This is an optimization exercise on Yosys and OpenROAD, whose aim is a short achievable clock period and few clock cycles, not a production implementation.
In this exercise RTL edits were held to simulation tests only and were not proved equivalent to the original.
Not every run is shown, and edits may drop behaviour that the tests do not exercise.
No activity file was given, so power comes from the tool's default toggle rates.

## flow/constraint.sdc

```tcl
create_clock -name core_clock -period 26.0 [get_ports {clk}]
set_input_delay 5.2000 -clock core_clock [delete_from_list [all_inputs] [get_ports {clk}]]
set_output_delay 5.2000 -clock core_clock [all_outputs]
set_load 0.01 [all_outputs]
```

## flow/run.sh

```bash
#!/bin/bash
# synth_recipe.tcl (not shown) runs the flow's synth.tcl, then flattens the netlist and writes it again
# the make line also repeats each setting of config.mk as NAME=value (left out here)
make -C /OpenROAD-flow-scripts/flow DESIGN_CONFIG=/design/flow/config.mk WORK_HOME=/design/flow/orfs CLKGATE_MAP_FILE= SYNTH_SCRIPT=/design/flow/synth_recipe.tcl finish
```

## flow/design.v

```verilog
module controller(
    input [6:0] op,
    input [2:0] funct3,
    input funct7b5,
    input Zero,
    output [1:0] ResultSrc,
    output MemWrite,
    output PCSrc,
    output ALUSrc,
    output RegWrite,
    output Jump,
    output [2:0] ImmSrc,
    output [2:0] ALUControl
);
    wire [1:0] ALUOp;
    wire Branch;
    maindec md(
        .op(op),
        .ResultSrc(ResultSrc),
        .MemWrite(MemWrite),
        .Branch(Branch),
        .ALUSrc(ALUSrc),
        .RegWrite(RegWrite),
        .Jump(Jump),
        .ImmSrc(ImmSrc),
        .ALUOp(ALUOp)
    );
    aludec ad(
        .opb5(op[5]),
        .funct3(funct3),
        .funct7b5(funct7b5),
        .ALUOp(ALUOp),
        .ALUControl(ALUControl)
    );
    assign PCSrc = (Branch & Zero) | Jump;
endmodule
module aludec(
    input opb5,
    input [2:0] funct3,
    input funct7b5,
    input [1:0] ALUOp,
    output reg [2:0] ALUControl
);
    wire RtypeSub;
    assign RtypeSub = funct7b5 & opb5;  
    always @(*) begin
        case(ALUOp)
            2'b00: ALUControl = 3'b000;  
            2'b01: ALUControl = 3'b001;  
            default: begin
                case(funct3)  
                    3'b000: begin
                        if (RtypeSub)
                            ALUControl = 3'b001;  
                        else
                            ALUControl = 3'b000;  
                    end
                    3'b001: ALUControl = 3'b110;  
                    3'b010: ALUControl = 3'b101;  
                    3'b110: ALUControl = 3'b011;  
                    3'b111: ALUControl = 3'b010;  
                    default: ALUControl = 3'b000;  
                endcase
            end
        endcase
    end
endmodule
module maindec(
    input [6:0] op,
    output reg [1:0] ResultSrc,
    output reg MemWrite,
    output reg Branch,
    output reg ALUSrc,
    output reg RegWrite,
    output reg Jump,
    output reg [2:0] ImmSrc,
    output reg [1:0] ALUOp
);
    always @(*) begin
        ResultSrc = 2'b00;
        MemWrite = 1'b0;
        Branch = 1'b0;
        ALUSrc = 1'b0;
        RegWrite = 1'b0;
        Jump = 1'b0;
        ImmSrc = 3'b000;
        ALUOp = 2'b00;
        case(op)
            7'b0000011: begin  
                RegWrite = 1'b1;
                ImmSrc = 3'b000;
                ALUSrc = 1'b1;
                MemWrite = 1'b0;
                ResultSrc = 2'b01;
                Branch = 1'b0;
                ALUOp = 2'b00;
                Jump = 1'b0;
            end
            7'b0100011: begin  
                RegWrite = 1'b0;
                ImmSrc = 3'b001;
                ALUSrc = 1'b1;
                MemWrite = 1'b1;
                ResultSrc = 2'b00;
                Branch = 1'b0;
                ALUOp = 2'b00;
                Jump = 1'b0;
            end
            7'b0110011: begin  
                RegWrite = 1'b1;
                ImmSrc = 3'b000;
                ALUSrc = 1'b0;
                MemWrite = 1'b0;
                ResultSrc = 2'b00;
                Branch = 1'b0;
                ALUOp = 2'b10;
                Jump = 1'b0;
            end
            7'b1100011: begin  
                RegWrite = 1'b0;
                ImmSrc = 3'b010;
                ALUSrc = 1'b0;
                MemWrite = 1'b0;
                ResultSrc = 2'b00;
                Branch = 1'b1;
                ALUOp = 2'b01;
                Jump = 1'b0;
            end
            7'b0010011: begin  
                RegWrite = 1'b1;
                ImmSrc = 3'b000;
                ALUSrc = 1'b1;
                MemWrite = 1'b0;
                ResultSrc = 2'b00;
                Branch = 1'b0;
                ALUOp = 2'b10;
                Jump = 1'b0;
            end
            7'b1101111: begin  
                RegWrite = 1'b1;
                ImmSrc = 3'b011;
                ALUSrc = 1'b0;
                MemWrite = 1'b0;
                ResultSrc = 2'b10;
                Branch = 1'b0;
                ALUOp = 2'b00;
                Jump = 1'b1;
            end
            7'b0110111: begin  
                RegWrite = 1'b1;
                ImmSrc = 3'b100;   
                ALUSrc = 1'b0;     
                MemWrite = 1'b0;
                ResultSrc = 2'b11;  
                Branch = 1'b0;
                ALUOp = 2'b00;    
                Jump = 1'b0;
            end
            default: begin
            end
        endcase
    end
endmodule
module datapath(
    input clk, reset,
    input [1:0] ResultSrc,
    input PCSrc, ALUSrc,
    input RegWrite,
    input [2:0] ImmSrc,
    input [2:0] ALUControl,
    output Zero,
    output [31:0] PC,
    input [31:0] Instr,
    output [31:0] ALUResult, WriteData,
    input [31:0] ReadData
);
    wire [31:0] PCNext, PCPlus4, PCTarget;
    wire [31:0] ImmExt;
    wire [31:0] SrcA, SrcB;
    wire [31:0] Result;
    wire Cout;
    flopr #(32) pcreg(
        .clk(clk),
        .reset(reset),
        .d(PCNext),
        .q(PC)
    );
    adder pcadd4(
        .a(PC),
        .b(32'd4),
        .y(PCPlus4)
    );
    adder pcaddbranch(
        .a(PC),
        .b(ImmExt),
        .y(PCTarget)
    );
    mux2 #(32) pcmux(
        .d0(PCPlus4),
        .d1(PCTarget),
        .s(PCSrc),
        .y(PCNext)
    );
    regfile rf(
        .clk(clk),
        .we3(RegWrite),
        .a1(Instr[19:15]),
        .a2(Instr[24:20]),
        .a3(Instr[11:7]),
        .wd3(Result),
        .rd1(SrcA),
        .rd2(WriteData)
    );
    extend ext(
        .instr(Instr[31:7]),
        .immsrc(ImmSrc),
        .immext(ImmExt)
    );
    mux2 #(32) srcbmux(
        .d0(WriteData),
        .d1(ImmExt),
        .s(ALUSrc),
        .y(SrcB)
    );
    alu alu(
        .a(SrcA),
        .b(SrcB),
        .select(ALUControl),
        .out(ALUResult),
        .zero(Zero),
        .Cout(Cout) 
    );
    mux3 #(32) resultmux(
        .d0(ALUResult),
        .d1(ReadData),
        .d2(PCPlus4),
        .d3(ImmExt),
        .s(ResultSrc),
        .y(Result)
    );
endmodule
module regfile(
    input clk,
    input we3,
    input [4:0] a1, a2, a3,
    input [31:0] wd3,
    output [31:0] rd1, rd2
);
    reg [31:0] registers[31:0];
    assign rd1 = (a1 == 5'b0) ? 32'b0 : registers[a1];  
    assign rd2 = (a2 == 5'b0) ? 32'b0 : registers[a2];  
    always @(posedge clk) begin
        if (we3 && (a3 != 5'b0)) begin
            registers[a3] <= wd3;
        end
    end
endmodule
module alu #(parameter N = 32)(
    output [N-1:0] out,
    output Cout,
    output zero,  
    input [N-1:0] a, b,
    input [2:0] select
);
    wire slt_xnor_to_and, slt_xor_to_and, slt_not_to_and, slt_and_to_xor, slt_xor_to_zero;
    wire [N-1:0] slt_zero_extender, add_not_to_mux, add_mux_to_sum, add_sum;
    wire [N-1:0] or_or, and_and, sll_sll ;      
    wire Cout_internal;
    assign add_not_to_mux = ~b;
    mux_2x1 mux2(.out(add_mux_to_sum), .a(b), .b(add_not_to_mux), .select(select[0]));
    adder_32 ad(.out(add_sum), .Cout(Cout_internal), .a(a), .b(add_mux_to_sum), .Cin(select[0]));
    assign slt_xnor_to_and = ~(a[N-1]^b[N-1]^select[0]);
    assign slt_xor_to_and = a[N-1]^add_sum[N-1];
    assign slt_not_to_and = ~select[1];
    assign slt_and_to_xor = slt_xnor_to_and & slt_xor_to_and & slt_not_to_and;
    assign slt_xor_to_zero = slt_and_to_xor ^ add_sum[N-1];
    zero_extender ze(.in(slt_xor_to_zero), .out(slt_zero_extender));
    assign or_or = a | b;
    assign and_and = a & b;
    assign sll_sll = a << b[4:0];  
    wire [N-1:0] in4 = {N{1'b0}};  
    wire [N-1:0] in7 = {N{1'b0}};
    mux_8x1 mux8(
        .out(out), 
        .in0(add_sum), 
        .in1(add_sum), 
        .in2(and_and), 
        .in3(or_or), 
        .in4(in4),      
        .in5(slt_zero_extender), 
        .in6(sll_sll),      
        .in7(in7),      
        .select(select)
    );
    assign Cout = Cout_internal;
    assign zero = (out == {N{1'b0}});
endmodule
module full_adder (
    input A,
    input B,
    input Cin,
    output Sum,
    output Cout
);
    assign Sum = A ^ B ^ Cin;
    assign Cout = (A & B) | (B & Cin) | (A & Cin);
endmodule
module adder_32 #(parameter N=32) (
    output [N-1:0] out,
    output Cout,
    input [N-1:0] a, b,
    input Cin
);
    wire [N:0] carry; 
    assign carry[0] = Cin;
    genvar i;
    generate
        for (i = 0; i < N; i = i + 1) begin : full_adder_block
            full_adder fa (
                .A(a[i]),
                .B(b[i]),
                .Cin(carry[i]),
                .Sum(out[i]),
                .Cout(carry[i+1])
            );
        end
    endgenerate
    assign Cout = carry[N];
endmodule
module mux_2x1 #(parameter N = 32) (
    output [N-1:0] out,
    input [N-1:0] a, b,
    input select
);
    assign out = select ? b : a;  
endmodule
module mux_8x1 #(parameter N = 32) (
    output reg [N-1:0] out,
    input [N-1:0] in0, in1, in2, in3, in4, in5, in6, in7,
    input [2:0] select
);
    always @(*) begin
        case (select)
            3'b000: out = in0;
            3'b001: out = in1;
            3'b010: out = in2;
            3'b011: out = in3;
            3'b100: out = in4;
            3'b101: out = in5;
            3'b110: out = in6;
            3'b111: out = in7;
            default: out = {N{1'b0}};  
        endcase
    end
endmodule
module zero_extender #(parameter in_width= 1, out_width=32) (
    input [in_width-1:0] in,
    output [out_width-1:0] out
);
    assign out = { {out_width-in_width{1'b0}}, in };
endmodule
module adder(
    input [31:0] a, b, 
    output [31:0] y
);
    assign y = a + b;
endmodule
module extend(
    input [31:7] instr,
    input [2:0] immsrc,
    output reg [31:0] immext
);
    always @(*) begin
        case(immsrc)
            3'b000: immext = {{20{instr[31]}}, instr[31:20]};
            3'b001: immext = {{20{instr[31]}}, instr[31:25], instr[11:7]};
            3'b010: immext = {{20{instr[31]}}, instr[7], instr[30:25], instr[11:8], 1'b0};
            3'b011: immext = {{12{instr[31]}}, instr[19:12], instr[20], instr[30:21], 1'b0};
            3'b100: immext = {instr[31:12], 12'b0};
            default: immext = 32'b0;  
        endcase
    end
endmodule
module flopr #(parameter WIDTH = 8)(
    input clk, reset,
    input [WIDTH-1:0] d,
    output reg [WIDTH-1:0] q
);
    always @(posedge clk or posedge reset) begin
        if (reset)
            q <= 0;
        else
            q <= d;
    end
endmodule
module mux2 #(parameter WIDTH = 8)(
    input [WIDTH-1:0] d0, d1,
    input s,
    output [WIDTH-1:0] y
);
    assign y = s ? d1 : d0;
endmodule
module mux3 #(parameter WIDTH = 8)(
    input [WIDTH-1:0] d0, d1, d2, d3,
    input [1:0] s,
    output [WIDTH-1:0] y
);
    assign y = (s == 2'b00) ? d0 :
               (s == 2'b01) ? d1 :
               (s == 2'b10) ? d2 : d3;   
endmodule
module riscvsingle(
    input clk, reset,
    output [31:0] PC,
    input [31:0] Instr,
    output MemWrite,
    output [31:0] ALUResult, WriteData,
    input [31:0] ReadData
);
    wire ALUSrc, RegWrite, Jump, Zero, PCSrc;
    wire [1:0] ResultSrc;
    wire [2:0] ALUControl, ImmSrc;
    controller c(
        .op(Instr[6:0]),
        .funct3(Instr[14:12]),
        .funct7b5(Instr[30]),
        .Zero(Zero),
        .ResultSrc(ResultSrc),
        .MemWrite(MemWrite),
        .PCSrc(PCSrc),
        .ALUSrc(ALUSrc),
        .RegWrite(RegWrite),
        .Jump(Jump),
        .ImmSrc(ImmSrc),
        .ALUControl(ALUControl)
    );
    datapath dp(
        .clk(clk),
        .reset(reset),
        .ResultSrc(ResultSrc),
        .PCSrc(PCSrc),
        .ALUSrc(ALUSrc),
        .RegWrite(RegWrite),
        .ImmSrc(ImmSrc),
        .ALUControl(ALUControl),
        .Zero(Zero),
        .PC(PC),
        .Instr(Instr),
        .ALUResult(ALUResult),
        .WriteData(WriteData),
        .ReadData(ReadData)
    );
endmodule
```

## flow/config.mk

```make
export PLATFORM = sky130hd
export DESIGN_NAME = riscvsingle
export DESIGN_NICKNAME = riscvsingle
export VERILOG_FILES = /design/flow/design.v
export SDC_FILE = /design/flow/constraint.sdc
export NUM_CORES = 4
export LEC_CHECK = 0
export CAP_MARGIN = 20
export CORE_MARGIN = 2
export CORE_UTILIZATION = 40
export SLEW_MARGIN = 20
```

==> reports/metrics.csv, run 1 <==
metric,value,unit
Synth Area in Adders,0.0220,
share of cells above drive strength 1,0.275,
gr busiest metal,met2,
Sw Pwr,1600,uW
Simple-Gate Fraction of Synth Area,0.0600,
"top cells by area, synth","edfxtp_1 54%, mux4_2 16%, mux2i_1 4.4%",
# resized after CTS,22,
number of warnings issued by yosys,6,
fill count,12200,
clock slew at reported path FFs,0.06,ns
nonclk inv count,44,
TNS Setup,0,ns
crit path launch type,primary input,
final count of hold timing violations,0,
fin crit period,25.44,ns
worst reg2reg path startpoint,dp.rf.registers[4][1]$_DFFE_PP_,
via/cell ratio,6.63,
Hold Path Class,reg -> reg,
clock group share of total power,0.312,
initial core utilization,0.401,
n_diodes,3,
crit path capture,ALUResult[0],
post-synth top area share,0.543,
"commonest non-fill, non-tap cell in the layout",edfxtp_1,
P_clk,1610,uW
number of multi-input logic gates,2347,
Most used DFF post-synth,edfxtp_1,
critical path class,in -> out,
seq_cells,1056,
final setup fails,0,
switching share of power,0.311,
post-synth cell types,104,
Post-DP Area,61800,um2
Gate Count Post-Synth,3690,
Well Taps,1890,
sequential group share of total power,0.428,
Final WS setup,0.559,ns
crit-path max FO,22,
"commonest cells after routing, fill and taps aside","1024 x edfxtp_1, 412 x mux4_2, 283 x buf_4",
HPWL after DPL,137,mm
clock buffers,134,
final RePlAce weighted congestion,0.997,
Slew Limit Fails,0,
Crit. Startpoint,Instr[22],
area of the multi-input gates,23900,um2
IO Pins,163,
fin cells,5999,
P_comb,1340,uW
initial antenna violation count,6,
post-synthesis xor/xnor area fraction,0.0139,
Largest regs,"dp.rf.registers x1024, dp.pcreg.q x32",
sequential element share of the synthesized area,0.557,
Area Overhead vs Synth,15.9,%
nets@finish,4149,
post-synth top area cell,edfxtp_1,
pin count of the biggest net entering global routing,81,
final hold slack,0.617,ns
Worst Path Arrival,20.24,ns
Post-CTS Repair Setup Buffers,3,
I/O Buffers,162,
number of flip-flops in the largest register,1024,
largest family of logic cells by synthesized area,multiplexers,
Synth Area per Inst,15.3,um2
final period utilization,0.978,
Via Count,39800,
Reg area,31600,um2
Tot Pwr,5150,uW
crit-path max cell delay,0.56,ns
GRT overflow,0,
mux cell area share after synthesis,0.232,
CP max stage cell,mux4_2,
hold path cells,2,
FF-to-FF End,dp.pcreg.q[0]$_DFFE_PP0P_,
Cells after DPL,5789,
first-pass detailed-route iteration total,6,
RSZ-0062 raised after global routing,no,
wire length of the first global-routing pass,302,mm
Clock Skews,0.0370,ns
Detail Route Antenna Nets,0,
drc violations,0,
Async SR Flop Fraction,0.0303,
CTS Buf Count,112,
clock latency (worst-skew pair),0.75,ns
top routing layer in use,met5,
"FF+latch count, synth",1056,
Reg with most FFs,dp.rf.registers,
pwr dens,78.5,nW/um2
Worst Hold Launch,dp.pcreg.q[2]$_DFF_PP0_,
Post-Place Worst Slack,-0.514,ns
most common cell in the netlist,edfxtp_1,
WL/cell,35.9,um
met3 usage,0.0633,
reg2reg setup slack,9.80,ns
Fmax,39.3,MHz
Most common cell on crit path,fa_2,
"Endpoint, Worst Hold",dp.pcreg.q[2]$_DFF_PP0_,
routed wl met3,23.3,mm
crit end category,output pin,
Met1 Wirelength,83.6,mm
clock network area share,0.0549,
worst-case clock buffer depth,3,
initial drt markers,5620,
relative slew slack,0.210,
Comb pwr share,0.259,
hold_buf cts,0,
met1 usage,0.400,
Layout non-clock buf frac,0.0605,
CP Buf/Inv Count,7,
Top pwr grp,registers,
P_int,3550,uW
vias in the first global route,39000,
fraction of area in multi-input gates,0.365,
Mapped Area,56600,um2
status,finished clean,
Leading cell kind,sequential cells,
Commonest cells post-synth,"1024 x edfxtp_1, 412 x mux4_2, 250 x mux2i_1, 237 x nand2_1, 178 x nor2_1",
met2 GRT Util,0.454,
max_cap viols,0,
Sequential Power,2210,uW
WL final,216,mm
met2 routed WL,97.6,mm
cell depth of the worst flop-to-flop path,51,
die area,145000,um2
clock root cell,clkbuf_16,
clock sinks,1056,
H-Tree Depth,3,
gr usage total,0.294,
Crit path max-delay family,adder cells,
CTS tree,yes,
WP depth,48,
compound-gate portion of the synthesized area,0.0831,
Leak,0.0222,uW
Slew @ Worst Pin,1.18,ns
Worst Path Required,20.80,ns
Plain + repair buffers,457,
number of enable flip-flop cells after synthesis,1024,
Testbench counts for the RTL of run 1, summed over its fixed seeds: cycles 60,147.
run_1/floorplan.png
The bar under the picture is 100 um long. Pins as bars on the die edge.
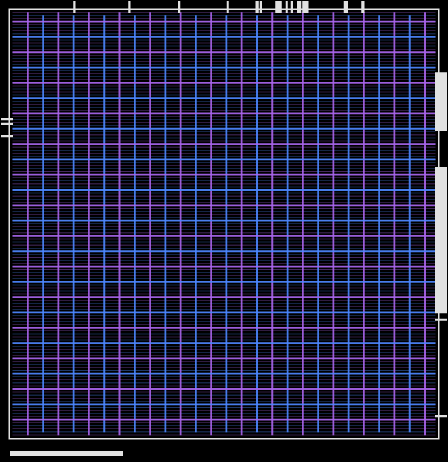
| color | net |
|---|---|
| purple | VSS |
| blue | VDD |
rows: 138
met1 rails: 139
Worst VDD drop: 0.0000657 V
Die X: 380 um
core area: 141000 um2
DIE HEIGHT: 380 um

run_1/class_map.png
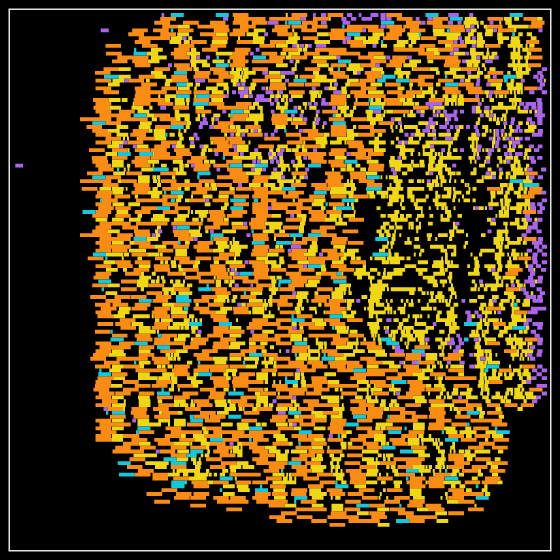
| color | class | cells | share of their area |
|---|---|---|---|
| purple | remaining buffers and delay cells | 457 | 6.3% |
| yellow | remaining logic cells | 2391 | 38% |
| orange | registers | 1056 | 50% |
| cyan | clock drivers and dummy loads | 202 | 5.7% |
design area: 65600 um2
Std-Cell Rows: 138
sequential share of cell area: 0.481
Final Util: 0.465

run_1/clock_wires.png
The bar under the picture is 100 um long.
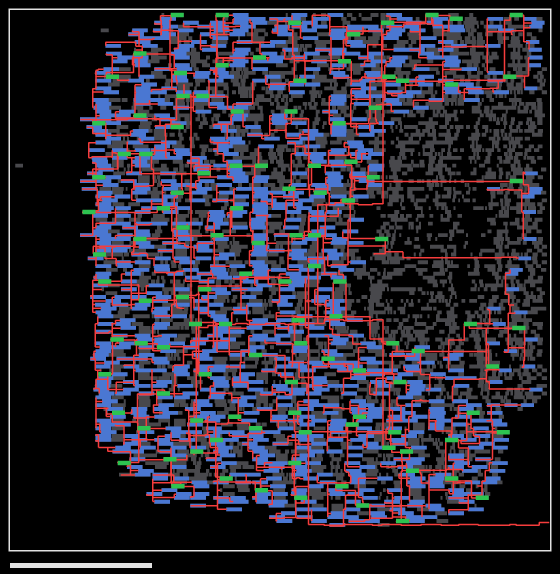
[red] clock wires | length: 13500 um
[green] clock-net drivers | count: 112
[blue] flip-flops | count: 1056
routed clock nets: 113

run_1/cts.png
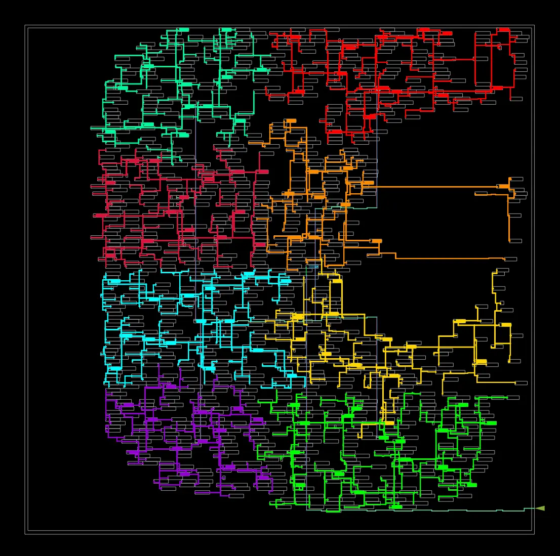

--- run 2 (changed files replaced; the others as in run 1) ---
==> flow/design.v <==
module decoder(
    input  [31:0] ir,
    output isR, isI, isLW, isSW, isBEQ, isJAL, isLUI,
    output useRs1, useRs2, wr,
    output [2:0] aluop,
    output [31:0] imm
);
    wire [6:0] op = ir[6:0];
    assign isR   = (op == 7'b0110011);
    assign isI   = (op == 7'b0010011);
    assign isLW  = (op == 7'b0000011);
    assign isSW  = (op == 7'b0100011);
    assign isBEQ = (op == 7'b1100011);
    assign isJAL = (op == 7'b1101111);
    assign isLUI = (op == 7'b0110111);
    assign useRs1 = isR | isI | isLW | isSW | isBEQ;
    assign useRs2 = isR | isSW | isBEQ;
    assign wr = (isR | isI | isLW | isJAL | isLUI) & (ir[11:7] != 5'd0);
    reg [2:0] aop;
    always @(*) begin
        aop = 3'b000;
        if (isR | isI) begin
            case (ir[14:12])
                3'b000: aop = (isR & ir[30]) ? 3'b001 : 3'b000;
                3'b001: aop = 3'b110;
                3'b010: aop = 3'b101;
                3'b110: aop = 3'b011;
                3'b111: aop = 3'b010;
                default: aop = 3'b000;
            endcase
        end
    end
    assign aluop = aop;
    assign imm = isSW  ? {{20{ir[31]}}, ir[31:25], ir[11:7]} :
                 isLUI ? {ir[31:12], 12'b0} :
                         {{20{ir[31]}}, ir[31:20]};
endmodule
module datapath(
    input clk, reset,
    output [31:0] PC,
    input [31:0] Instr,
    output MemWrite,
    output [31:0] ALUResult, WriteData,
    input [31:0] ReadData
);
    reg [31:0] pcF;
    reg        vD;
    reg [31:0] irD, pcD, pc4D;
    reg        vE, wrE, ldE, swE;
    reg [4:0]  rdE;
    reg [2:0]  opE;
    reg [31:0] aE, bE, sE;
    reg        laE, lbE, lsE;
    reg        wrM, ldM, swM;
    reg [4:0]  rdM;
    reg [31:0] rM, wdM;
    reg        vW;
    reg [4:0]  rdW;
    reg [31:0] ldW;
    assign PC = pcF;
    assign ALUResult = rM;
    assign WriteData = wdM;
    assign MemWrite = swM;
    wire [31:0] pcF4 = pcF + 32'd4;
    wire        btb_v   [0:15];
    wire [5:0]  btb_tag [0:15];
    wire [31:0] btb_tgt [0:15];
    wire [1:0]  btb_ctr [0:15];
    wire [3:0] fidx = pcF[5:2];
    wire fhit = btb_v[fidx] & (btb_tag[fidx] == pcF[11:6]) & btb_ctr[fidx][1];
    wire [31:0] predF = fhit ? btb_tgt[fidx] : pcF4;
    wire isR, isI, isLW, isSW, isBEQ, isJAL, isLUI, useRs1, useRs2, wrD;
    wire [2:0] aluopD;
    wire [31:0] immD;
    decoder dec(
        .ir(irD), .isR(isR), .isI(isI), .isLW(isLW), .isSW(isSW), .isBEQ(isBEQ),
        .isJAL(isJAL), .isLUI(isLUI), .useRs1(useRs1), .useRs2(useRs2), .wr(wrD),
        .aluop(aluopD), .imm(immD)
    );
    wire [4:0] rs1 = irD[19:15];
    wire [4:0] rs2 = irD[24:20];
    wire [4:0] rdD = irD[11:7];
    wire [31:0] rfv [0:31];
    assign rfv[0] = 32'd0;
    wire weM = wrM & ~ldM;
    genvar gi;
    generate
        for (gi = 1; gi < 32; gi = gi + 1) begin : rf
            reg [31:0] r;
            always @(posedge clk) begin
                if (weM && rdM == gi)
                    r <= rM;
                else if (vW && rdW == gi)
                    r <= ldW;
            end
            assign rfv[gi] = r;
        end
    endgenerate
    wire [31:0] resE;
    wire e1 = wrE & (rdE == rs1);
    wire e2 = wrE & (rdE == rs2);
    wire m1 = wrM & (rdM == rs1);
    wire m2 = wrM & (rdM == rs2);
    wire w1 = vW & (rdW == rs1);
    wire w2 = vW & (rdW == rs2);
    wire [31:0] fwd1 = e1 ? resE : (m1 & ~ldM) ? rM : w1 ? ldW : rfv[rs1];
    wire [31:0] fwd2 = e2 ? resE : (m2 & ~ldM) ? rM : w2 ? ldW : rfv[rs2];
    wire l1 = ~e1 & m1 & ldM;
    wire l2 = ~e2 & m2 & ldM;
    wire stall = vD & ( (ldE & ((useRs1 & e1) | (useRs2 & e2)))
                      | (isBEQ & (l1 | l2)) );
    wire [31:0] offD = isJAL ? {{12{irD[31]}}, irD[19:12], irD[20], irD[30:21], 1'b0}
                             : {{20{irD[31]}}, irD[7], irD[30:25], irD[11:8], 1'b0};
    wire [31:0] tgtD = pcD + offD;
    wire mt = (tgtD != pcF);
    wire mn = (pc4D != pcF);
    wire eq = (fwd1 == fwd2);
    wire takenD = isJAL | (isBEQ & eq);
    wire go = vD & ~stall;
    wire mispred = go & (takenD ? mt : mn);
    wire [31:0] nextD = takenD ? tgtD : pc4D;
    always @(posedge clk or posedge reset) begin
        if (reset) begin
            pcF <= 32'd0;
            vD <= 1'b0;
        end else if (mispred) begin
            pcF <= nextD;
            vD <= 1'b0;
        end else if (!stall) begin
            pcF <= predF;
            vD <= 1'b1;
        end
    end
    always @(posedge clk) begin
        if (!stall) begin
            irD <= Instr;
            pcD <= pcF;
            pc4D <= pcF4;
        end
    end
    wire [3:0] didx = pcD[5:2];
    wire dhit = btb_v[didx] & (btb_tag[didx] == pcD[11:6]);
    wire [1:0] dctr = btb_ctr[didx];
    wire btb_we = go & (isBEQ | isJAL);
    wire [1:0] nctr = takenD ? (isJAL ? 2'b11 : !dhit ? 2'b10 : (dctr == 2'b11) ? 2'b11 : dctr + 2'b01)
                             : (!dhit ? 2'b00 : (dctr == 2'b00) ? 2'b00 : dctr - 2'b01);
    generate
        for (gi = 0; gi < 16; gi = gi + 1) begin : btb
            reg        v;
            reg [5:0]  tag;
            reg [31:0] tgt;
            reg [1:0]  ctr;
            always @(posedge clk or posedge reset) begin
                if (reset)
                    v <= 1'b0;
                else if (btb_we && takenD && didx == gi)
                    v <= 1'b1;
            end
            always @(posedge clk) begin
                if (btb_we && didx == gi) begin
                    if (takenD) begin
                        tag <= pcD[11:6];
                        tgt <= tgtD;
                    end
                    ctr <= nctr;
                end
            end
            assign btb_v[gi] = v;
            assign btb_tag[gi] = tag;
            assign btb_tgt[gi] = tgt;
            assign btb_ctr[gi] = ctr;
        end
    endgenerate
    always @(posedge clk or posedge reset) begin
        if (reset) begin
            vE <= 1'b0;
            wrE <= 1'b0;
            ldE <= 1'b0;
            swE <= 1'b0;
        end else begin
            vE <= go;
            wrE <= go & wrD;
            ldE <= go & isLW;
            swE <= go & isSW;
        end
    end
    always @(posedge clk) begin
        if (go) begin
            rdE <= rdD;
            opE <= aluopD;
            aE <= isJAL ? pcD : isLUI ? 32'd0 : fwd1;
            bE <= isR ? fwd2 : isJAL ? 32'd4 : immD;
            sE <= fwd2;
            laE <= l1 & ~isJAL & ~isLUI;
            lbE <= l2 & isR;
            lsE <= l2;
        end
    end
    wire [31:0] opA = laE ? ldW : aE;
    wire [31:0] opB = lbE ? ldW : bE;
    wire [31:0] opS = lsE ? ldW : sE;
    wire sub = opE[0];
    wire [31:0] bx = sub ? ~opB : opB;
    wire [31:0] sum = opA + bx + {31'd0, sub};
    wire lt = (opA[31] ^ opB[31]) ? opA[31] : sum[31];
    reg [31:0] res;
    always @(*) begin
        case (opE)
            3'b010: res = opA & opB;
            3'b011: res = opA | opB;
            3'b101: res = {31'd0, lt};
            3'b110: res = opA << opB[4:0];
            default: res = sum;
        endcase
    end
    assign resE = res;
    always @(posedge clk or posedge reset) begin
        if (reset) begin
            wrM <= 1'b0;
            ldM <= 1'b0;
            swM <= 1'b0;
        end else begin
            wrM <= wrE;
            ldM <= ldE;
            swM <= swE;
        end
    end
    always @(posedge clk) begin
        rdM <= rdE;
        rM <= resE;
        wdM <= opS;
    end
    always @(posedge clk or posedge reset) begin
        if (reset)
            vW <= 1'b0;
        else
            vW <= wrM & ldM;
    end
    always @(posedge clk) begin
        rdW <= rdM;
        ldW <= ReadData;
    end
endmodule
module riscvsingle(
    input clk, reset,
    output [31:0] PC,
    input [31:0] Instr,
    output MemWrite,
    output [31:0] ALUResult, WriteData,
    input [31:0] ReadData
);
    datapath dp(
        .clk(clk),
        .reset(reset),
        .PC(PC),
        .Instr(Instr),
        .MemWrite(MemWrite),
        .ALUResult(ALUResult),
        .WriteData(WriteData),
        .ReadData(ReadData)
    );
endmodule
run_2/cts.png
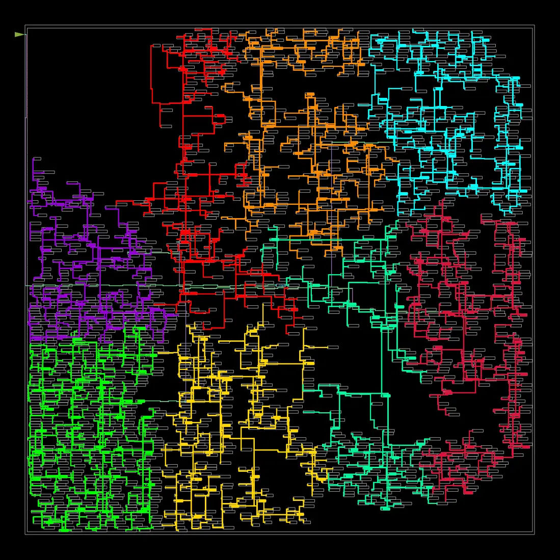
clock root cell: clkbuf_16
CTS Buf Count: 226
H-Tree Depth: 4

run_2/clock_wires.png
The bar under the picture is 200 um long.
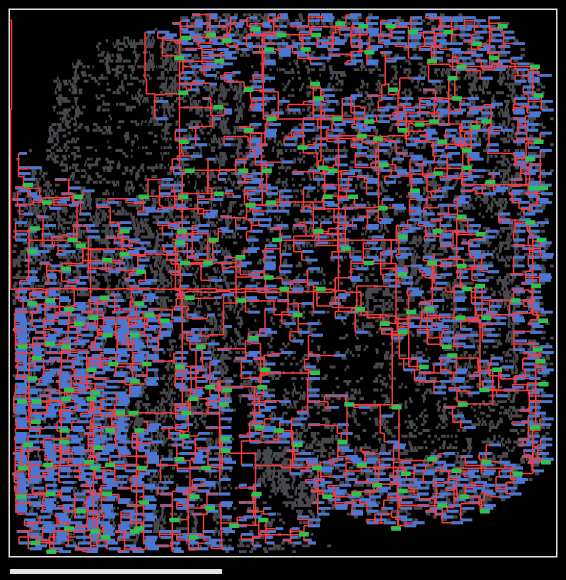
[red] clock wires | length: 27.7 mm
[green] clock-net drivers | count: 226
[blue] flip-flops | count: 1995
routed clock nets: 227
flops lie: widely spread

==> reports/metrics.csv, run 2 <==
metric,value,unit
status,finished clean,
sequential group share of total power,0.371,
RSZ-0062 raised after global routing,no,
switching share of power,0.385,
Reg with most FFs,dp.rf.r,
Synth Area per Inst,12.2,um2
crit-path max cell delay,0.92,ns
I/O Buffers,162,
via/cell ratio,7.53,
n_diodes,58,
"commonest cells after routing, fill and taps aside","1833 x edfxtp_1, 1029 x mux2_2, 828 x a22oi_1",
reg2reg setup slack,15.82,ns
Std-Cell Rows,187,
# resized after CTS,0,
Worst VDD drop,0.0000951,V
Top pwr grp,registers,
clock latency (worst-skew pair),0.97,ns
worst-case clock buffer depth,4,
final setup fails,0,
share of cells above drive strength 1,0.235,
Final WS setup,15.82,ns
post-synth top area cell,edfxtp_1,
crit path launch type,flip-flop,
worst reg2reg path startpoint,dp.lbE$_DFFE_PP_,
Most used DFF post-synth,edfxtp_1,
clock slew at reported path FFs,0.06,ns
GRT overflow,0,
Fmax,98.2,MHz
CTS tree,yes,
Cells after DPL,11700,
Synth Area in Adders,0.00907,
number of flip-flops in the largest register,992,
Post-CTS Repair Setup Buffers,0,
WL final,608,mm
top routing layer in use,met5,
"top cells by area, synth","edfxtp_1 53%, mux2_2 11%, a22oi_1 6.0%",
IO Pins,163,
HPWL after DPL,385,mm
WL/cell,49.9,um
initial core utilization,0.402,
cell depth of the worst flop-to-flop path,22,
Post-Place Worst Slack,16.05,ns
design area,119000,um2
Worst Path Arrival,10.69,ns
met1 usage,0.539,
Plain + repair buffers,582,
Sw Pwr,4320,uW
Comb pwr share,0.336,
vias in the first global route,84600,
Crit. Startpoint,dp.lbE$_DFFE_PP_,
crit-path max FO,49,
die area,265000,um2
clock group share of total power,0.293,
crit path cell chain,"buf_4, mux2_2, mux2i_1, fa_1, nand2b_1, a21oi_1, o311ai_0, nand2_1, a31oi_1, xnor2_1, o21ai_0, buf_4, inv_1, o22ai_1, o2111ai_1, nor4_1, nand4_4, o21ai_4, buf_4, nand3_2, nor2_4, buf_4",
Commonest cells post-synth,"1833 x edfxtp_1, 1029 x mux2_2, 828 x a22oi_1, 680 x clkbuf_1, 424 x nand2_1",
crit end category,flip-flop,
Worst Hold Launch,dp.rdE[1]$_DFFE_PP_,
Slew @ Worst Pin,1.37,ns
final hold slack,0.446,ns
max_cap viols,0,
sequential share of cell area,0.491,
crit path capture,dp.btb[1].tgt[16]$_DFFE_PP_,
gr busiest metal,met2,
Mapped Area,104000,um2
initial antenna violation count,75,
Crit path max-delay family,simple AND/OR/NAND/NOR gates,
Sequential Power,4160,uW
"Endpoint, Worst Hold",dp.rdM[1]$_DFF_P_,
met2 routed WL,255,mm
Async SR Flop Fraction,0.0281,
most common cell in the netlist,edfxtp_1,
met3 usage,0.146,
"FF+latch count, synth",1995,
final RePlAce weighted congestion,1.04,
Most common cell on crit path,buf_4,
Leading cell kind,sequential cells,
nets@finish,8679,
Layout non-clock buf frac,0.0422,
Hold Path Class,reg -> reg,
Well Taps,3402,
core area,259000,um2
hold path cells,0,
compound-gate portion of the synthesized area,0.157,
drc violations,0,
final count of hold timing violations,0,
CP Buf/Inv Count,5,
Detail Route Antenna Nets,0,
largest family of logic cells by synthesized area,compound AO/OA/AOI/OAI gates,
number of multi-input logic gates,5638,
Die X,515,um
Reg area,58600,um2
Gate Count Post-Synth,8557,
relative slew slack,0.0870,
sequential element share of the synthesized area,0.562,
mux cell area share after synthesis,0.123,
TNS Setup,0,ns
post-synth cell types,106,
gr usage total,0.446,
Leak,0.0403,uW
clock sinks,1995,
first-pass detailed-route iteration total,11,
nonclk inv count,102,
fin crit period,10.18,ns
Via Count,91800,
CP max stage cell,nor2_4,
met2 GRT Util,0.652,
FF-to-FF End,dp.btb[1].tgt[16]$_DFFE_PP_,
WP depth,22,
DIE HEIGHT,515,um
post-synthesis xor/xnor area fraction,0.0168,
hold_buf cts,0,
fill count,23400,
post-synth top area share,0.528,
clock buffers,290,
P_int,6910,uW
final period utilization,0.392,
Largest regs,"dp.rf.r x992, dp.btb.tgt x512, dp.btb.tag x96",
Simple-Gate Fraction of Synth Area,0.0972,
Tot Pwr,11200,uW
P_comb,3780,uW
number of warnings issued by yosys,2,
"commonest non-fill, non-tap cell in the layout",edfxtp_1,
fin cells,12200,
P_clk,3290,uW
fraction of area in multi-input gates,0.365,
routed wl met3,79.5,mm
Worst Path Required,26.51,ns
initial drt markers,18300,
clock network area share,0.0614,
Final Util,0.460,
number of enable flip-flop cells after synthesis,1833,
Clock Skews,0.110,ns
Slew Limit Fails,0,
Met1 Wirelength,212,mm
wire length of the first global-routing pass,797,mm
area of the multi-input gates,43600,um2
critical path class,reg -> reg,
pwr dens,94.1,nW/um2
Post-DP Area,112000,um2
seq_cells,1995,
pin count of the biggest net entering global routing,71,
Area Overhead vs Synth,14.4,%
Testbench counts for the RTL of run 2, summed over its fixed seeds: cycles 63,804.
run_2/layers.png
The bar under the picture is 200 um long.
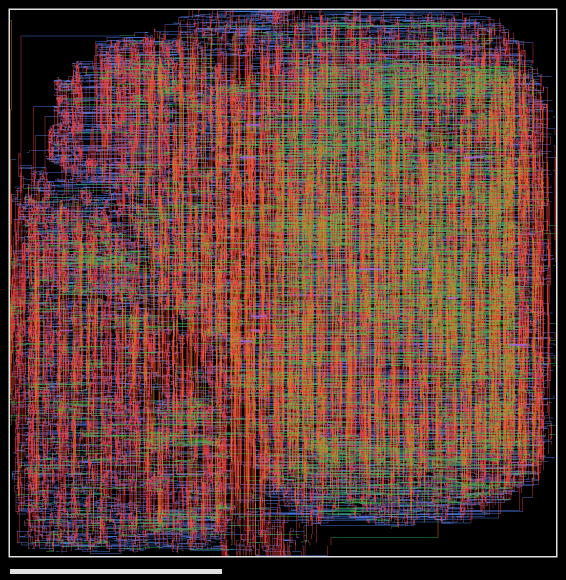
| color | layer | wire length |
|---|---|---|
| orange | M4 | 61.7 mm |
| purple | M5 | 148 um |
| blue | M1 | 212 mm |
| red | M2 | 255 mm |
| green | M3 | 79.5 mm |

run_2/class_map.png
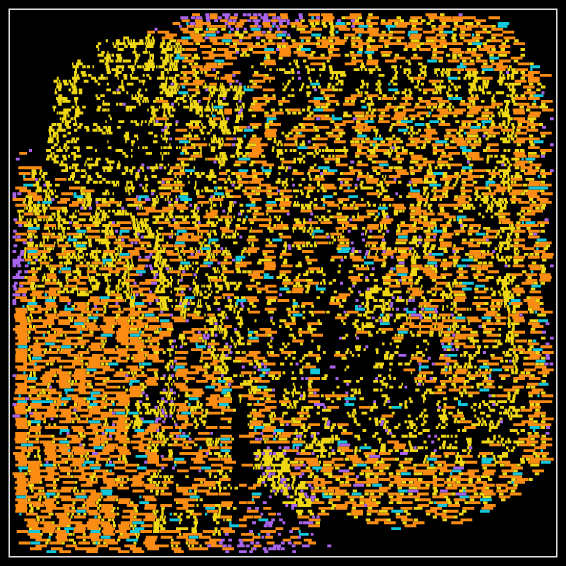
| color | class | cells | share of their area |
|---|---|---|---|
| yellow | remaining logic cells | 5740 | 38% |
| orange | registers | 1995 | 51% |
| purple | remaining buffers and delay cells | 582 | 4.4% |
| cyan | clock drivers and dummy loads | 405 | 6.4% |

==> inputs of run 3 (changes only) <==
--- a/flow/config.mk
+++ b/flow/config.mk
@@ -5,6 +5,7 @@
 export SDC_FILE = /design/flow/constraint.sdc
 export NUM_CORES = 4
 export LEC_CHECK = 0
+export ABC_CLOCK_PERIOD_IN_PS = 5000
 export CAP_MARGIN = 20
 export CORE_MARGIN = 2
 export CORE_UTILIZATION = 40
run_3/floorplan.png
The bar under the picture is 200 um long. Pins as bars on the die edge.
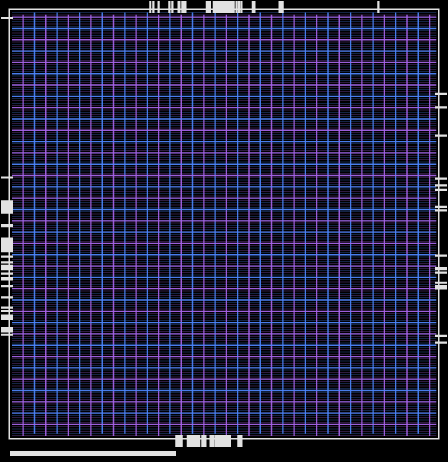
| color | net |
|---|---|
| blue | VDD |
| purple | VSS |
met5 straps: 37
rows: 187
signal pins: 163
met1 rails: 188
met4 straps: 37

==> reports/metrics.csv, run 3 <==
metric,value,unit
Sw Pwr,4320,uW
largest family of logic cells by synthesized area,compound AO/OA/AOI/OAI gates,
core area,259000,um2
Leading cell kind,sequential cells,
Crit path max-delay family,simple AND/OR/NAND/NOR gates,
fraction of area in multi-input gates,0.365,
crit end category,flip-flop,
clock root cell,clkbuf_16,
Most used DFF post-synth,edfxtp_1,
Synth Area in Adders,0.00907,
status,finished clean,
"FF+latch count, synth",1995,
relative slew slack,0.0870,
"Endpoint, Worst Hold",dp.rdM[1]$_DFF_P_,
reg2reg setup slack,15.82,ns
clock group share of total power,0.293,
Post-Place Worst Slack,16.05,ns
fin crit period,10.18,ns
fin cells,12200,
Leak,0.0403,uW
n_diodes,58,
crit-path max cell delay,0.92,ns
number of multi-input logic gates,5638,
HPWL after DPL,385,mm
worst reg2reg path startpoint,dp.lbE$_DFFE_PP_,
Synth Area per Inst,12.2,um2
Area Overhead vs Synth,14.4,%
met2 GRT Util,0.652,
crit path cell chain,"buf_4, mux2_2, mux2i_1, fa_1, nand2b_1, a21oi_1, o311ai_0, nand2_1, a31oi_1, xnor2_1, o21ai_0, buf_4, inv_1, o22ai_1, o2111ai_1, nor4_1, nand4_4, o21ai_4, buf_4, nand3_2, nor2_4, buf_4",
P_comb,3780,uW
Most common cell on crit path,buf_4,
drc violations,0,
H-Tree Depth,4,
post-synth top area share,0.528,
sequential element share of the synthesized area,0.562,
CTS tree,yes,
Worst Path Required,26.51,ns
Reg area,58600,um2
mux cell area share after synthesis,0.123,
nonclk inv count,102,
compound-gate portion of the synthesized area,0.157,
initial antenna violation count,75,
design area,119000,um2
Async SR Flop Fraction,0.0281,
Clock Skews,0.110,ns
number of warnings issued by yosys,2,
Simple-Gate Fraction of Synth Area,0.0972,
post-synthesis xor/xnor area fraction,0.0168,
TNS Setup,0,ns
final period utilization,0.392,
gr busiest metal,met2,
final hold slack,0.446,ns
nets@finish,8679,
Hold Path Class,reg -> reg,
Gate Count Post-Synth,8557,
routed wl met3,79.5,mm
Crit. Startpoint,dp.lbE$_DFFE_PP_,
final RePlAce weighted congestion,1.04,
cell depth of the worst flop-to-flop path,22,
Comb pwr share,0.336,
Worst Hold Launch,dp.rdE[1]$_DFFE_PP_,
Cells after DPL,11700,
clock sinks,1995,
via/cell ratio,7.53,
CTS Buf Count,226,
WP depth,22,
met2 routed WL,255,mm
GRT overflow,0,
clock latency (worst-skew pair),0.97,ns
hold_buf cts,0,
"commonest non-fill, non-tap cell in the layout",edfxtp_1,
Slew @ Worst Pin,1.37,ns
P_clk,3290,uW
IO Pins,163,
number of flip-flops in the largest register,992,
CP Buf/Inv Count,5,
P_int,6910,uW
met3 usage,0.146,
Post-CTS Repair Setup Buffers,0,
I/O Buffers,162,
Fmax,98.2,MHz
Worst VDD drop,0.0000951,V
final count of hold timing violations,0,
sequential share of cell area,0.491,
post-synth cell types,106,
Commonest cells post-synth,"1833 x edfxtp_1, 1029 x mux2_2, 828 x a22oi_1, 680 x clkbuf_1, 424 x nand2_1",
Worst Path Arrival,10.69,ns
Largest regs,"dp.rf.r x992, dp.btb.tgt x512, dp.btb.tag x96",
pwr dens,94.1,nW/um2
area of the multi-input gates,43600,um2
share of cells above drive strength 1,0.235,
vias in the first global route,84600,
fill count,23400,
die area,265000,um2
Slew Limit Fails,0,
Die X,515,um
Well Taps,3402,
WL/cell,49.9,um
Detail Route Antenna Nets,0,
Plain + repair buffers,582,
post-synth top area cell,edfxtp_1,
switching share of power,0.385,
Final Util,0.460,
CP max stage cell,nor2_4,
"commonest cells after routing, fill and taps aside","1833 x edfxtp_1, 1029 x mux2_2, 828 x a22oi_1",
WL final,608,mm
Via Count,91800,
"top cells by area, synth","edfxtp_1 53%, mux2_2 11%, a22oi_1 6.0%",
Met1 Wirelength,212,mm
==> run 4: a larger rewrite; changed files in full <==
removed: flow/run.sh
==> flow/design.v <==
module decoder(
    input  [31:0] ir,
    output isR, isI, isLW, isSW, isBEQ, isJAL, isLUI,
    output useRs1, useRs2, wr,
    output [2:0] aluop,
    output [31:0] imm
);
    wire [6:0] op = ir[6:0];
    assign isR   = (op == 7'b0110011);
    assign isI   = (op == 7'b0010011);
    assign isLW  = (op == 7'b0000011);
    assign isSW  = (op == 7'b0100011);
    assign isBEQ = (op == 7'b1100011);
    assign isJAL = (op == 7'b1101111);
    assign isLUI = (op == 7'b0110111);
    assign useRs1 = isR | isI | isLW | isSW | isBEQ;
    assign useRs2 = isR | isSW | isBEQ;
    assign wr = (isR | isI | isLW | isJAL | isLUI) & (ir[11:7] != 5'd0);
    reg [2:0] aop;
    always @(*) begin
        aop = 3'b000;
        if (isR | isI) begin
            case (ir[14:12])
                3'b000: aop = (isR & ir[30]) ? 3'b001 : 3'b000;
                3'b001: aop = 3'b110;
                3'b010: aop = 3'b101;
                3'b110: aop = 3'b011;
                3'b111: aop = 3'b010;
                default: aop = 3'b000;
            endcase
        end
    end
    assign aluop = aop;
    assign imm = isSW  ? {{20{ir[31]}}, ir[31:25], ir[11:7]} :
                 isLUI ? {ir[31:12], 12'b0} :
                         {{20{ir[31]}}, ir[31:20]};
endmodule
module datapath(
    input clk, reset,
    output [31:0] PC,
    input [31:0] Instr,
    output MemWrite,
    output [31:0] ALUResult, WriteData,
    input [31:0] ReadData
);
    reg [31:0] pcF;
    reg        vD;
    reg [31:0] irD, pcD, pc4D;
    reg        foldD;
    reg        vE, wrE, ldE, swE;
    reg [4:0]  rdE;
    reg [2:0]  opE;
    reg [31:0] aE, bE, bxE, sE;
    reg        subE;
    reg        laE, lbE, lsE;
    reg        wrM, ldM, swM;
    reg [4:0]  rdM;
    reg [31:0] rM, wdM;
    reg        vW;
    reg [4:0]  rdW;
    reg [31:0] ldW;
    assign PC = pcF;
    assign ALUResult = rM;
    assign WriteData = wdM;
    assign MemWrite = swM;
    wire [31:0] pcF4 = pcF + 32'd4;
    wire        btb_v   [0:7];
    wire [6:0]  btb_tag [0:7];
    wire [31:0] btb_tgt [0:7];
    wire [1:0]  btb_ctr [0:7];
    wire        btb_tkv [0:7];
    wire [31:0] btb_tki [0:7];
    wire        btb_ntv [0:7];
    wire [31:0] btb_nti [0:7];
    wire [2:0] fidx = pcF[4:2];
    wire fhit = btb_v[fidx] & (btb_tag[fidx] == pcF[11:5]) & btb_ctr[fidx][1];
    wire        fld_v   [0:7];
    wire [26:0] fld_tag [0:7];
    wire [29:0] fld_tgt [0:7];
    wire [2:0] gidx = pcF[4:2];
    wire ghit = fld_v[gidx] & (fld_tag[gidx] == pcF[31:5]);
    wire foldF = ~fhit & ghit;
    wire [31:0] predF = fhit ? btb_tgt[fidx] : ghit ? {fld_tgt[gidx], 2'b00} : pcF4;
    wire isR, isI, isLW, isSW, isBEQ, isJAL, isLUI, useRs1, useRs2, wrD;
    wire [2:0] aluopD;
    wire [31:0] immD;
    decoder dec(
        .ir(irD), .isR(isR), .isI(isI), .isLW(isLW), .isSW(isSW), .isBEQ(isBEQ),
        .isJAL(isJAL), .isLUI(isLUI), .useRs1(useRs1), .useRs2(useRs2), .wr(wrD),
        .aluop(aluopD), .imm(immD)
    );
    wire [4:0] rs1 = irD[19:15];
    wire [4:0] rs2 = irD[24:20];
    wire [4:0] rdD = irD[11:7];
    wire [31:0] rfv [0:31];
    assign rfv[0] = 32'd0;
    wire weM = wrM & ~ldM;
    genvar gi;
    generate
        for (gi = 1; gi < 32; gi = gi + 1) begin : rf
            reg [31:0] r;
            always @(posedge clk) begin
                if (weM && rdM == gi)
                    r <= rM;
                else if (vW && rdW == gi)
                    r <= ldW;
            end
            assign rfv[gi] = r;
        end
    endgenerate
    wire [31:0] resE;
    wire e1 = wrE & (rdE == rs1);
    wire e2 = wrE & (rdE == rs2);
    wire m1 = wrM & (rdM == rs1);
    wire m2 = wrM & (rdM == rs2);
    wire w1 = vW & (rdW == rs1);
    wire w2 = vW & (rdW == rs2);
    wire [31:0] o1 = (m1 & ~ldM) ? rM : w1 ? ldW : rfv[rs1];
    wire [31:0] o2 = (m2 & ~ldM) ? rM : w2 ? ldW : rfv[rs2];
    wire [31:0] fwd1 = e1 ? resE : o1;
    wire [31:0] fwd2 = e2 ? resE : o2;
    wire l1 = ~e1 & m1 & ldM;
    wire l2 = ~e2 & m2 & ldM;
    wire eqE;
    wire same = (rs1 == rs2);
    wire [31:0] kD = e1 ? o2 : o1;
    wire eq = same | ((e1 | e2) ? eqE : (o1 == o2));
    wire stall = vD & ( (ldE & ((useRs1 & e1) | (useRs2 & e2)))
                      | (isBEQ & (l1 | l2)) );
    wire [31:0] offD = isJAL ? {{12{irD[31]}}, irD[19:12], irD[20], irD[30:21], 1'b0}
                             : {{20{irD[31]}}, irD[7], irD[30:25], irD[11:8], 1'b0};
    wire [31:0] tgtD = pcD + offD;
    wire mt = (tgtD != pcF);
    wire mn = (pc4D != pcF);
    wire takenD = isJAL | (isBEQ & eq);
    wire go = vD & ~stall;
    wire mispred = go & (takenD ? mt : (mn & ~foldD));
    wire [31:0] nextD = takenD ? tgtD : pc4D;
    wire [2:0] didx = pcD[4:2];
    wire dhit = btb_v[didx] & (btb_tag[didx] == pcD[11:5]);
    wire altv = dhit & (takenD ? btb_tkv[didx] : btb_ntv[didx]);
    wire [31:0] alti = takenD ? btb_tki[didx] : btb_nti[didx];
    wire [31:0] tgt4D = pc4D + offD;
    wire [31:0] pc8D = pc4D + 32'd4;
    wire [31:0] next4D = takenD ? tgt4D : pc8D;
    always @(posedge clk or posedge reset) begin
        if (reset) begin
            pcF <= 32'd0;
            vD <= 1'b0;
        end else if (mispred) begin
            pcF <= altv ? next4D : nextD;
            vD <= altv;
        end else if (!stall) begin
            pcF <= predF;
            vD <= 1'b1;
        end
    end
    always @(posedge clk) begin
        if (mispred) begin
            irD <= alti;
            foldD <= 1'b0;
            pcD <= nextD;
            pc4D <= next4D;
        end else if (!stall) begin
            irD <= Instr;
            foldD <= foldF;
            pcD <= pcF;
            pc4D <= pcF4;
        end
    end
    wire [1:0] dctr = btb_ctr[didx];
    reg        uwe, utk, ujal, uhit, ufold;
    reg [2:0]  uidx;
    reg [6:0]  utag;
    reg [31:0] utgt;
    reg [1:0]  uctr;
    always @(posedge clk or posedge reset) begin
        if (reset)
            uwe <= 1'b0;
        else
            uwe <= go & (isBEQ | isJAL);
    end
    always @(posedge clk) begin
        utk <= takenD;
        ujal <= isJAL;
        uhit <= dhit;
        ufold <= foldD;
        uidx <= didx;
        utag <= pcD[11:5];
        utgt <= tgtD;
        uctr <= dctr;
    end
    wire [31:0] uins = vD ? irD : Instr;
    wire btb_we = uwe;
    wire takenU = utk;
    wire [1:0] nctr = utk ? (ujal ? 2'b11 : !uhit ? 2'b10 : (uctr == 2'b11) ? 2'b11 : uctr + 2'b01)
                          : ((uctr == 2'b00) ? 2'b00 : uctr - 2'b01);
    generate
        for (gi = 0; gi < 8; gi = gi + 1) begin : btb
            reg        v, tkv, ntv;
            reg [6:0]  tag;
            reg [31:0] tgt, tki, nti;
            reg [1:0]  ctr;
            always @(posedge clk or posedge reset) begin
                if (reset) begin
                    v <= 1'b0;
                    tkv <= 1'b0;
                    ntv <= 1'b0;
                end else if (btb_we && uidx == gi) begin
                    if (takenU) begin
                        v <= 1'b1;
                        tkv <= 1'b1;
                        if (!uhit)
                            ntv <= 1'b0;
                    end else if (uhit && !ufold) begin
                        ntv <= 1'b1;
                    end
                end
            end
            always @(posedge clk) begin
                if (btb_we && uidx == gi) begin
                    if (takenU) begin
                        tag <= utag;
                        tgt <= utgt;
                        tki <= uins;
                    end else if (uhit && !ufold) begin
                        nti <= uins;
                    end
                    if (takenU || uhit)
                        ctr <= nctr;
                end
            end
            assign btb_v[gi] = v;
            assign btb_tag[gi] = tag;
            assign btb_tgt[gi] = tgt;
            assign btb_ctr[gi] = ctr;
            assign btb_tkv[gi] = tkv;
            assign btb_tki[gi] = tki;
            assign btb_ntv[gi] = ntv;
            assign btb_nti[gi] = nti;
        end
    endgenerate
    reg        gwe;
    reg [29:0] gkey, gtgt;
    always @(posedge clk or posedge reset) begin
        if (reset)
            gwe <= 1'b0;
        else
            gwe <= go & isJAL & (rdD == 5'd0);
    end
    wire [31:0] pcDm4 = pcD - 32'd4;
    always @(posedge clk) begin
        gkey <= pcDm4[31:2];
        gtgt <= tgtD[31:2];
    end
    generate
        for (gi = 0; gi < 8; gi = gi + 1) begin : fld
            reg        v;
            reg [26:0] tag;
            reg [29:0] tgt;
            always @(posedge clk or posedge reset) begin
                if (reset)
                    v <= 1'b0;
                else if (gwe && gkey[2:0] == gi)
                    v <= 1'b1;
            end
            always @(posedge clk) begin
                if (gwe && gkey[2:0] == gi) begin
                    tag <= gkey[29:3];
                    tgt <= gtgt;
                end
            end
            assign fld_v[gi] = v;
            assign fld_tag[gi] = tag;
            assign fld_tgt[gi] = tgt;
        end
    endgenerate
    wire [31:0] bD = isR ? fwd2 : isJAL ? 32'd4 : immD;
    wire subD = (aluopD == 3'b001) | (aluopD == 3'b101);
    always @(posedge clk or posedge reset) begin
        if (reset) begin
            vE <= 1'b0;
            wrE <= 1'b0;
            ldE <= 1'b0;
            swE <= 1'b0;
        end else begin
            vE <= go;
            wrE <= go & wrD;
            ldE <= go & isLW;
            swE <= go & isSW;
        end
    end
    always @(posedge clk) begin
        if (go) begin
            rdE <= rdD;
            opE <= aluopD;
            aE <= isJAL ? pcD : isLUI ? 32'd0 : fwd1;
            bE <= bD;
            bxE <= subD ? ~bD : bD;
            subE <= subD;
            sE <= fwd2;
            laE <= l1 & ~isJAL & ~isLUI;
            lbE <= l2 & isR;
            lsE <= l2;
        end
    end
    wire [31:0] opA = laE ? ldW : aE;
    wire [31:0] opB = lbE ? ldW : bE;
    wire [31:0] opS = lsE ? ldW : sE;
    wire sub = subE;
    wire [31:0] bx = lbE ? (ldW ^ {32{subE}}) : bxE;
    wire [31:0] sum = opA + bx + {31'd0, sub};
    wire lt = (opA[31] ^ opB[31]) ? opA[31] : sum[31];
    wire [31:0] tk = opA ^ bx ^ kD;
    wire [31:0] mj = (opA & bx) | (opA & tk) | (bx & tk);
    wire eqadd = ~(tk[0] ^ sub) & (&(tk[31:1] ~^ mj[30:0]));
    wire [31:0] shl = opA << opB[4:0];
    reg er;
    always @(*) begin
        case (opE)
            3'b010: er = ~|((opA & opB) ^ kD);
            3'b011: er = ~|((opA | opB) ^ kD);
            3'b101: er = (kD == {31'd0, lt});
            3'b110: er = (shl == kD);
            default: er = eqadd;
        endcase
    end
    assign eqE = er;
    reg [31:0] res;
    always @(*) begin
        case (opE)
            3'b010: res = opA & opB;
            3'b011: res = opA | opB;
            3'b101: res = {31'd0, lt};
            3'b110: res = shl;
            default: res = sum;
        endcase
    end
    assign resE = res;
    always @(posedge clk or posedge reset) begin
        if (reset) begin
            wrM <= 1'b0;
            ldM <= 1'b0;
            swM <= 1'b0;
        end else begin
            wrM <= wrE;
            ldM <= ldE;
            swM <= swE;
        end
    end
    always @(posedge clk) begin
        rdM <= rdE;
        rM <= resE;
        wdM <= opS;
    end
    always @(posedge clk or posedge reset) begin
        if (reset)
            vW <= 1'b0;
        else
            vW <= wrM & ldM;
    end
    always @(posedge clk) begin
        rdW <= rdM;
        ldW <= ReadData;
    end
endmodule
module riscvsingle(
    input clk, reset,
    output [31:0] PC,
    input [31:0] Instr,
    output MemWrite,
    output [31:0] ALUResult, WriteData,
    input [31:0] ReadData
);
    datapath dp(
        .clk(clk),
        .reset(reset),
        .PC(PC),
        .Instr(Instr),
        .MemWrite(MemWrite),
        .ALUResult(ALUResult),
        .WriteData(WriteData),
        .ReadData(ReadData)
    );
endmodule
==> flow/flow/run.sh <==
#!/bin/bash
# Standard ORFS layout, with timing repair asked to leave extra setup slack
# (the clock and I/O constraints are the standard flow's, unchanged).
set -euo pipefail
bash standard.sh SETUP_SLACK_MARGIN=20 finish > make.log 2>&1
==> flow/standard.sh <==
#!/bin/bash
# synth_recipe.tcl (not shown) runs the flow's synth.tcl, then flattens the netlist and writes it again
# the make line also repeats each setting of config.mk as NAME=value (left out here)
make -C /OpenROAD-flow-scripts/flow DESIGN_CONFIG=/design/flow/config.mk WORK_HOME=/design/flow/orfs CLKGATE_MAP_FILE= SYNTH_SCRIPT=/design/flow/synth_recipe.tcl "${@:-finish}"
==> flow/config.mk <==
export PLATFORM = sky130hd
export DESIGN_NAME = riscvsingle
export DESIGN_NICKNAME = riscvsingle
export VERILOG_FILES = /design/flow/design.v
export SDC_FILE = /design/flow/constraint.sdc
export NUM_CORES = 4
export LEC_CHECK = 0
export CAP_MARGIN = 20
export CORE_MARGIN = 2
export CORE_UTILIZATION = 30
export SLEW_MARGIN = 20
run_4/layers.png
The bar under the picture is 200 um long.
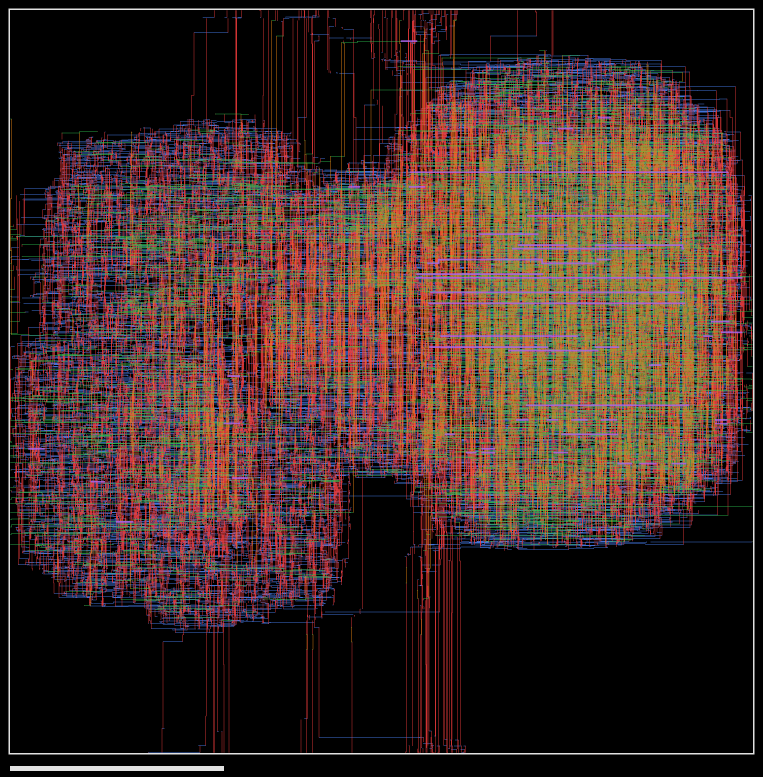
| color | layer | wire length |
|---|---|---|
| green | M3 | 117 mm |
| red | M2 | 306 mm |
| blue | M1 | 258 mm |
| orange | M4 | 70.9 mm |
| purple | M5 | 2710 um |

run_4/class_map.png
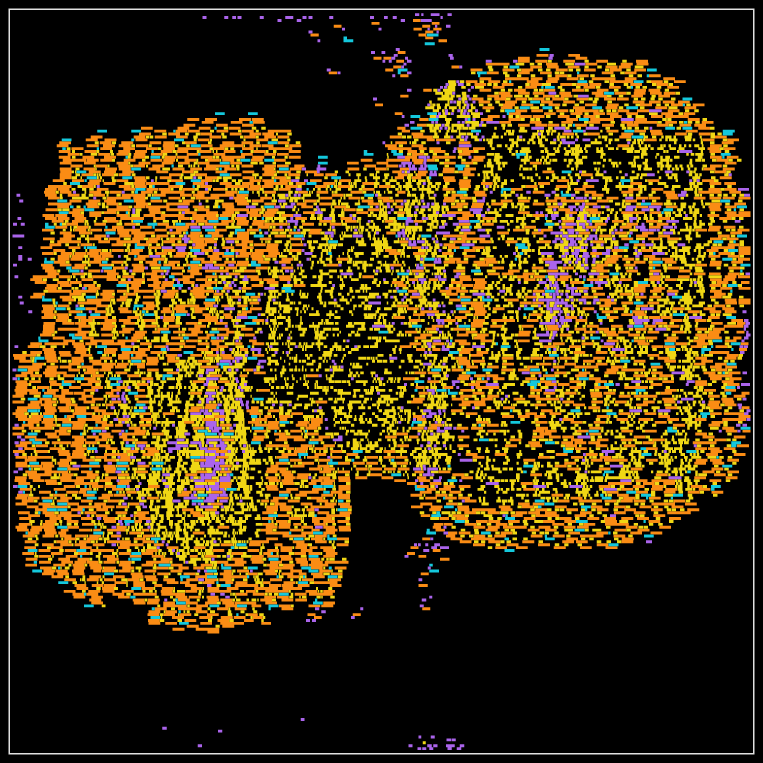
| color | class | cells | share of their area |
|---|---|---|---|
| purple | remaining buffers and delay cells | 1130 | 7.9% |
| yellow | remaining logic cells | 7793 | 37% |
| cyan | clock drivers and dummy loads | 554 | 5.8% |
| orange | registers | 2775 | 49% |

run_4/floorplan.png
The bar under the picture is 200 um long. Pins as bars on the die edge.
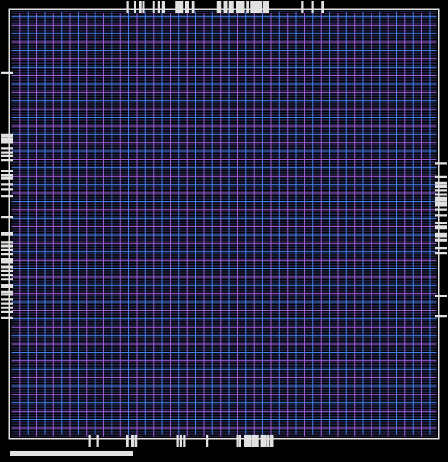
| color | net |
|---|---|
| purple | VSS |
| blue | VDD |
met1 rails: 254
rows: 253

run_4/cts.png
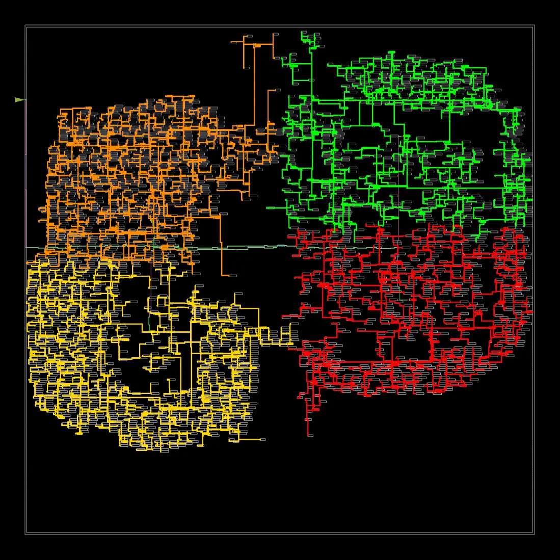
seq_cells: 2775
clock sinks: 2775

==> reports/metrics.csv, run 4 <==
metric,value,unit
pin count of the biggest net entering global routing,83,
routed wl met3,117,mm
design area,174000,um2
cell depth of the worst flop-to-flop path,24,
post-synth top area share,0.531,
initial antenna violation count,114,
fill count,45400,
final period utilization,0.265,
final hold slack,0.374,ns
critical path class,reg -> out,
CTS tree,yes,
largest family of logic cells by synthesized area,compound AO/OA/AOI/OAI gates,
post-synth cell types,115,
"Endpoint, Worst Hold",dp.swM$_DFF_PP0_,
CP max stage cell,dfrtp_4,
crit path launch type,flip-flop,
CTS Buf Count,304,
clock slew at reported path FFs,0.07,ns
clock network area share,0.0558,
clock buffers,416,
Post-DP Area,153000,um2
Slew Limit Fails,0,
"FF+latch count, synth",2775,
nets@finish,12200,
Crit path max-delay family,flip-flops,
post-synthesis xor/xnor area fraction,0.0317,
clock root cell,clkbuf_16,
crit path capture,PC[2],
status,finished clean,
die area,481000,um2
Top pwr grp,combinational logic,
worst reg2reg path startpoint,dp.irD[23]$_DFFE_PP_,
initial core utilization,0.301,
Most used DFF post-synth,edfxtp_1,
gr usage total,0.297,
met2 GRT Util,0.419,
Reg with most FFs,dp.rf.r,
TNS Setup,0,ns
"commonest non-fill, non-tap cell in the layout",edfxtp_1,
wire length of the first global-routing pass,990,mm
pwr dens,136,nW/um2
Reg area,81400,um2
FF-to-FF End,dp.irD[24]$_DFFE_PP_,
Clock Skews,0.0819,ns
Leak,0.0617,uW
RSZ-0062 raised after global routing,yes,
Comb pwr share,0.558,
clock latency (worst-skew pair),1.01,ns
Plain + repair buffers,1130,
Worst VDD drop,0.0000916,V
Worst Hold Launch,dp.swE$_DFF_PP0_,
top routing layer in use,met5,
final count of hold timing violations,0,
crit end category,output pin,
WL final,755,mm
Post-CTS Repair Setup Buffers,270,
hold path cells,0,
GRT overflow,0,
Post-Place Worst Slack,16.21,ns
Worst Path Arrival,1.70,ns
Sequential Power,6110,uW
initial drt markers,24900,
Detail Route Antenna Nets,0,
DIE HEIGHT,694,um
Testbench counts for the RTL of run 4, summed over its fixed seeds: cycles 53,071.
run_4/clock_wires.png
The bar under the picture is 200 um long.
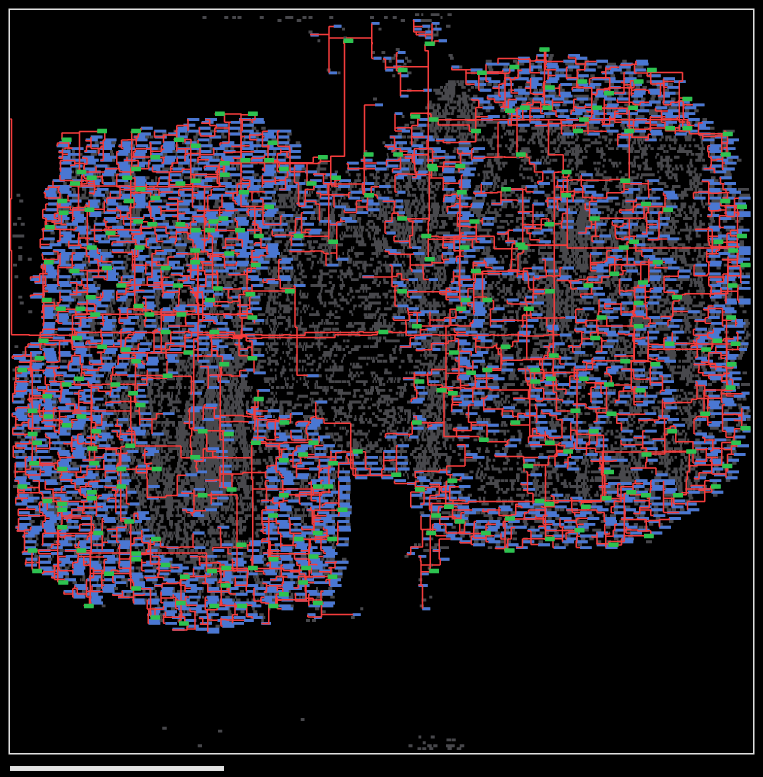

--- run 5 (changed files replaced; the others as in run 4) ---
==> flow/design.v <==
module decoder(
    input  [31:0] ir,
    output isR, isI, isLW, isSW, isBEQ, isJAL, isLUI,
    output useRs1, useRs2, wr,
    output [2:0] aluop,
    output [31:0] imm
);
    wire [6:0] op = ir[6:0];
    assign isR   = (op == 7'b0110011);
    assign isI   = (op == 7'b0010011);
    assign isLW  = (op == 7'b0000011);
    assign isSW  = (op == 7'b0100011);
    assign isBEQ = (op == 7'b1100011);
    assign isJAL = (op == 7'b1101111);
    assign isLUI = (op == 7'b0110111);
    assign useRs1 = isR | isI | isLW | isSW | isBEQ;
    assign useRs2 = isR | isSW | isBEQ;
    assign wr = (isR | isI | isLW | isJAL | isLUI) & (ir[11:7] != 5'd0);
    reg [2:0] aop;
    always @(*) begin
        aop = 3'b000;
        if (isR | isI) begin
            case (ir[14:12])
                3'b000: aop = (isR & ir[30]) ? 3'b001 : 3'b000;
                3'b001: aop = 3'b110;
                3'b010: aop = 3'b101;
                3'b110: aop = 3'b011;
                3'b111: aop = 3'b010;
                default: aop = 3'b000;
            endcase
        end
    end
    assign aluop = aop;
    assign imm = isSW  ? {{20{ir[31]}}, ir[31:25], ir[11:7]} :
                 isLUI ? {ir[31:12], 12'b0} :
                         {{20{ir[31]}}, ir[31:20]};
endmodule
module predec(
    input  [31:0] ir,
    output [143:0] pd
);
    wire isR, isI, isLW, isSW, isBEQ, isJAL, isLUI, useRs1, useRs2, wr;
    wire [2:0] aluop;
    wire [31:0] imm;
    decoder dec(
        .ir(ir), .isR(isR), .isI(isI), .isLW(isLW), .isSW(isSW), .isBEQ(isBEQ),
        .isJAL(isJAL), .isLUI(isLUI), .useRs1(useRs1), .useRs2(useRs2), .wr(wr),
        .aluop(aluop), .imm(imm)
    );
    wire sub = (aluop == 3'b001) | (aluop == 3'b101);
    wire opok = ~aluop[2];
    wire fz = isR | isI | isLUI | isSW;
    wire [31:0] off = isJAL ? {{12{ir[31]}}, ir[19:12], ir[20], ir[30:21], 1'b0}
                            : {{20{ir[31]}}, ir[7], ir[30:25], ir[11:8], 1'b0};
    wire [31:0] s1 = 32'd1 << ir[19:15];
    wire [31:0] s2 = 32'd1 << ir[24:20];
    assign pd = {isR, isI, isLW, isSW, isBEQ, isJAL, isLUI, useRs1, useRs2, wr, aluop, sub, opok, fz,
                 imm, off, s1, s2};
endmodule
module datapath(
    input clk, reset,
    output [31:0] PC,
    input [31:0] Instr,
    output MemWrite,
    output [31:0] ALUResult, WriteData,
    input [31:0] ReadData
);
    genvar gi;
    reg [31:0] pcF, pcFn;
    wire [31:0] pcFi = ~pcFn;
    reg        vD;
    reg [31:0] irD, pcD, pc4D;
    reg [143:0] pdD;
    reg        foldD;
    reg        fuD, bprD;
    reg [31:0] bwD, bpc4D, btgD;
    reg        daD, dbD, bsmD;
    reg [4:0]  rkD;
    reg [31:0] skD;
    reg        vE, wrE, ldE, swE, fzE;
    reg [4:0]  rdE;
    reg [2:0]  opE;
    reg [31:0] aE, bE, bxE, sE, pcE;
    reg        subE;
    reg        laE, lbE, lsE;
    reg        fuE, fpE, bprE, bsmE;
    reg [31:0] bvkE, btgE, btg4E, bpc4E, bpc8E;
    reg        wrM, ldM, swM;
    reg [4:0]  rdM;
    reg [31:0] rM, rMn, wdM;
    wire [31:0] rMi = ~rMn;
    reg        vW;
    reg [4:0]  rdW;
    reg [31:0] ldW;
    assign PC = pcF;
    assign ALUResult = rM;
    assign WriteData = wdM;
    assign MemWrite = swM;
    wire [31:0] pcF4;
    inc4 incF(.x(pcFi), .y(pcF4));
    wire [2:0] fidx = pcFi[4:2];
    wire lowF = (pcFi[31:12] == 20'd0);
    wire        fld_v   [0:7];
    wire [6:0]  fld_tag [0:7];
    wire [9:0]  fld_tgt [0:7];
    wire ghit = fld_v[fidx] & (fld_tag[fidx] == pcFi[11:5]) & lowF;
    wire [31:0] gtgtF = {20'd0, fld_tgt[fidx], 2'b00};
    wire        ft_v   [0:7];
    wire [6:0]  ft_tag [0:7];
    wire [31:0] ft_bw  [0:7];
    wire [9:0]  ft_bp4 [0:7];
    wire [9:0]  ft_tgt [0:7];
    wire [1:0]  ft_ctr [0:7];
    wire        ft_tkv [0:7];
    wire [31:0] ft_tki [0:7];
    wire        ft_ntv [0:7];
    wire [31:0] ft_nti [0:7];
    wire hhit = ft_v[fidx] & (ft_tag[fidx] == pcFi[11:5]) & lowF;
    wire hpt = ft_ctr[fidx][1];
    wire [31:0] hbpc4 = {20'd0, ft_bp4[fidx], 2'b00};
    wire [31:0] htgt = {20'd0, ft_tgt[fidx], 2'b00};
    wire foldF = ~hhit & ghit;
    wire [31:0] predF = hhit ? (hpt ? htgt : hbpc4) :
                        ghit ? gtgtF : pcF4;
    wire isR, isI, isLW, isSW, isBEQ, isJAL, isLUI, useRs1, useRs2, wrD, subD, opok, fzD;
    wire [2:0] aluopD;
    wire [31:0] immD, offD, s1D, s2D;
    assign {isR, isI, isLW, isSW, isBEQ, isJAL, isLUI, useRs1, useRs2, wrD, aluopD, subD, opok, fzD,
            immD, offD, s1D, s2D} = pdD;
    wire [143:0] pdF;
    predec pF(.ir(Instr), .pd(pdF));
    wire [31:0] bwF = ft_bw[fidx];
    wire [4:0] rb1F = bwF[19:15];
    wire [4:0] rb2F = bwF[24:20];
    wire wrF = pdF[134];
    wire daF = wrF & (Instr[11:7] == rb1F);
    wire dbF = wrF & (Instr[11:7] == rb2F);
    wire [4:0] rkF = daF ? rb2F : rb1F;
    wire [4:0] rs1 = irD[19:15];
    wire [4:0] rs2 = irD[24:20];
    wire [4:0] rdD = irD[11:7];
    wire [31:0] rfv [0:31];
    assign rfv[0] = 32'd0;
    wire weM = wrM & ~ldM;
    generate
        for (gi = 1; gi < 32; gi = gi + 1) begin : rf
            reg [31:0] r;
            always @(posedge clk) begin
                if (weM && rdM == gi)
                    r <= rMi;
                else if (vW && rdW == gi)
                    r <= ldW;
            end
            assign rfv[gi] = r;
        end
    endgenerate
    wire [31:0] resE;
    wire e1 = wrE & (rdE == rs1);
    wire e2 = wrE & (rdE == rs2);
    wire m1 = wrM & (rdM == rs1);
    wire m2 = wrM & (rdM == rs2);
    wire w1 = vW & (rdW == rs1);
    wire w2 = vW & (rdW == rs2);
    reg [31:0] rd1, rd2;
    integer ri;
    always @(*) begin
        rd1 = 32'd0;
        rd2 = 32'd0;
        for (ri = 1; ri < 32; ri = ri + 1) begin
            rd1 = rd1 | (rfv[ri] & {32{s1D[ri]}});
            rd2 = rd2 | (rfv[ri] & {32{s2D[ri]}});
        end
    end
    wire [31:0] o1 = (m1 & ~ldM) ? rMi : w1 ? ldW : rd1;
    wire [31:0] o2 = (m2 & ~ldM) ? rMi : w2 ? ldW : rd2;
    wire [31:0] fwd1 = e1 ? resE : o1;
    wire [31:0] fwd2 = e2 ? resE : o2;
    wire l1 = ~e1 & m1 & ldM;
    wire l2 = ~e2 & m2 & ldM;
    wire eqE;
    wire same = (rs1 == rs2);
    wire [31:0] kD = e1 ? o2 : o1;
    wire eq = same | ((e1 | e2) ? eqE : (o1 == o2));
    wire da = daD;
    wire db = dbD;
    wire [4:0] rk = rkD;
    wire ek = wrE & (rdE == rk);
    wire mk = wrM & (rdM == rk);
    wire wk = vW & (rdW == rk);
    reg [31:0] rdk;
    always @(*) begin
        rdk = 32'd0;
        for (ri = 1; ri < 32; ri = ri + 1)
            rdk = rdk | (rfv[ri] & {32{skD[ri]}});
    end
    wire [31:0] bvkR = (mk & ~ldM) ? rMi : wk ? ldW : rdk;
    wire [31:0] bvk = ek ? resE : bvkR;
    wire kdep = da & db;
    wire stallB = fuD & ~kdep & ((ek & ldE) | (~ek & mk & ldM));
    wire stall = vD & ( (ldE & ((useRs1 & e1) | (useRs2 & e2)))
                      | (isBEQ & (l1 | l2))
                      | stallB );
    wire [31:0] tgtD;
    ksadd addT(.a(pcD), .b(offD), .cin(1'b0), .s(tgtD));
    wire tgtok;
    addeq eqT(.a(pcD), .b(offD), .k(pcFi), .eq(tgtok));
    wire mt = ~tgtok;
    wire mn = (pc4D != pcFi);
    wire takenD = isJAL | (isBEQ & eq);
    wire go = vD & ~stall;
    wire mispD = go & ~fuD & (takenD ? mt : (mn & ~foldD));
    wire [31:0] nextD = takenD ? tgtD : pc4D;
    wire [2:0] didx = pcD[4:2];
    wire rslv = opok & ~(useRs1 & (e1 | l1)) & ~(isR & (e2 | l2)) & (kdep | ~(ek | (mk & ldM)));
    wire [31:0] aRD = isLUI ? 32'd0 : o1;
    wire [31:0] bRD = isR ? o2 : immD;
    wire [31:0] bxRD = subD ? ~bRD : bRD;
    wire eqKD;
    rescmp cmpF(.a(aRD), .b(bRD), .bx(bxRD), .sub(subD), .lt(1'b0), .shl(32'd0), .op(aluopD), .k(bvkR), .eq(eqKD));
    wire eqBD = bsmD | eqKD;
    wire [31:0] btg4D, bpc8D;
    inc4 incB1(.x(btgD), .y(btg4D));
    inc4 incB2(.x(bpc4D), .y(bpc8D));
    wire [31:0] nextFD = eqBD ? btgD : bpc4D;
    wire [31:0] next4FD = eqBD ? btg4D : bpc8D;
    wire fdhit = ft_v[didx] & (ft_tag[didx] == pcD[11:5]) & (pcD[31:12] == 20'd0);
    wire altvFD = fdhit & (eqBD ? ft_tkv[didx] : ft_ntv[didx]);
    wire [31:0] altiFD = eqBD ? ft_tki[didx] : ft_nti[didx];
    wire [143:0] pdTFD, pdNFD;
    predec pTFD(.ir(ft_tki[didx]), .pd(pdTFD));
    predec pNFD(.ir(ft_nti[didx]), .pd(pdNFD));
    wire misFD = go & fuD & rslv & (eqBD != bprD);
    wire eqKB;
    wire eqB = bsmE | eqKB;
    wire mispB = fuE & (eqB != bprE);
    wire [31:0] nextB = eqB ? btgE : bpc4E;
    wire [31:0] next4B = eqB ? btg4E : bpc8E;
    wire [2:0] eidx = pcE[4:2];
    wire ehit = ft_v[eidx] & (ft_tag[eidx] == pcE[11:5]) & (pcE[31:12] == 20'd0);
    wire altvB = ehit & (eqB ? ft_tkv[eidx] : ft_ntv[eidx]);
    wire [31:0] altiB = eqB ? ft_tki[eidx] : ft_nti[eidx];
    wire [143:0] pdTB, pdNB;
    predec pTB(.ir(ft_tki[eidx]), .pd(pdTB));
    predec pNB(.ir(ft_nti[eidx]), .pd(pdNB));
    wire goK = go & ~mispB;
    wire [240:0] gD = {irD, pdD, foldD, pcD, pc4D};
    wire [240:0] gF = {Instr, pdF, foldF, pcFi, pcF4};
    wire [240:0] gNS = stall ? gD : gF;
    wire [240:0] gTFD = {ft_tki[didx], pdTFD, 1'b0, btgD, btg4D};
    wire [240:0] gNFD = {ft_nti[didx], pdNFD, 1'b0, bpc4D, bpc8D};
    wire [240:0] gTB = {ft_tki[eidx], pdTB, 1'b0, btgE, btg4E};
    wire [240:0] gNB = {ft_nti[eidx], pdNB, 1'b0, bpc4E, bpc8E};
    wire fdc = go & fuD & rslv;
    wire [240:0] gY1 = (fdc & ~bprD) ? gTFD : gNS;
    wire [240:0] gY0 = (fdc & bprD) ? gNFD : gNS;
    wire [240:0] gVD = eqBD ? gY1 : gY0;
    wire [240:0] gW1 = (fuE & ~bprE) ? gTB : gVD;
    wire [240:0] gW0 = (fuE & bprE) ? gNB : gVD;
    always @(posedge clk)
        {irD, pdD, foldD, pcD, pc4D} <= eqB ? gW1 : gW0;
    always @(posedge clk) begin
        if (!stall) begin
            bprD <= hpt;
            bwD <= ft_bw[fidx];
            daD <= daF;
            dbD <= dbF;
            bsmD <= (rb1F == rb2F);
            rkD <= rkF;
            skD <= 32'd1 << rkF;
            bpc4D <= hbpc4;
            btgD <= htgt;
        end
    end
    wire dnc = go & ~fuD;
    wire [31:0] PN = stall ? pcFi : predF;
    wire vN = stall ? vD : 1'b1;
    wire altvT = fdhit & ft_tkv[didx];
    wire altvN = fdhit & ft_ntv[didx];
    wire [31:0] P1 = (dnc & mt) ? tgtD : PN;
    wire [31:0] P0 = (dnc & mn & ~foldD) ? pc4D : PN;
    wire [31:0] Q1 = (fdc & ~bprD) ? (altvT ? btg4D : btgD) : PN;
    wire [31:0] Q0 = (fdc & bprD) ? (altvN ? bpc8D : bpc4D) : PN;
    wire v1 = (dnc & mt) ? 1'b0 : vN;
    wire v0 = (dnc & mn & ~foldD) ? 1'b0 : vN;
    wire u1 = (fdc & ~bprD) ? altvT : vN;
    wire u0 = (fdc & bprD) ? altvN : vN;
    wire [31:0] PD = fuD ? (eqBD ? Q1 : Q0) : (takenD ? P1 : P0);
    wire vDd = fuD ? (eqBD ? u1 : u0) : (takenD ? v1 : v0);
    wire altvTB = ehit & ft_tkv[eidx];
    wire altvNB = ehit & ft_ntv[eidx];
    wire [31:0] R1 = (fuE & ~bprE) ? (altvTB ? btg4E : btgE) : PD;
    wire [31:0] R0 = (fuE & bprE) ? (altvNB ? bpc8E : bpc4E) : PD;
    wire x1 = (fuE & ~bprE) ? altvTB : vDd;
    wire x0 = (fuE & bprE) ? altvNB : vDd;
    always @(posedge clk) begin
        if (reset) begin
            pcF <= 32'd0;
            pcFn <= 32'hffffffff;
            vD <= 1'b0;
            fuD <= 1'b0;
        end else begin
            pcF <= eqB ? R1 : R0;
            pcFn <= ~(eqB ? R1 : R0);
            vD <= eqB ? x1 : x0;
            fuD <= ~(mispB | misFD | mispD) & (stall ? fuD : hhit);
        end
    end
    reg ufold;
    always @(posedge clk)
        ufold <= foldD;
    wire [31:0] uins = vD ? irD : Instr;
    reg        gwe;
    reg [9:0]  gkey, gtgt;
    always @(posedge clk) begin
        if (reset)
            gwe <= 1'b0;
        else
            gwe <= goK & isJAL & (rdD == 5'd0) & ~fuD
                   & (pcDm4[31:12] == 20'd0) & (tgtD[31:12] == 20'd0);
    end
    wire [31:0] pcDm4 = pcD - 32'd4;
    always @(posedge clk) begin
        gkey <= pcDm4[11:2];
        gtgt <= tgtD[11:2];
    end
    generate
        for (gi = 0; gi < 8; gi = gi + 1) begin : fld
            reg        v;
            reg [6:0]  tag;
            reg [9:0]  tgt;
            always @(posedge clk) begin
                if (reset)
                    v <= 1'b0;
                else if (gwe && gkey[2:0] == gi)
                    v <= 1'b1;
            end
            always @(posedge clk) begin
                if (gwe && gkey[2:0] == gi) begin
                    tag <= gkey[9:3];
                    tgt <= gtgt;
                end
            end
            assign fld_v[gi] = v;
            assign fld_tag[gi] = tag;
            assign fld_tgt[gi] = tgt;
        end
    endgenerate
    reg        ctk;
    reg        cwe;
    reg [9:0]  ckey, cbp4, ctgt;
    reg [31:0] cbw;
    always @(posedge clk) begin
        if (reset)
            cwe <= 1'b0;
        else
            cwe <= goK & isBEQ & ~fuD & vE & fzE & ~fpE & (e1 | e2)
                   & (pcE[31:12] == 20'd0) & (pc4D[31:12] == 20'd0) & (tgtD[31:12] == 20'd0);
    end
    always @(posedge clk) begin
        ctk <= takenD;
        ckey <= pcE[11:2];
        cbp4 <= pc4D[11:2];
        ctgt <= tgtD[11:2];
        cbw <= irD;
    end
    reg        rwe, rtk, rmis, rsv;
    reg [9:0]  rkey;
    reg [31:0] rsw;
    always @(posedge clk) begin
        if (reset)
            rwe <= 1'b0;
        else
            rwe <= fuE;
    end
    always @(posedge clk) begin
        rtk <= eqB;
        rmis <= mispB;
        rkey <= pcE[11:2];
        rsw <= irD;
        rsv <= vD;
    end
    wire [31:0] rins = rmis ? uins : rsw;
    wire rinsv = rmis | rsv;
    reg        qwe, qtk;
    reg [9:0]  qkey;
    always @(posedge clk) begin
        if (reset)
            qwe <= 1'b0;
        else
            qwe <= goK & fuD & rslv;
    end
    always @(posedge clk) begin
        qtk <= eqBD;
        qkey <= pcD[11:2];
    end
    wire mwe = rwe | qwe;
    wire [9:0] mkey = rwe ? rkey : qkey;
    wire mtk = rwe ? rtk : qtk;
    wire [31:0] mins = rwe ? rins : uins;
    wire minsv = rwe ? rinsv : 1'b1;
    wire mhit = ft_v[mkey[2:0]] & (ft_tag[mkey[2:0]] == mkey[9:3]);
    wire [1:0] mctr = ft_ctr[mkey[2:0]];
    wire [1:0] mnctr = mtk ? ((mctr == 2'b11) ? 2'b11 : mctr + 2'b01)
                           : ((mctr == 2'b00) ? 2'b00 : mctr - 2'b01);
    generate
        for (gi = 0; gi < 8; gi = gi + 1) begin : ft
            reg        v, tkv, ntv;
            reg [6:0]  tag;
            reg [31:0] bw, tki, nti;
            reg [9:0]  bp4, tgt;
            reg [1:0]  ctr;
            always @(posedge clk) begin
                if (reset) begin
                    v <= 1'b0;
                    tkv <= 1'b0;
                    ntv <= 1'b0;
                end else if (cwe && ckey[2:0] == gi) begin
                    v <= 1'b1;
                    tkv <= ctk;
                    ntv <= ~ctk & ~ufold;
                end else if (mwe && mhit && mkey[2:0] == gi) begin
                    if (mtk)
                        tkv <= minsv;
                    else
                        ntv <= minsv;
                end
            end
            always @(posedge clk) begin
                if (cwe && ckey[2:0] == gi) begin
                    tag <= ckey[9:3];
                    bw <= cbw;
                    bp4 <= cbp4;
                    tgt <= ctgt;
                    ctr <= ctk ? 2'b10 : 2'b01;
                    if (ctk)
                        tki <= uins;
                    else
                        nti <= uins;
                end else if (mwe && mhit && mkey[2:0] == gi) begin
                    ctr <= mnctr;
                    if (mtk)
                        tki <= mins;
                    else
                        nti <= mins;
                end
            end
            assign ft_v[gi] = v;
            assign ft_tag[gi] = tag;
            assign ft_bw[gi] = bw;
            assign ft_bp4[gi] = bp4;
            assign ft_tgt[gi] = tgt;
            assign ft_ctr[gi] = ctr;
            assign ft_tkv[gi] = tkv;
            assign ft_tki[gi] = tki;
            assign ft_ntv[gi] = ntv;
            assign ft_nti[gi] = nti;
        end
    endgenerate
    wire [31:0] bD = isR ? fwd2 : isJAL ? 32'd4 : immD;
    always @(posedge clk) begin
        if (reset) begin
            vE <= 1'b0;
            wrE <= 1'b0;
            ldE <= 1'b0;
            swE <= 1'b0;
            fuE <= 1'b0;
            fpE <= 1'b0;
            fzE <= 1'b0;
        end else begin
            vE <= goK;
            wrE <= goK & wrD;
            ldE <= goK & isLW;
            swE <= goK & isSW;
            fuE <= goK & fuD & ~rslv;
            fpE <= goK & fuD;
            fzE <= fzD;
        end
    end
    always @(posedge clk) begin
        if (go) begin
            rdE <= rdD;
            opE <= aluopD;
            pcE <= pcD;
            aE <= isJAL ? pcD : isLUI ? 32'd0 : fwd1;
            bE <= bD;
            bxE <= subD ? ~bD : bD;
            subE <= subD;
            sE <= fwd2;
            laE <= l1 & ~isJAL & ~isLUI;
            lbE <= l2 & isR;
            lsE <= l2;
            bprE <= bprD;
            bsmE <= bsmD;
            bvkE <= bvk;
            btgE <= btgD;
            btg4E <= btg4D;
            bpc4E <= bpc4D;
            bpc8E <= bpc8D;
        end
    end
    wire [31:0] opA = laE ? ldW : aE;
    wire [31:0] opB = lbE ? ldW : bE;
    wire [31:0] opS = lsE ? ldW : sE;
    wire sub = subE;
    wire [31:0] bx = lbE ? (ldW ^ {32{subE}}) : bxE;
    wire [31:0] sum;
    ksadd addE(.a(opA), .b(bx), .cin(sub), .s(sum));
    wire lt = (opA[31] ^ opB[31]) ? opA[31] : sum[31];
    wire [31:0] shl = opA << opB[4:0];
    reg [31:0] res;
    always @(*) begin
        case (opE)
            3'b010: res = opA & opB;
            3'b011: res = opA | opB;
            3'b101: res = {31'd0, lt};
            3'b110: res = shl;
            default: res = sum;
        endcase
    end
    assign resE = res;
    rescmp cmpD(.a(opA), .b(opB), .bx(bx), .sub(sub), .lt(lt), .shl(shl), .op(opE), .k(kD), .eq(eqE));
    rescmp cmpB(.a(opA), .b(opB), .bx(bx), .sub(sub), .lt(lt), .shl(shl), .op(opE), .k(bvkE), .eq(eqKB));
    always @(posedge clk) begin
        if (reset) begin
            wrM <= 1'b0;
            ldM <= 1'b0;
            swM <= 1'b0;
        end else begin
            wrM <= wrE;
            ldM <= ldE;
            swM <= swE;
        end
    end
    always @(posedge clk) begin
        rdM <= rdE;
        rM <= resE;
        rMn <= ~resE;
        wdM <= opS;
    end
    always @(posedge clk) begin
        if (reset)
            vW <= 1'b0;
        else
            vW <= wrM & ldM;
    end
    always @(posedge clk) begin
        rdW <= rdM;
        ldW <= ReadData;
    end
endmodule
module rescmp(
    input [31:0] a, b, bx,
    input sub, lt,
    input [31:0] shl,
    input [2:0] op,
    input [31:0] k,
    output reg eq
);
    wire [31:0] tk = a ^ bx ^ k;
    wire [31:0] mj = (a & bx) | (a & tk) | (bx & tk);
    wire eqadd = ~(tk[0] ^ sub) & (&(tk[31:1] ~^ mj[30:0]));
    always @(*) begin
        case (op)
            3'b010: eq = ~|((a & b) ^ k);
            3'b011: eq = ~|((a | b) ^ k);
            3'b101: eq = (k == {31'd0, lt});
            3'b110: eq = (shl == k);
            default: eq = eqadd;
        endcase
    end
endmodule
module ksadd(
    input [31:0] a, b,
    input cin,
    output [31:0] s
);
    wire [31:0] p = a ^ b;
    wire [31:0] g = a & b;
    wire [31:0] gl [0:5];
    wire [31:0] pl [0:5];
    assign gl[0] = {g[31:1], g[0] | (p[0] & cin)};
    assign pl[0] = p;
    genvar l, i;
    generate
        for (l = 0; l < 5; l = l + 1) begin : lv
            for (i = 0; i < 32; i = i + 1) begin : bt
                if (i >= (1 << l)) begin : cb
                    assign gl[l+1][i] = gl[l][i] | (pl[l][i] & gl[l][i - (1 << l)]);
                    assign pl[l+1][i] = pl[l][i] & pl[l][i - (1 << l)];
                end else begin : pt
                    assign gl[l+1][i] = gl[l][i];
                    assign pl[l+1][i] = pl[l][i];
                end
            end
        end
    endgenerate
    assign s = p ^ {gl[5][30:0], cin};
endmodule
module inc4(
    input [31:0] x,
    output [31:0] y
);
    genvar i;
    assign y[1:0] = x[1:0];
    assign y[2] = ~x[2];
    generate
        for (i = 3; i < 32; i = i + 1) begin : bt
            assign y[i] = x[i] ^ (&x[i-1:2]);
        end
    endgenerate
endmodule
module addeq(
    input [31:0] a, b, k,
    output eq
);
    wire [31:0] t = a ^ b ^ k;
    wire [31:0] m = (a & b) | (a & t) | (b & t);
    assign eq = ~t[0] & (&(t[31:1] ~^ m[30:0]));
endmodule
module riscvsingle(
    input clk, reset,
    output [31:0] PC,
    input [31:0] Instr,
    output MemWrite,
    output [31:0] ALUResult, WriteData,
    input [31:0] ReadData
);
    datapath dp(
        .clk(clk),
        .reset(reset),
        .PC(PC),
        .Instr(Instr),
        .MemWrite(MemWrite),
        .ALUResult(ALUResult),
        .WriteData(WriteData),
        .ReadData(ReadData)
    );
endmodule
==> flow/config.mk <==
export PLATFORM = sky130hd
export DESIGN_NAME = riscvsingle
export DESIGN_NICKNAME = riscvsingle
export VERILOG_FILES = /design/flow/design.v
export SDC_FILE = /design/flow/constraint.sdc
export NUM_CORES = 4
export LEC_CHECK = 0
export CAP_MARGIN = 20
export CORE_MARGIN = 2
export CORE_UTILIZATION = 20
export PLACE_DENSITY = 0.3
export SLEW_MARGIN = 20
run_5/clock_wires.png
The bar under the picture is 200 um long.
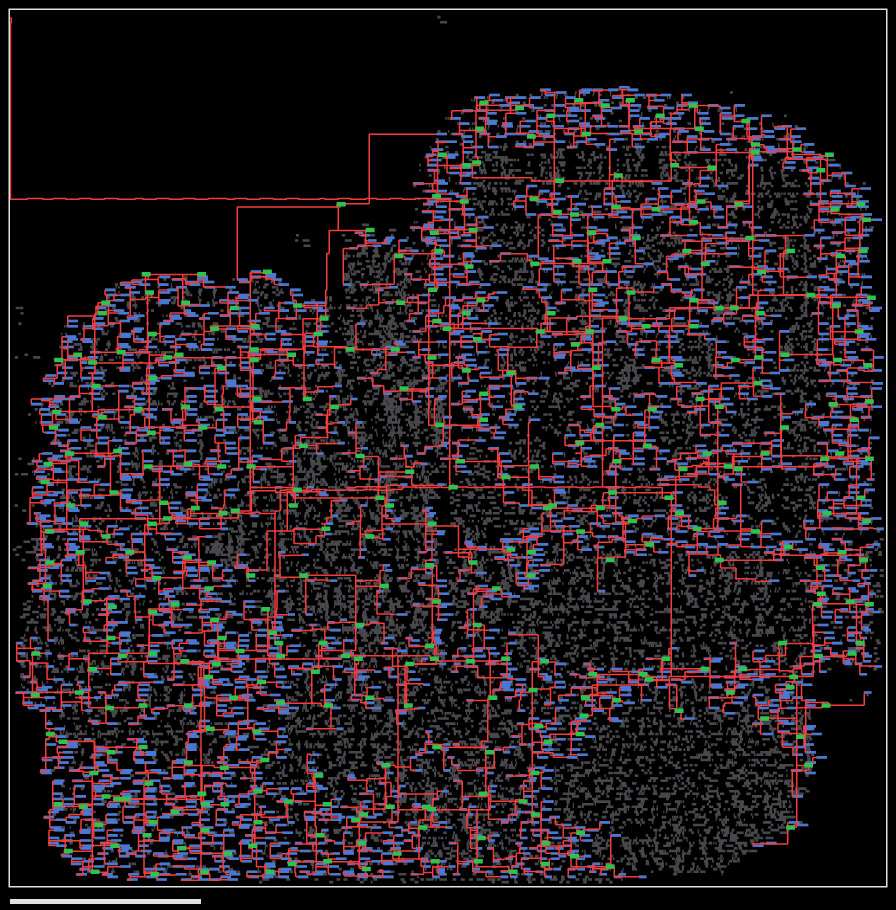
[blue] flip-flops | count: 2835
[green] clock-net drivers | count: 370
[red] clock wires | length: 53.6 mm
routed clock nets: 371
flops lie: widely spread
P_clk: 5310 uW
Clock Skews: 0.134 ns
clock group share of total power: 0.276
clock latency (worst-skew pair): 1.14 ns

run_5/floorplan.png
The bar under the picture is 200 um long. Pins as bars on the die edge.
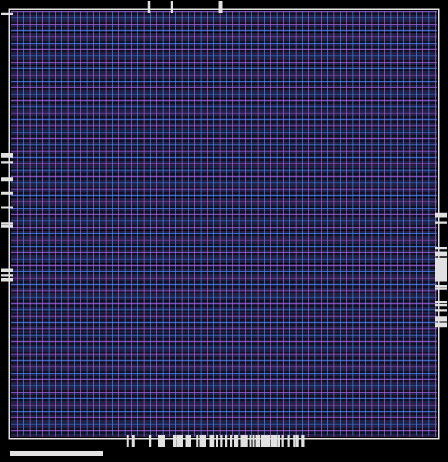
| color | net |
|---|---|
| blue | VDD |
| purple | VSS |
rows: 335
met4 straps: 67

run_5/cts.png
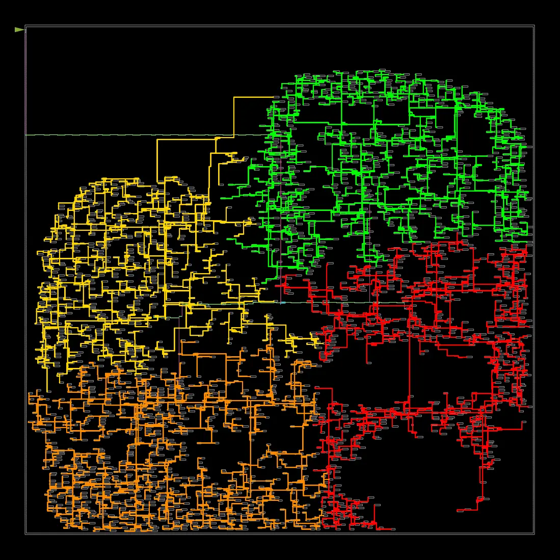
clock sinks: 2835
H-Tree Depth: 5
CTS Buf Count: 370
seq_cells: 2835

run_5/class_map.png
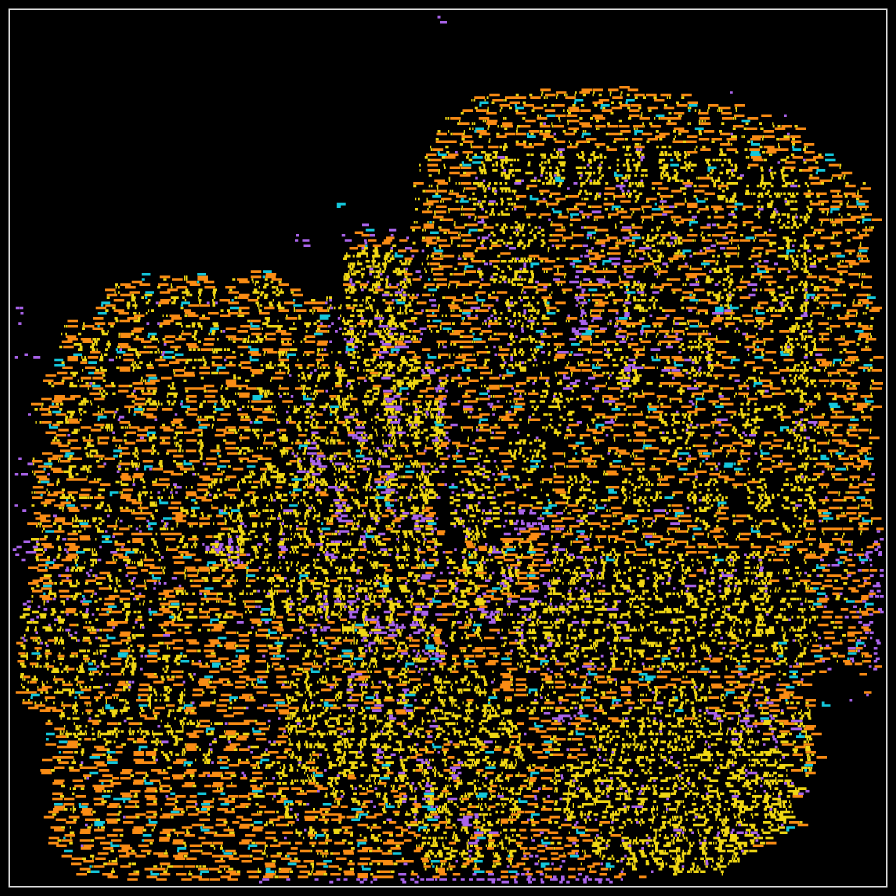
| color | class | cells | share of their area |
|---|---|---|---|
| purple | remaining buffers and delay cells | 1734 | 9.4% |
| yellow | remaining logic cells | 12946 | 45% |
| orange | registers | 2835 | 40% |
| cyan | clock drivers and dummy loads | 691 | 5.9% |
Final Util: 0.259
sequential share of cell area: 0.371
Std-Cell Rows: 335
core area: 832000 um2
design area: 216000 um2

==> reports/metrics.csv, run 5 <==
metric,value,unit
status,finished clean,
Mapped Area,167000,um2
Final WS setup,19.24,ns
Reg area,79900,um2
met3 usage,0.0875,
hold_buf cts,0,
met2 GRT Util,0.445,
worst-case clock buffer depth,4,
GRT overflow,0,
clock buffers,494,
drc violations,0,
fin crit period,6.76,ns
Hold Path Class,reg -> reg,
post-synthesis xor/xnor area fraction,0.0360,
Crit. Startpoint,dp.pcF[6]$_SDFF_PP0_,
# resized after CTS,2058,
number of enable flip-flop cells after synthesis,2258,
P_comb,8080,uW
crit end category,output pin,
RSZ-0062 raised after global routing,yes,
final setup fails,0,
final hold slack,0.386,ns
via/cell ratio,5.91,
"top cells by area, synth","edfxtp_1 41%, dfxtp_1 6.9%, a22oi_1 5.4%",
final RePlAce weighted congestion,0.949,
Most used DFF post-synth,edfxtp_1,
HPWL after DPL,860,mm
crit path cell chain,buf_6,
routed wl met3,138,mm
CP Buf/Inv Count,1,
"commonest cells after routing, fill and taps aside","2258 x edfxtp_1, 1597 x nor2_1, 1435 x nand2_1",
mux cell area share after synthesis,0.0433,
top routing layer in use,met5,
Worst VDD drop,0.0000604,V
Leak,0.0735,uW
crit path launch type,flip-flop,
hold path cells,0,
post-synth top area share,0.406,
initial core utilization,0.201,
gr busiest metal,met2,
Area Overhead vs Synth,29.2,%
TNS Setup,0,ns
post-synth top area cell,edfxtp_1,
Post-DP Area,185000,um2
final count of hold timing violations,0,
Die X,917,um
Comb pwr share,0.419,
Worst Hold Launch,dp.pcE[5]$_DFFE_PP_,
Crit path max-delay family,flip-flops,
CP max stage cell,dfxtp_4,
Cells after DPL,27900,
met1 usage,0.401,
gr usage total,0.304,
Post-CTS Repair Setup Buffers,502,
initial drt markers,28800,
relative slew slack,0.121,
Commonest cells post-synth,"2258 x edfxtp_1, 1769 x nor2_1, 1508 x nand2_1, 1446 x a21oi_1, 1244 x clkbuf_1",
wire length of the first global-routing pass,1710,mm
Via Count,174000,
Tot Pwr,19300,uW
final period utilization,0.260,
pwr dens,89.4,nW/um2
die area,841000,um2
fin cells,29500,
post-synth cell types,116,
Gate Count Post-Synth,17400,
crit-path max cell delay,0.39,ns
most common cell in the netlist,edfxtp_1,
Synth Area in Adders,0.0217,
Largest regs,"dp.rf.r x992, dp.ft.nti x256, dp.ft.tki x256",
crit path capture,PC[6],
Slew Limit Fails,0,
clock slew at reported path FFs,0.06,ns
initial antenna violation count,172,
Worst Path Required,20.80,ns
fraction of area in multi-input gates,0.412,
Met1 Wirelength,552,mm
met2 routed WL,562,mm
Synth Area per Inst,9.59,um2
Async SR Flop Fraction,0,
Sequential Power,5880,uW
largest family of logic cells by synthesized area,compound AO/OA/AOI/OAI gates,
compound-gate portion of the synthesized area,0.239,
Worst Path Arrival,1.56,ns
clock root cell,clkbuf_16,
I/O Buffers,162,
area of the multi-input gates,88800,um2
Layout non-clock buf frac,0.0875,
Detail Route Antenna Nets,0,
n_diodes,135,
nonclk inv count,410,
Well Taps,11100,
pin count of the biggest net entering global routing,115,
reg2reg setup slack,19.36,ns
number of multi-input logic gates,12500,
number of flip-flops in the largest register,992,
critical path class,reg -> out,
Simple-Gate Fraction of Synth Area,0.137,
number of warnings issued by yosys,4,
"commonest non-fill, non-tap cell in the layout",edfxtp_1,
FF-to-FF End,dp.pcF[10]$_SDFF_PP0_,
switching share of power,0.451,
"FF+latch count, synth",2835,
sequential group share of total power,0.305,
Reg with most FFs,dp.rf.r,
Plain + repair buffers,1734,
WP depth,1,
Top pwr grp,combinational logic,
share of cells above drive strength 1,0.230,
WL final,1350,mm
P_int,10600,uW
Leading cell kind,multi-input combinational cells,
vias in the first global route,158000,
Slew @ Worst Pin,1.32,ns
"Endpoint, Worst Hold",dp.rkey[3]$_DFF_P_,
max_cap viols,0,
cell depth of the worst flop-to-flop path,23,
DIE HEIGHT,917,um
IO Pins,163,
Sw Pwr,8690,uW
clock network area share,0.0555,
WL/cell,45.8,um
sequential element share of the synthesized area,0.476,
CTS tree,yes,
worst reg2reg path startpoint,dp.pdD[25]$_DFF_P_,
Post-Place Worst Slack,15.94,ns
crit-path max FO,1,
nets@finish,18200,
fill count,88500,
Fmax,148,MHz
first-pass detailed-route iteration total,13,
Testbench counts for the RTL of run 5, summed over its fixed seeds: cycles 37,622.

## afterwards: timing with drivers on the ports
How much do the figures lean on ideal ports? The routed layouts below were timed once more, with nothing changed but the port constraints. Step 1 sets driving cells, clkbuf_16 on the clock port and buf_2 on the other inputs (assumed; they add their load-dependent delay and slew). Step 2 adds t to the input delays and takes it off the output delays; t is the mean of the earliest and latest rising clock arrival at the registers after step 1. Input paths then give back, and output paths get back, about the clock's delay inside the block. Slacks: ideal / step 1 / step 2; pairs: ideal / step 1.
run	shift t [ns]	setup WS [ns]	clock arrival spread, ns
run 1	0.819	0.559 / 0.463 / 0.463	0.037 / 0.037
run 2	1.021	15.821 / 15.821 / 15.821	0.113 / 0.112
run 3	1.021	15.821 / 15.821 / 15.821	0.113 / 0.112
run 4	1.081	19.099 / 18.990 / 19.159	0.082 / 0.082
run 5	1.212	19.239 / 19.097 / 18.137	0.141 / 0.141
After both steps every run listed still meets setup and hold. For run 5, which loses most, drivers alone change the setup slack by -0.142 ns; drivers and shift together by -1.102 ns.
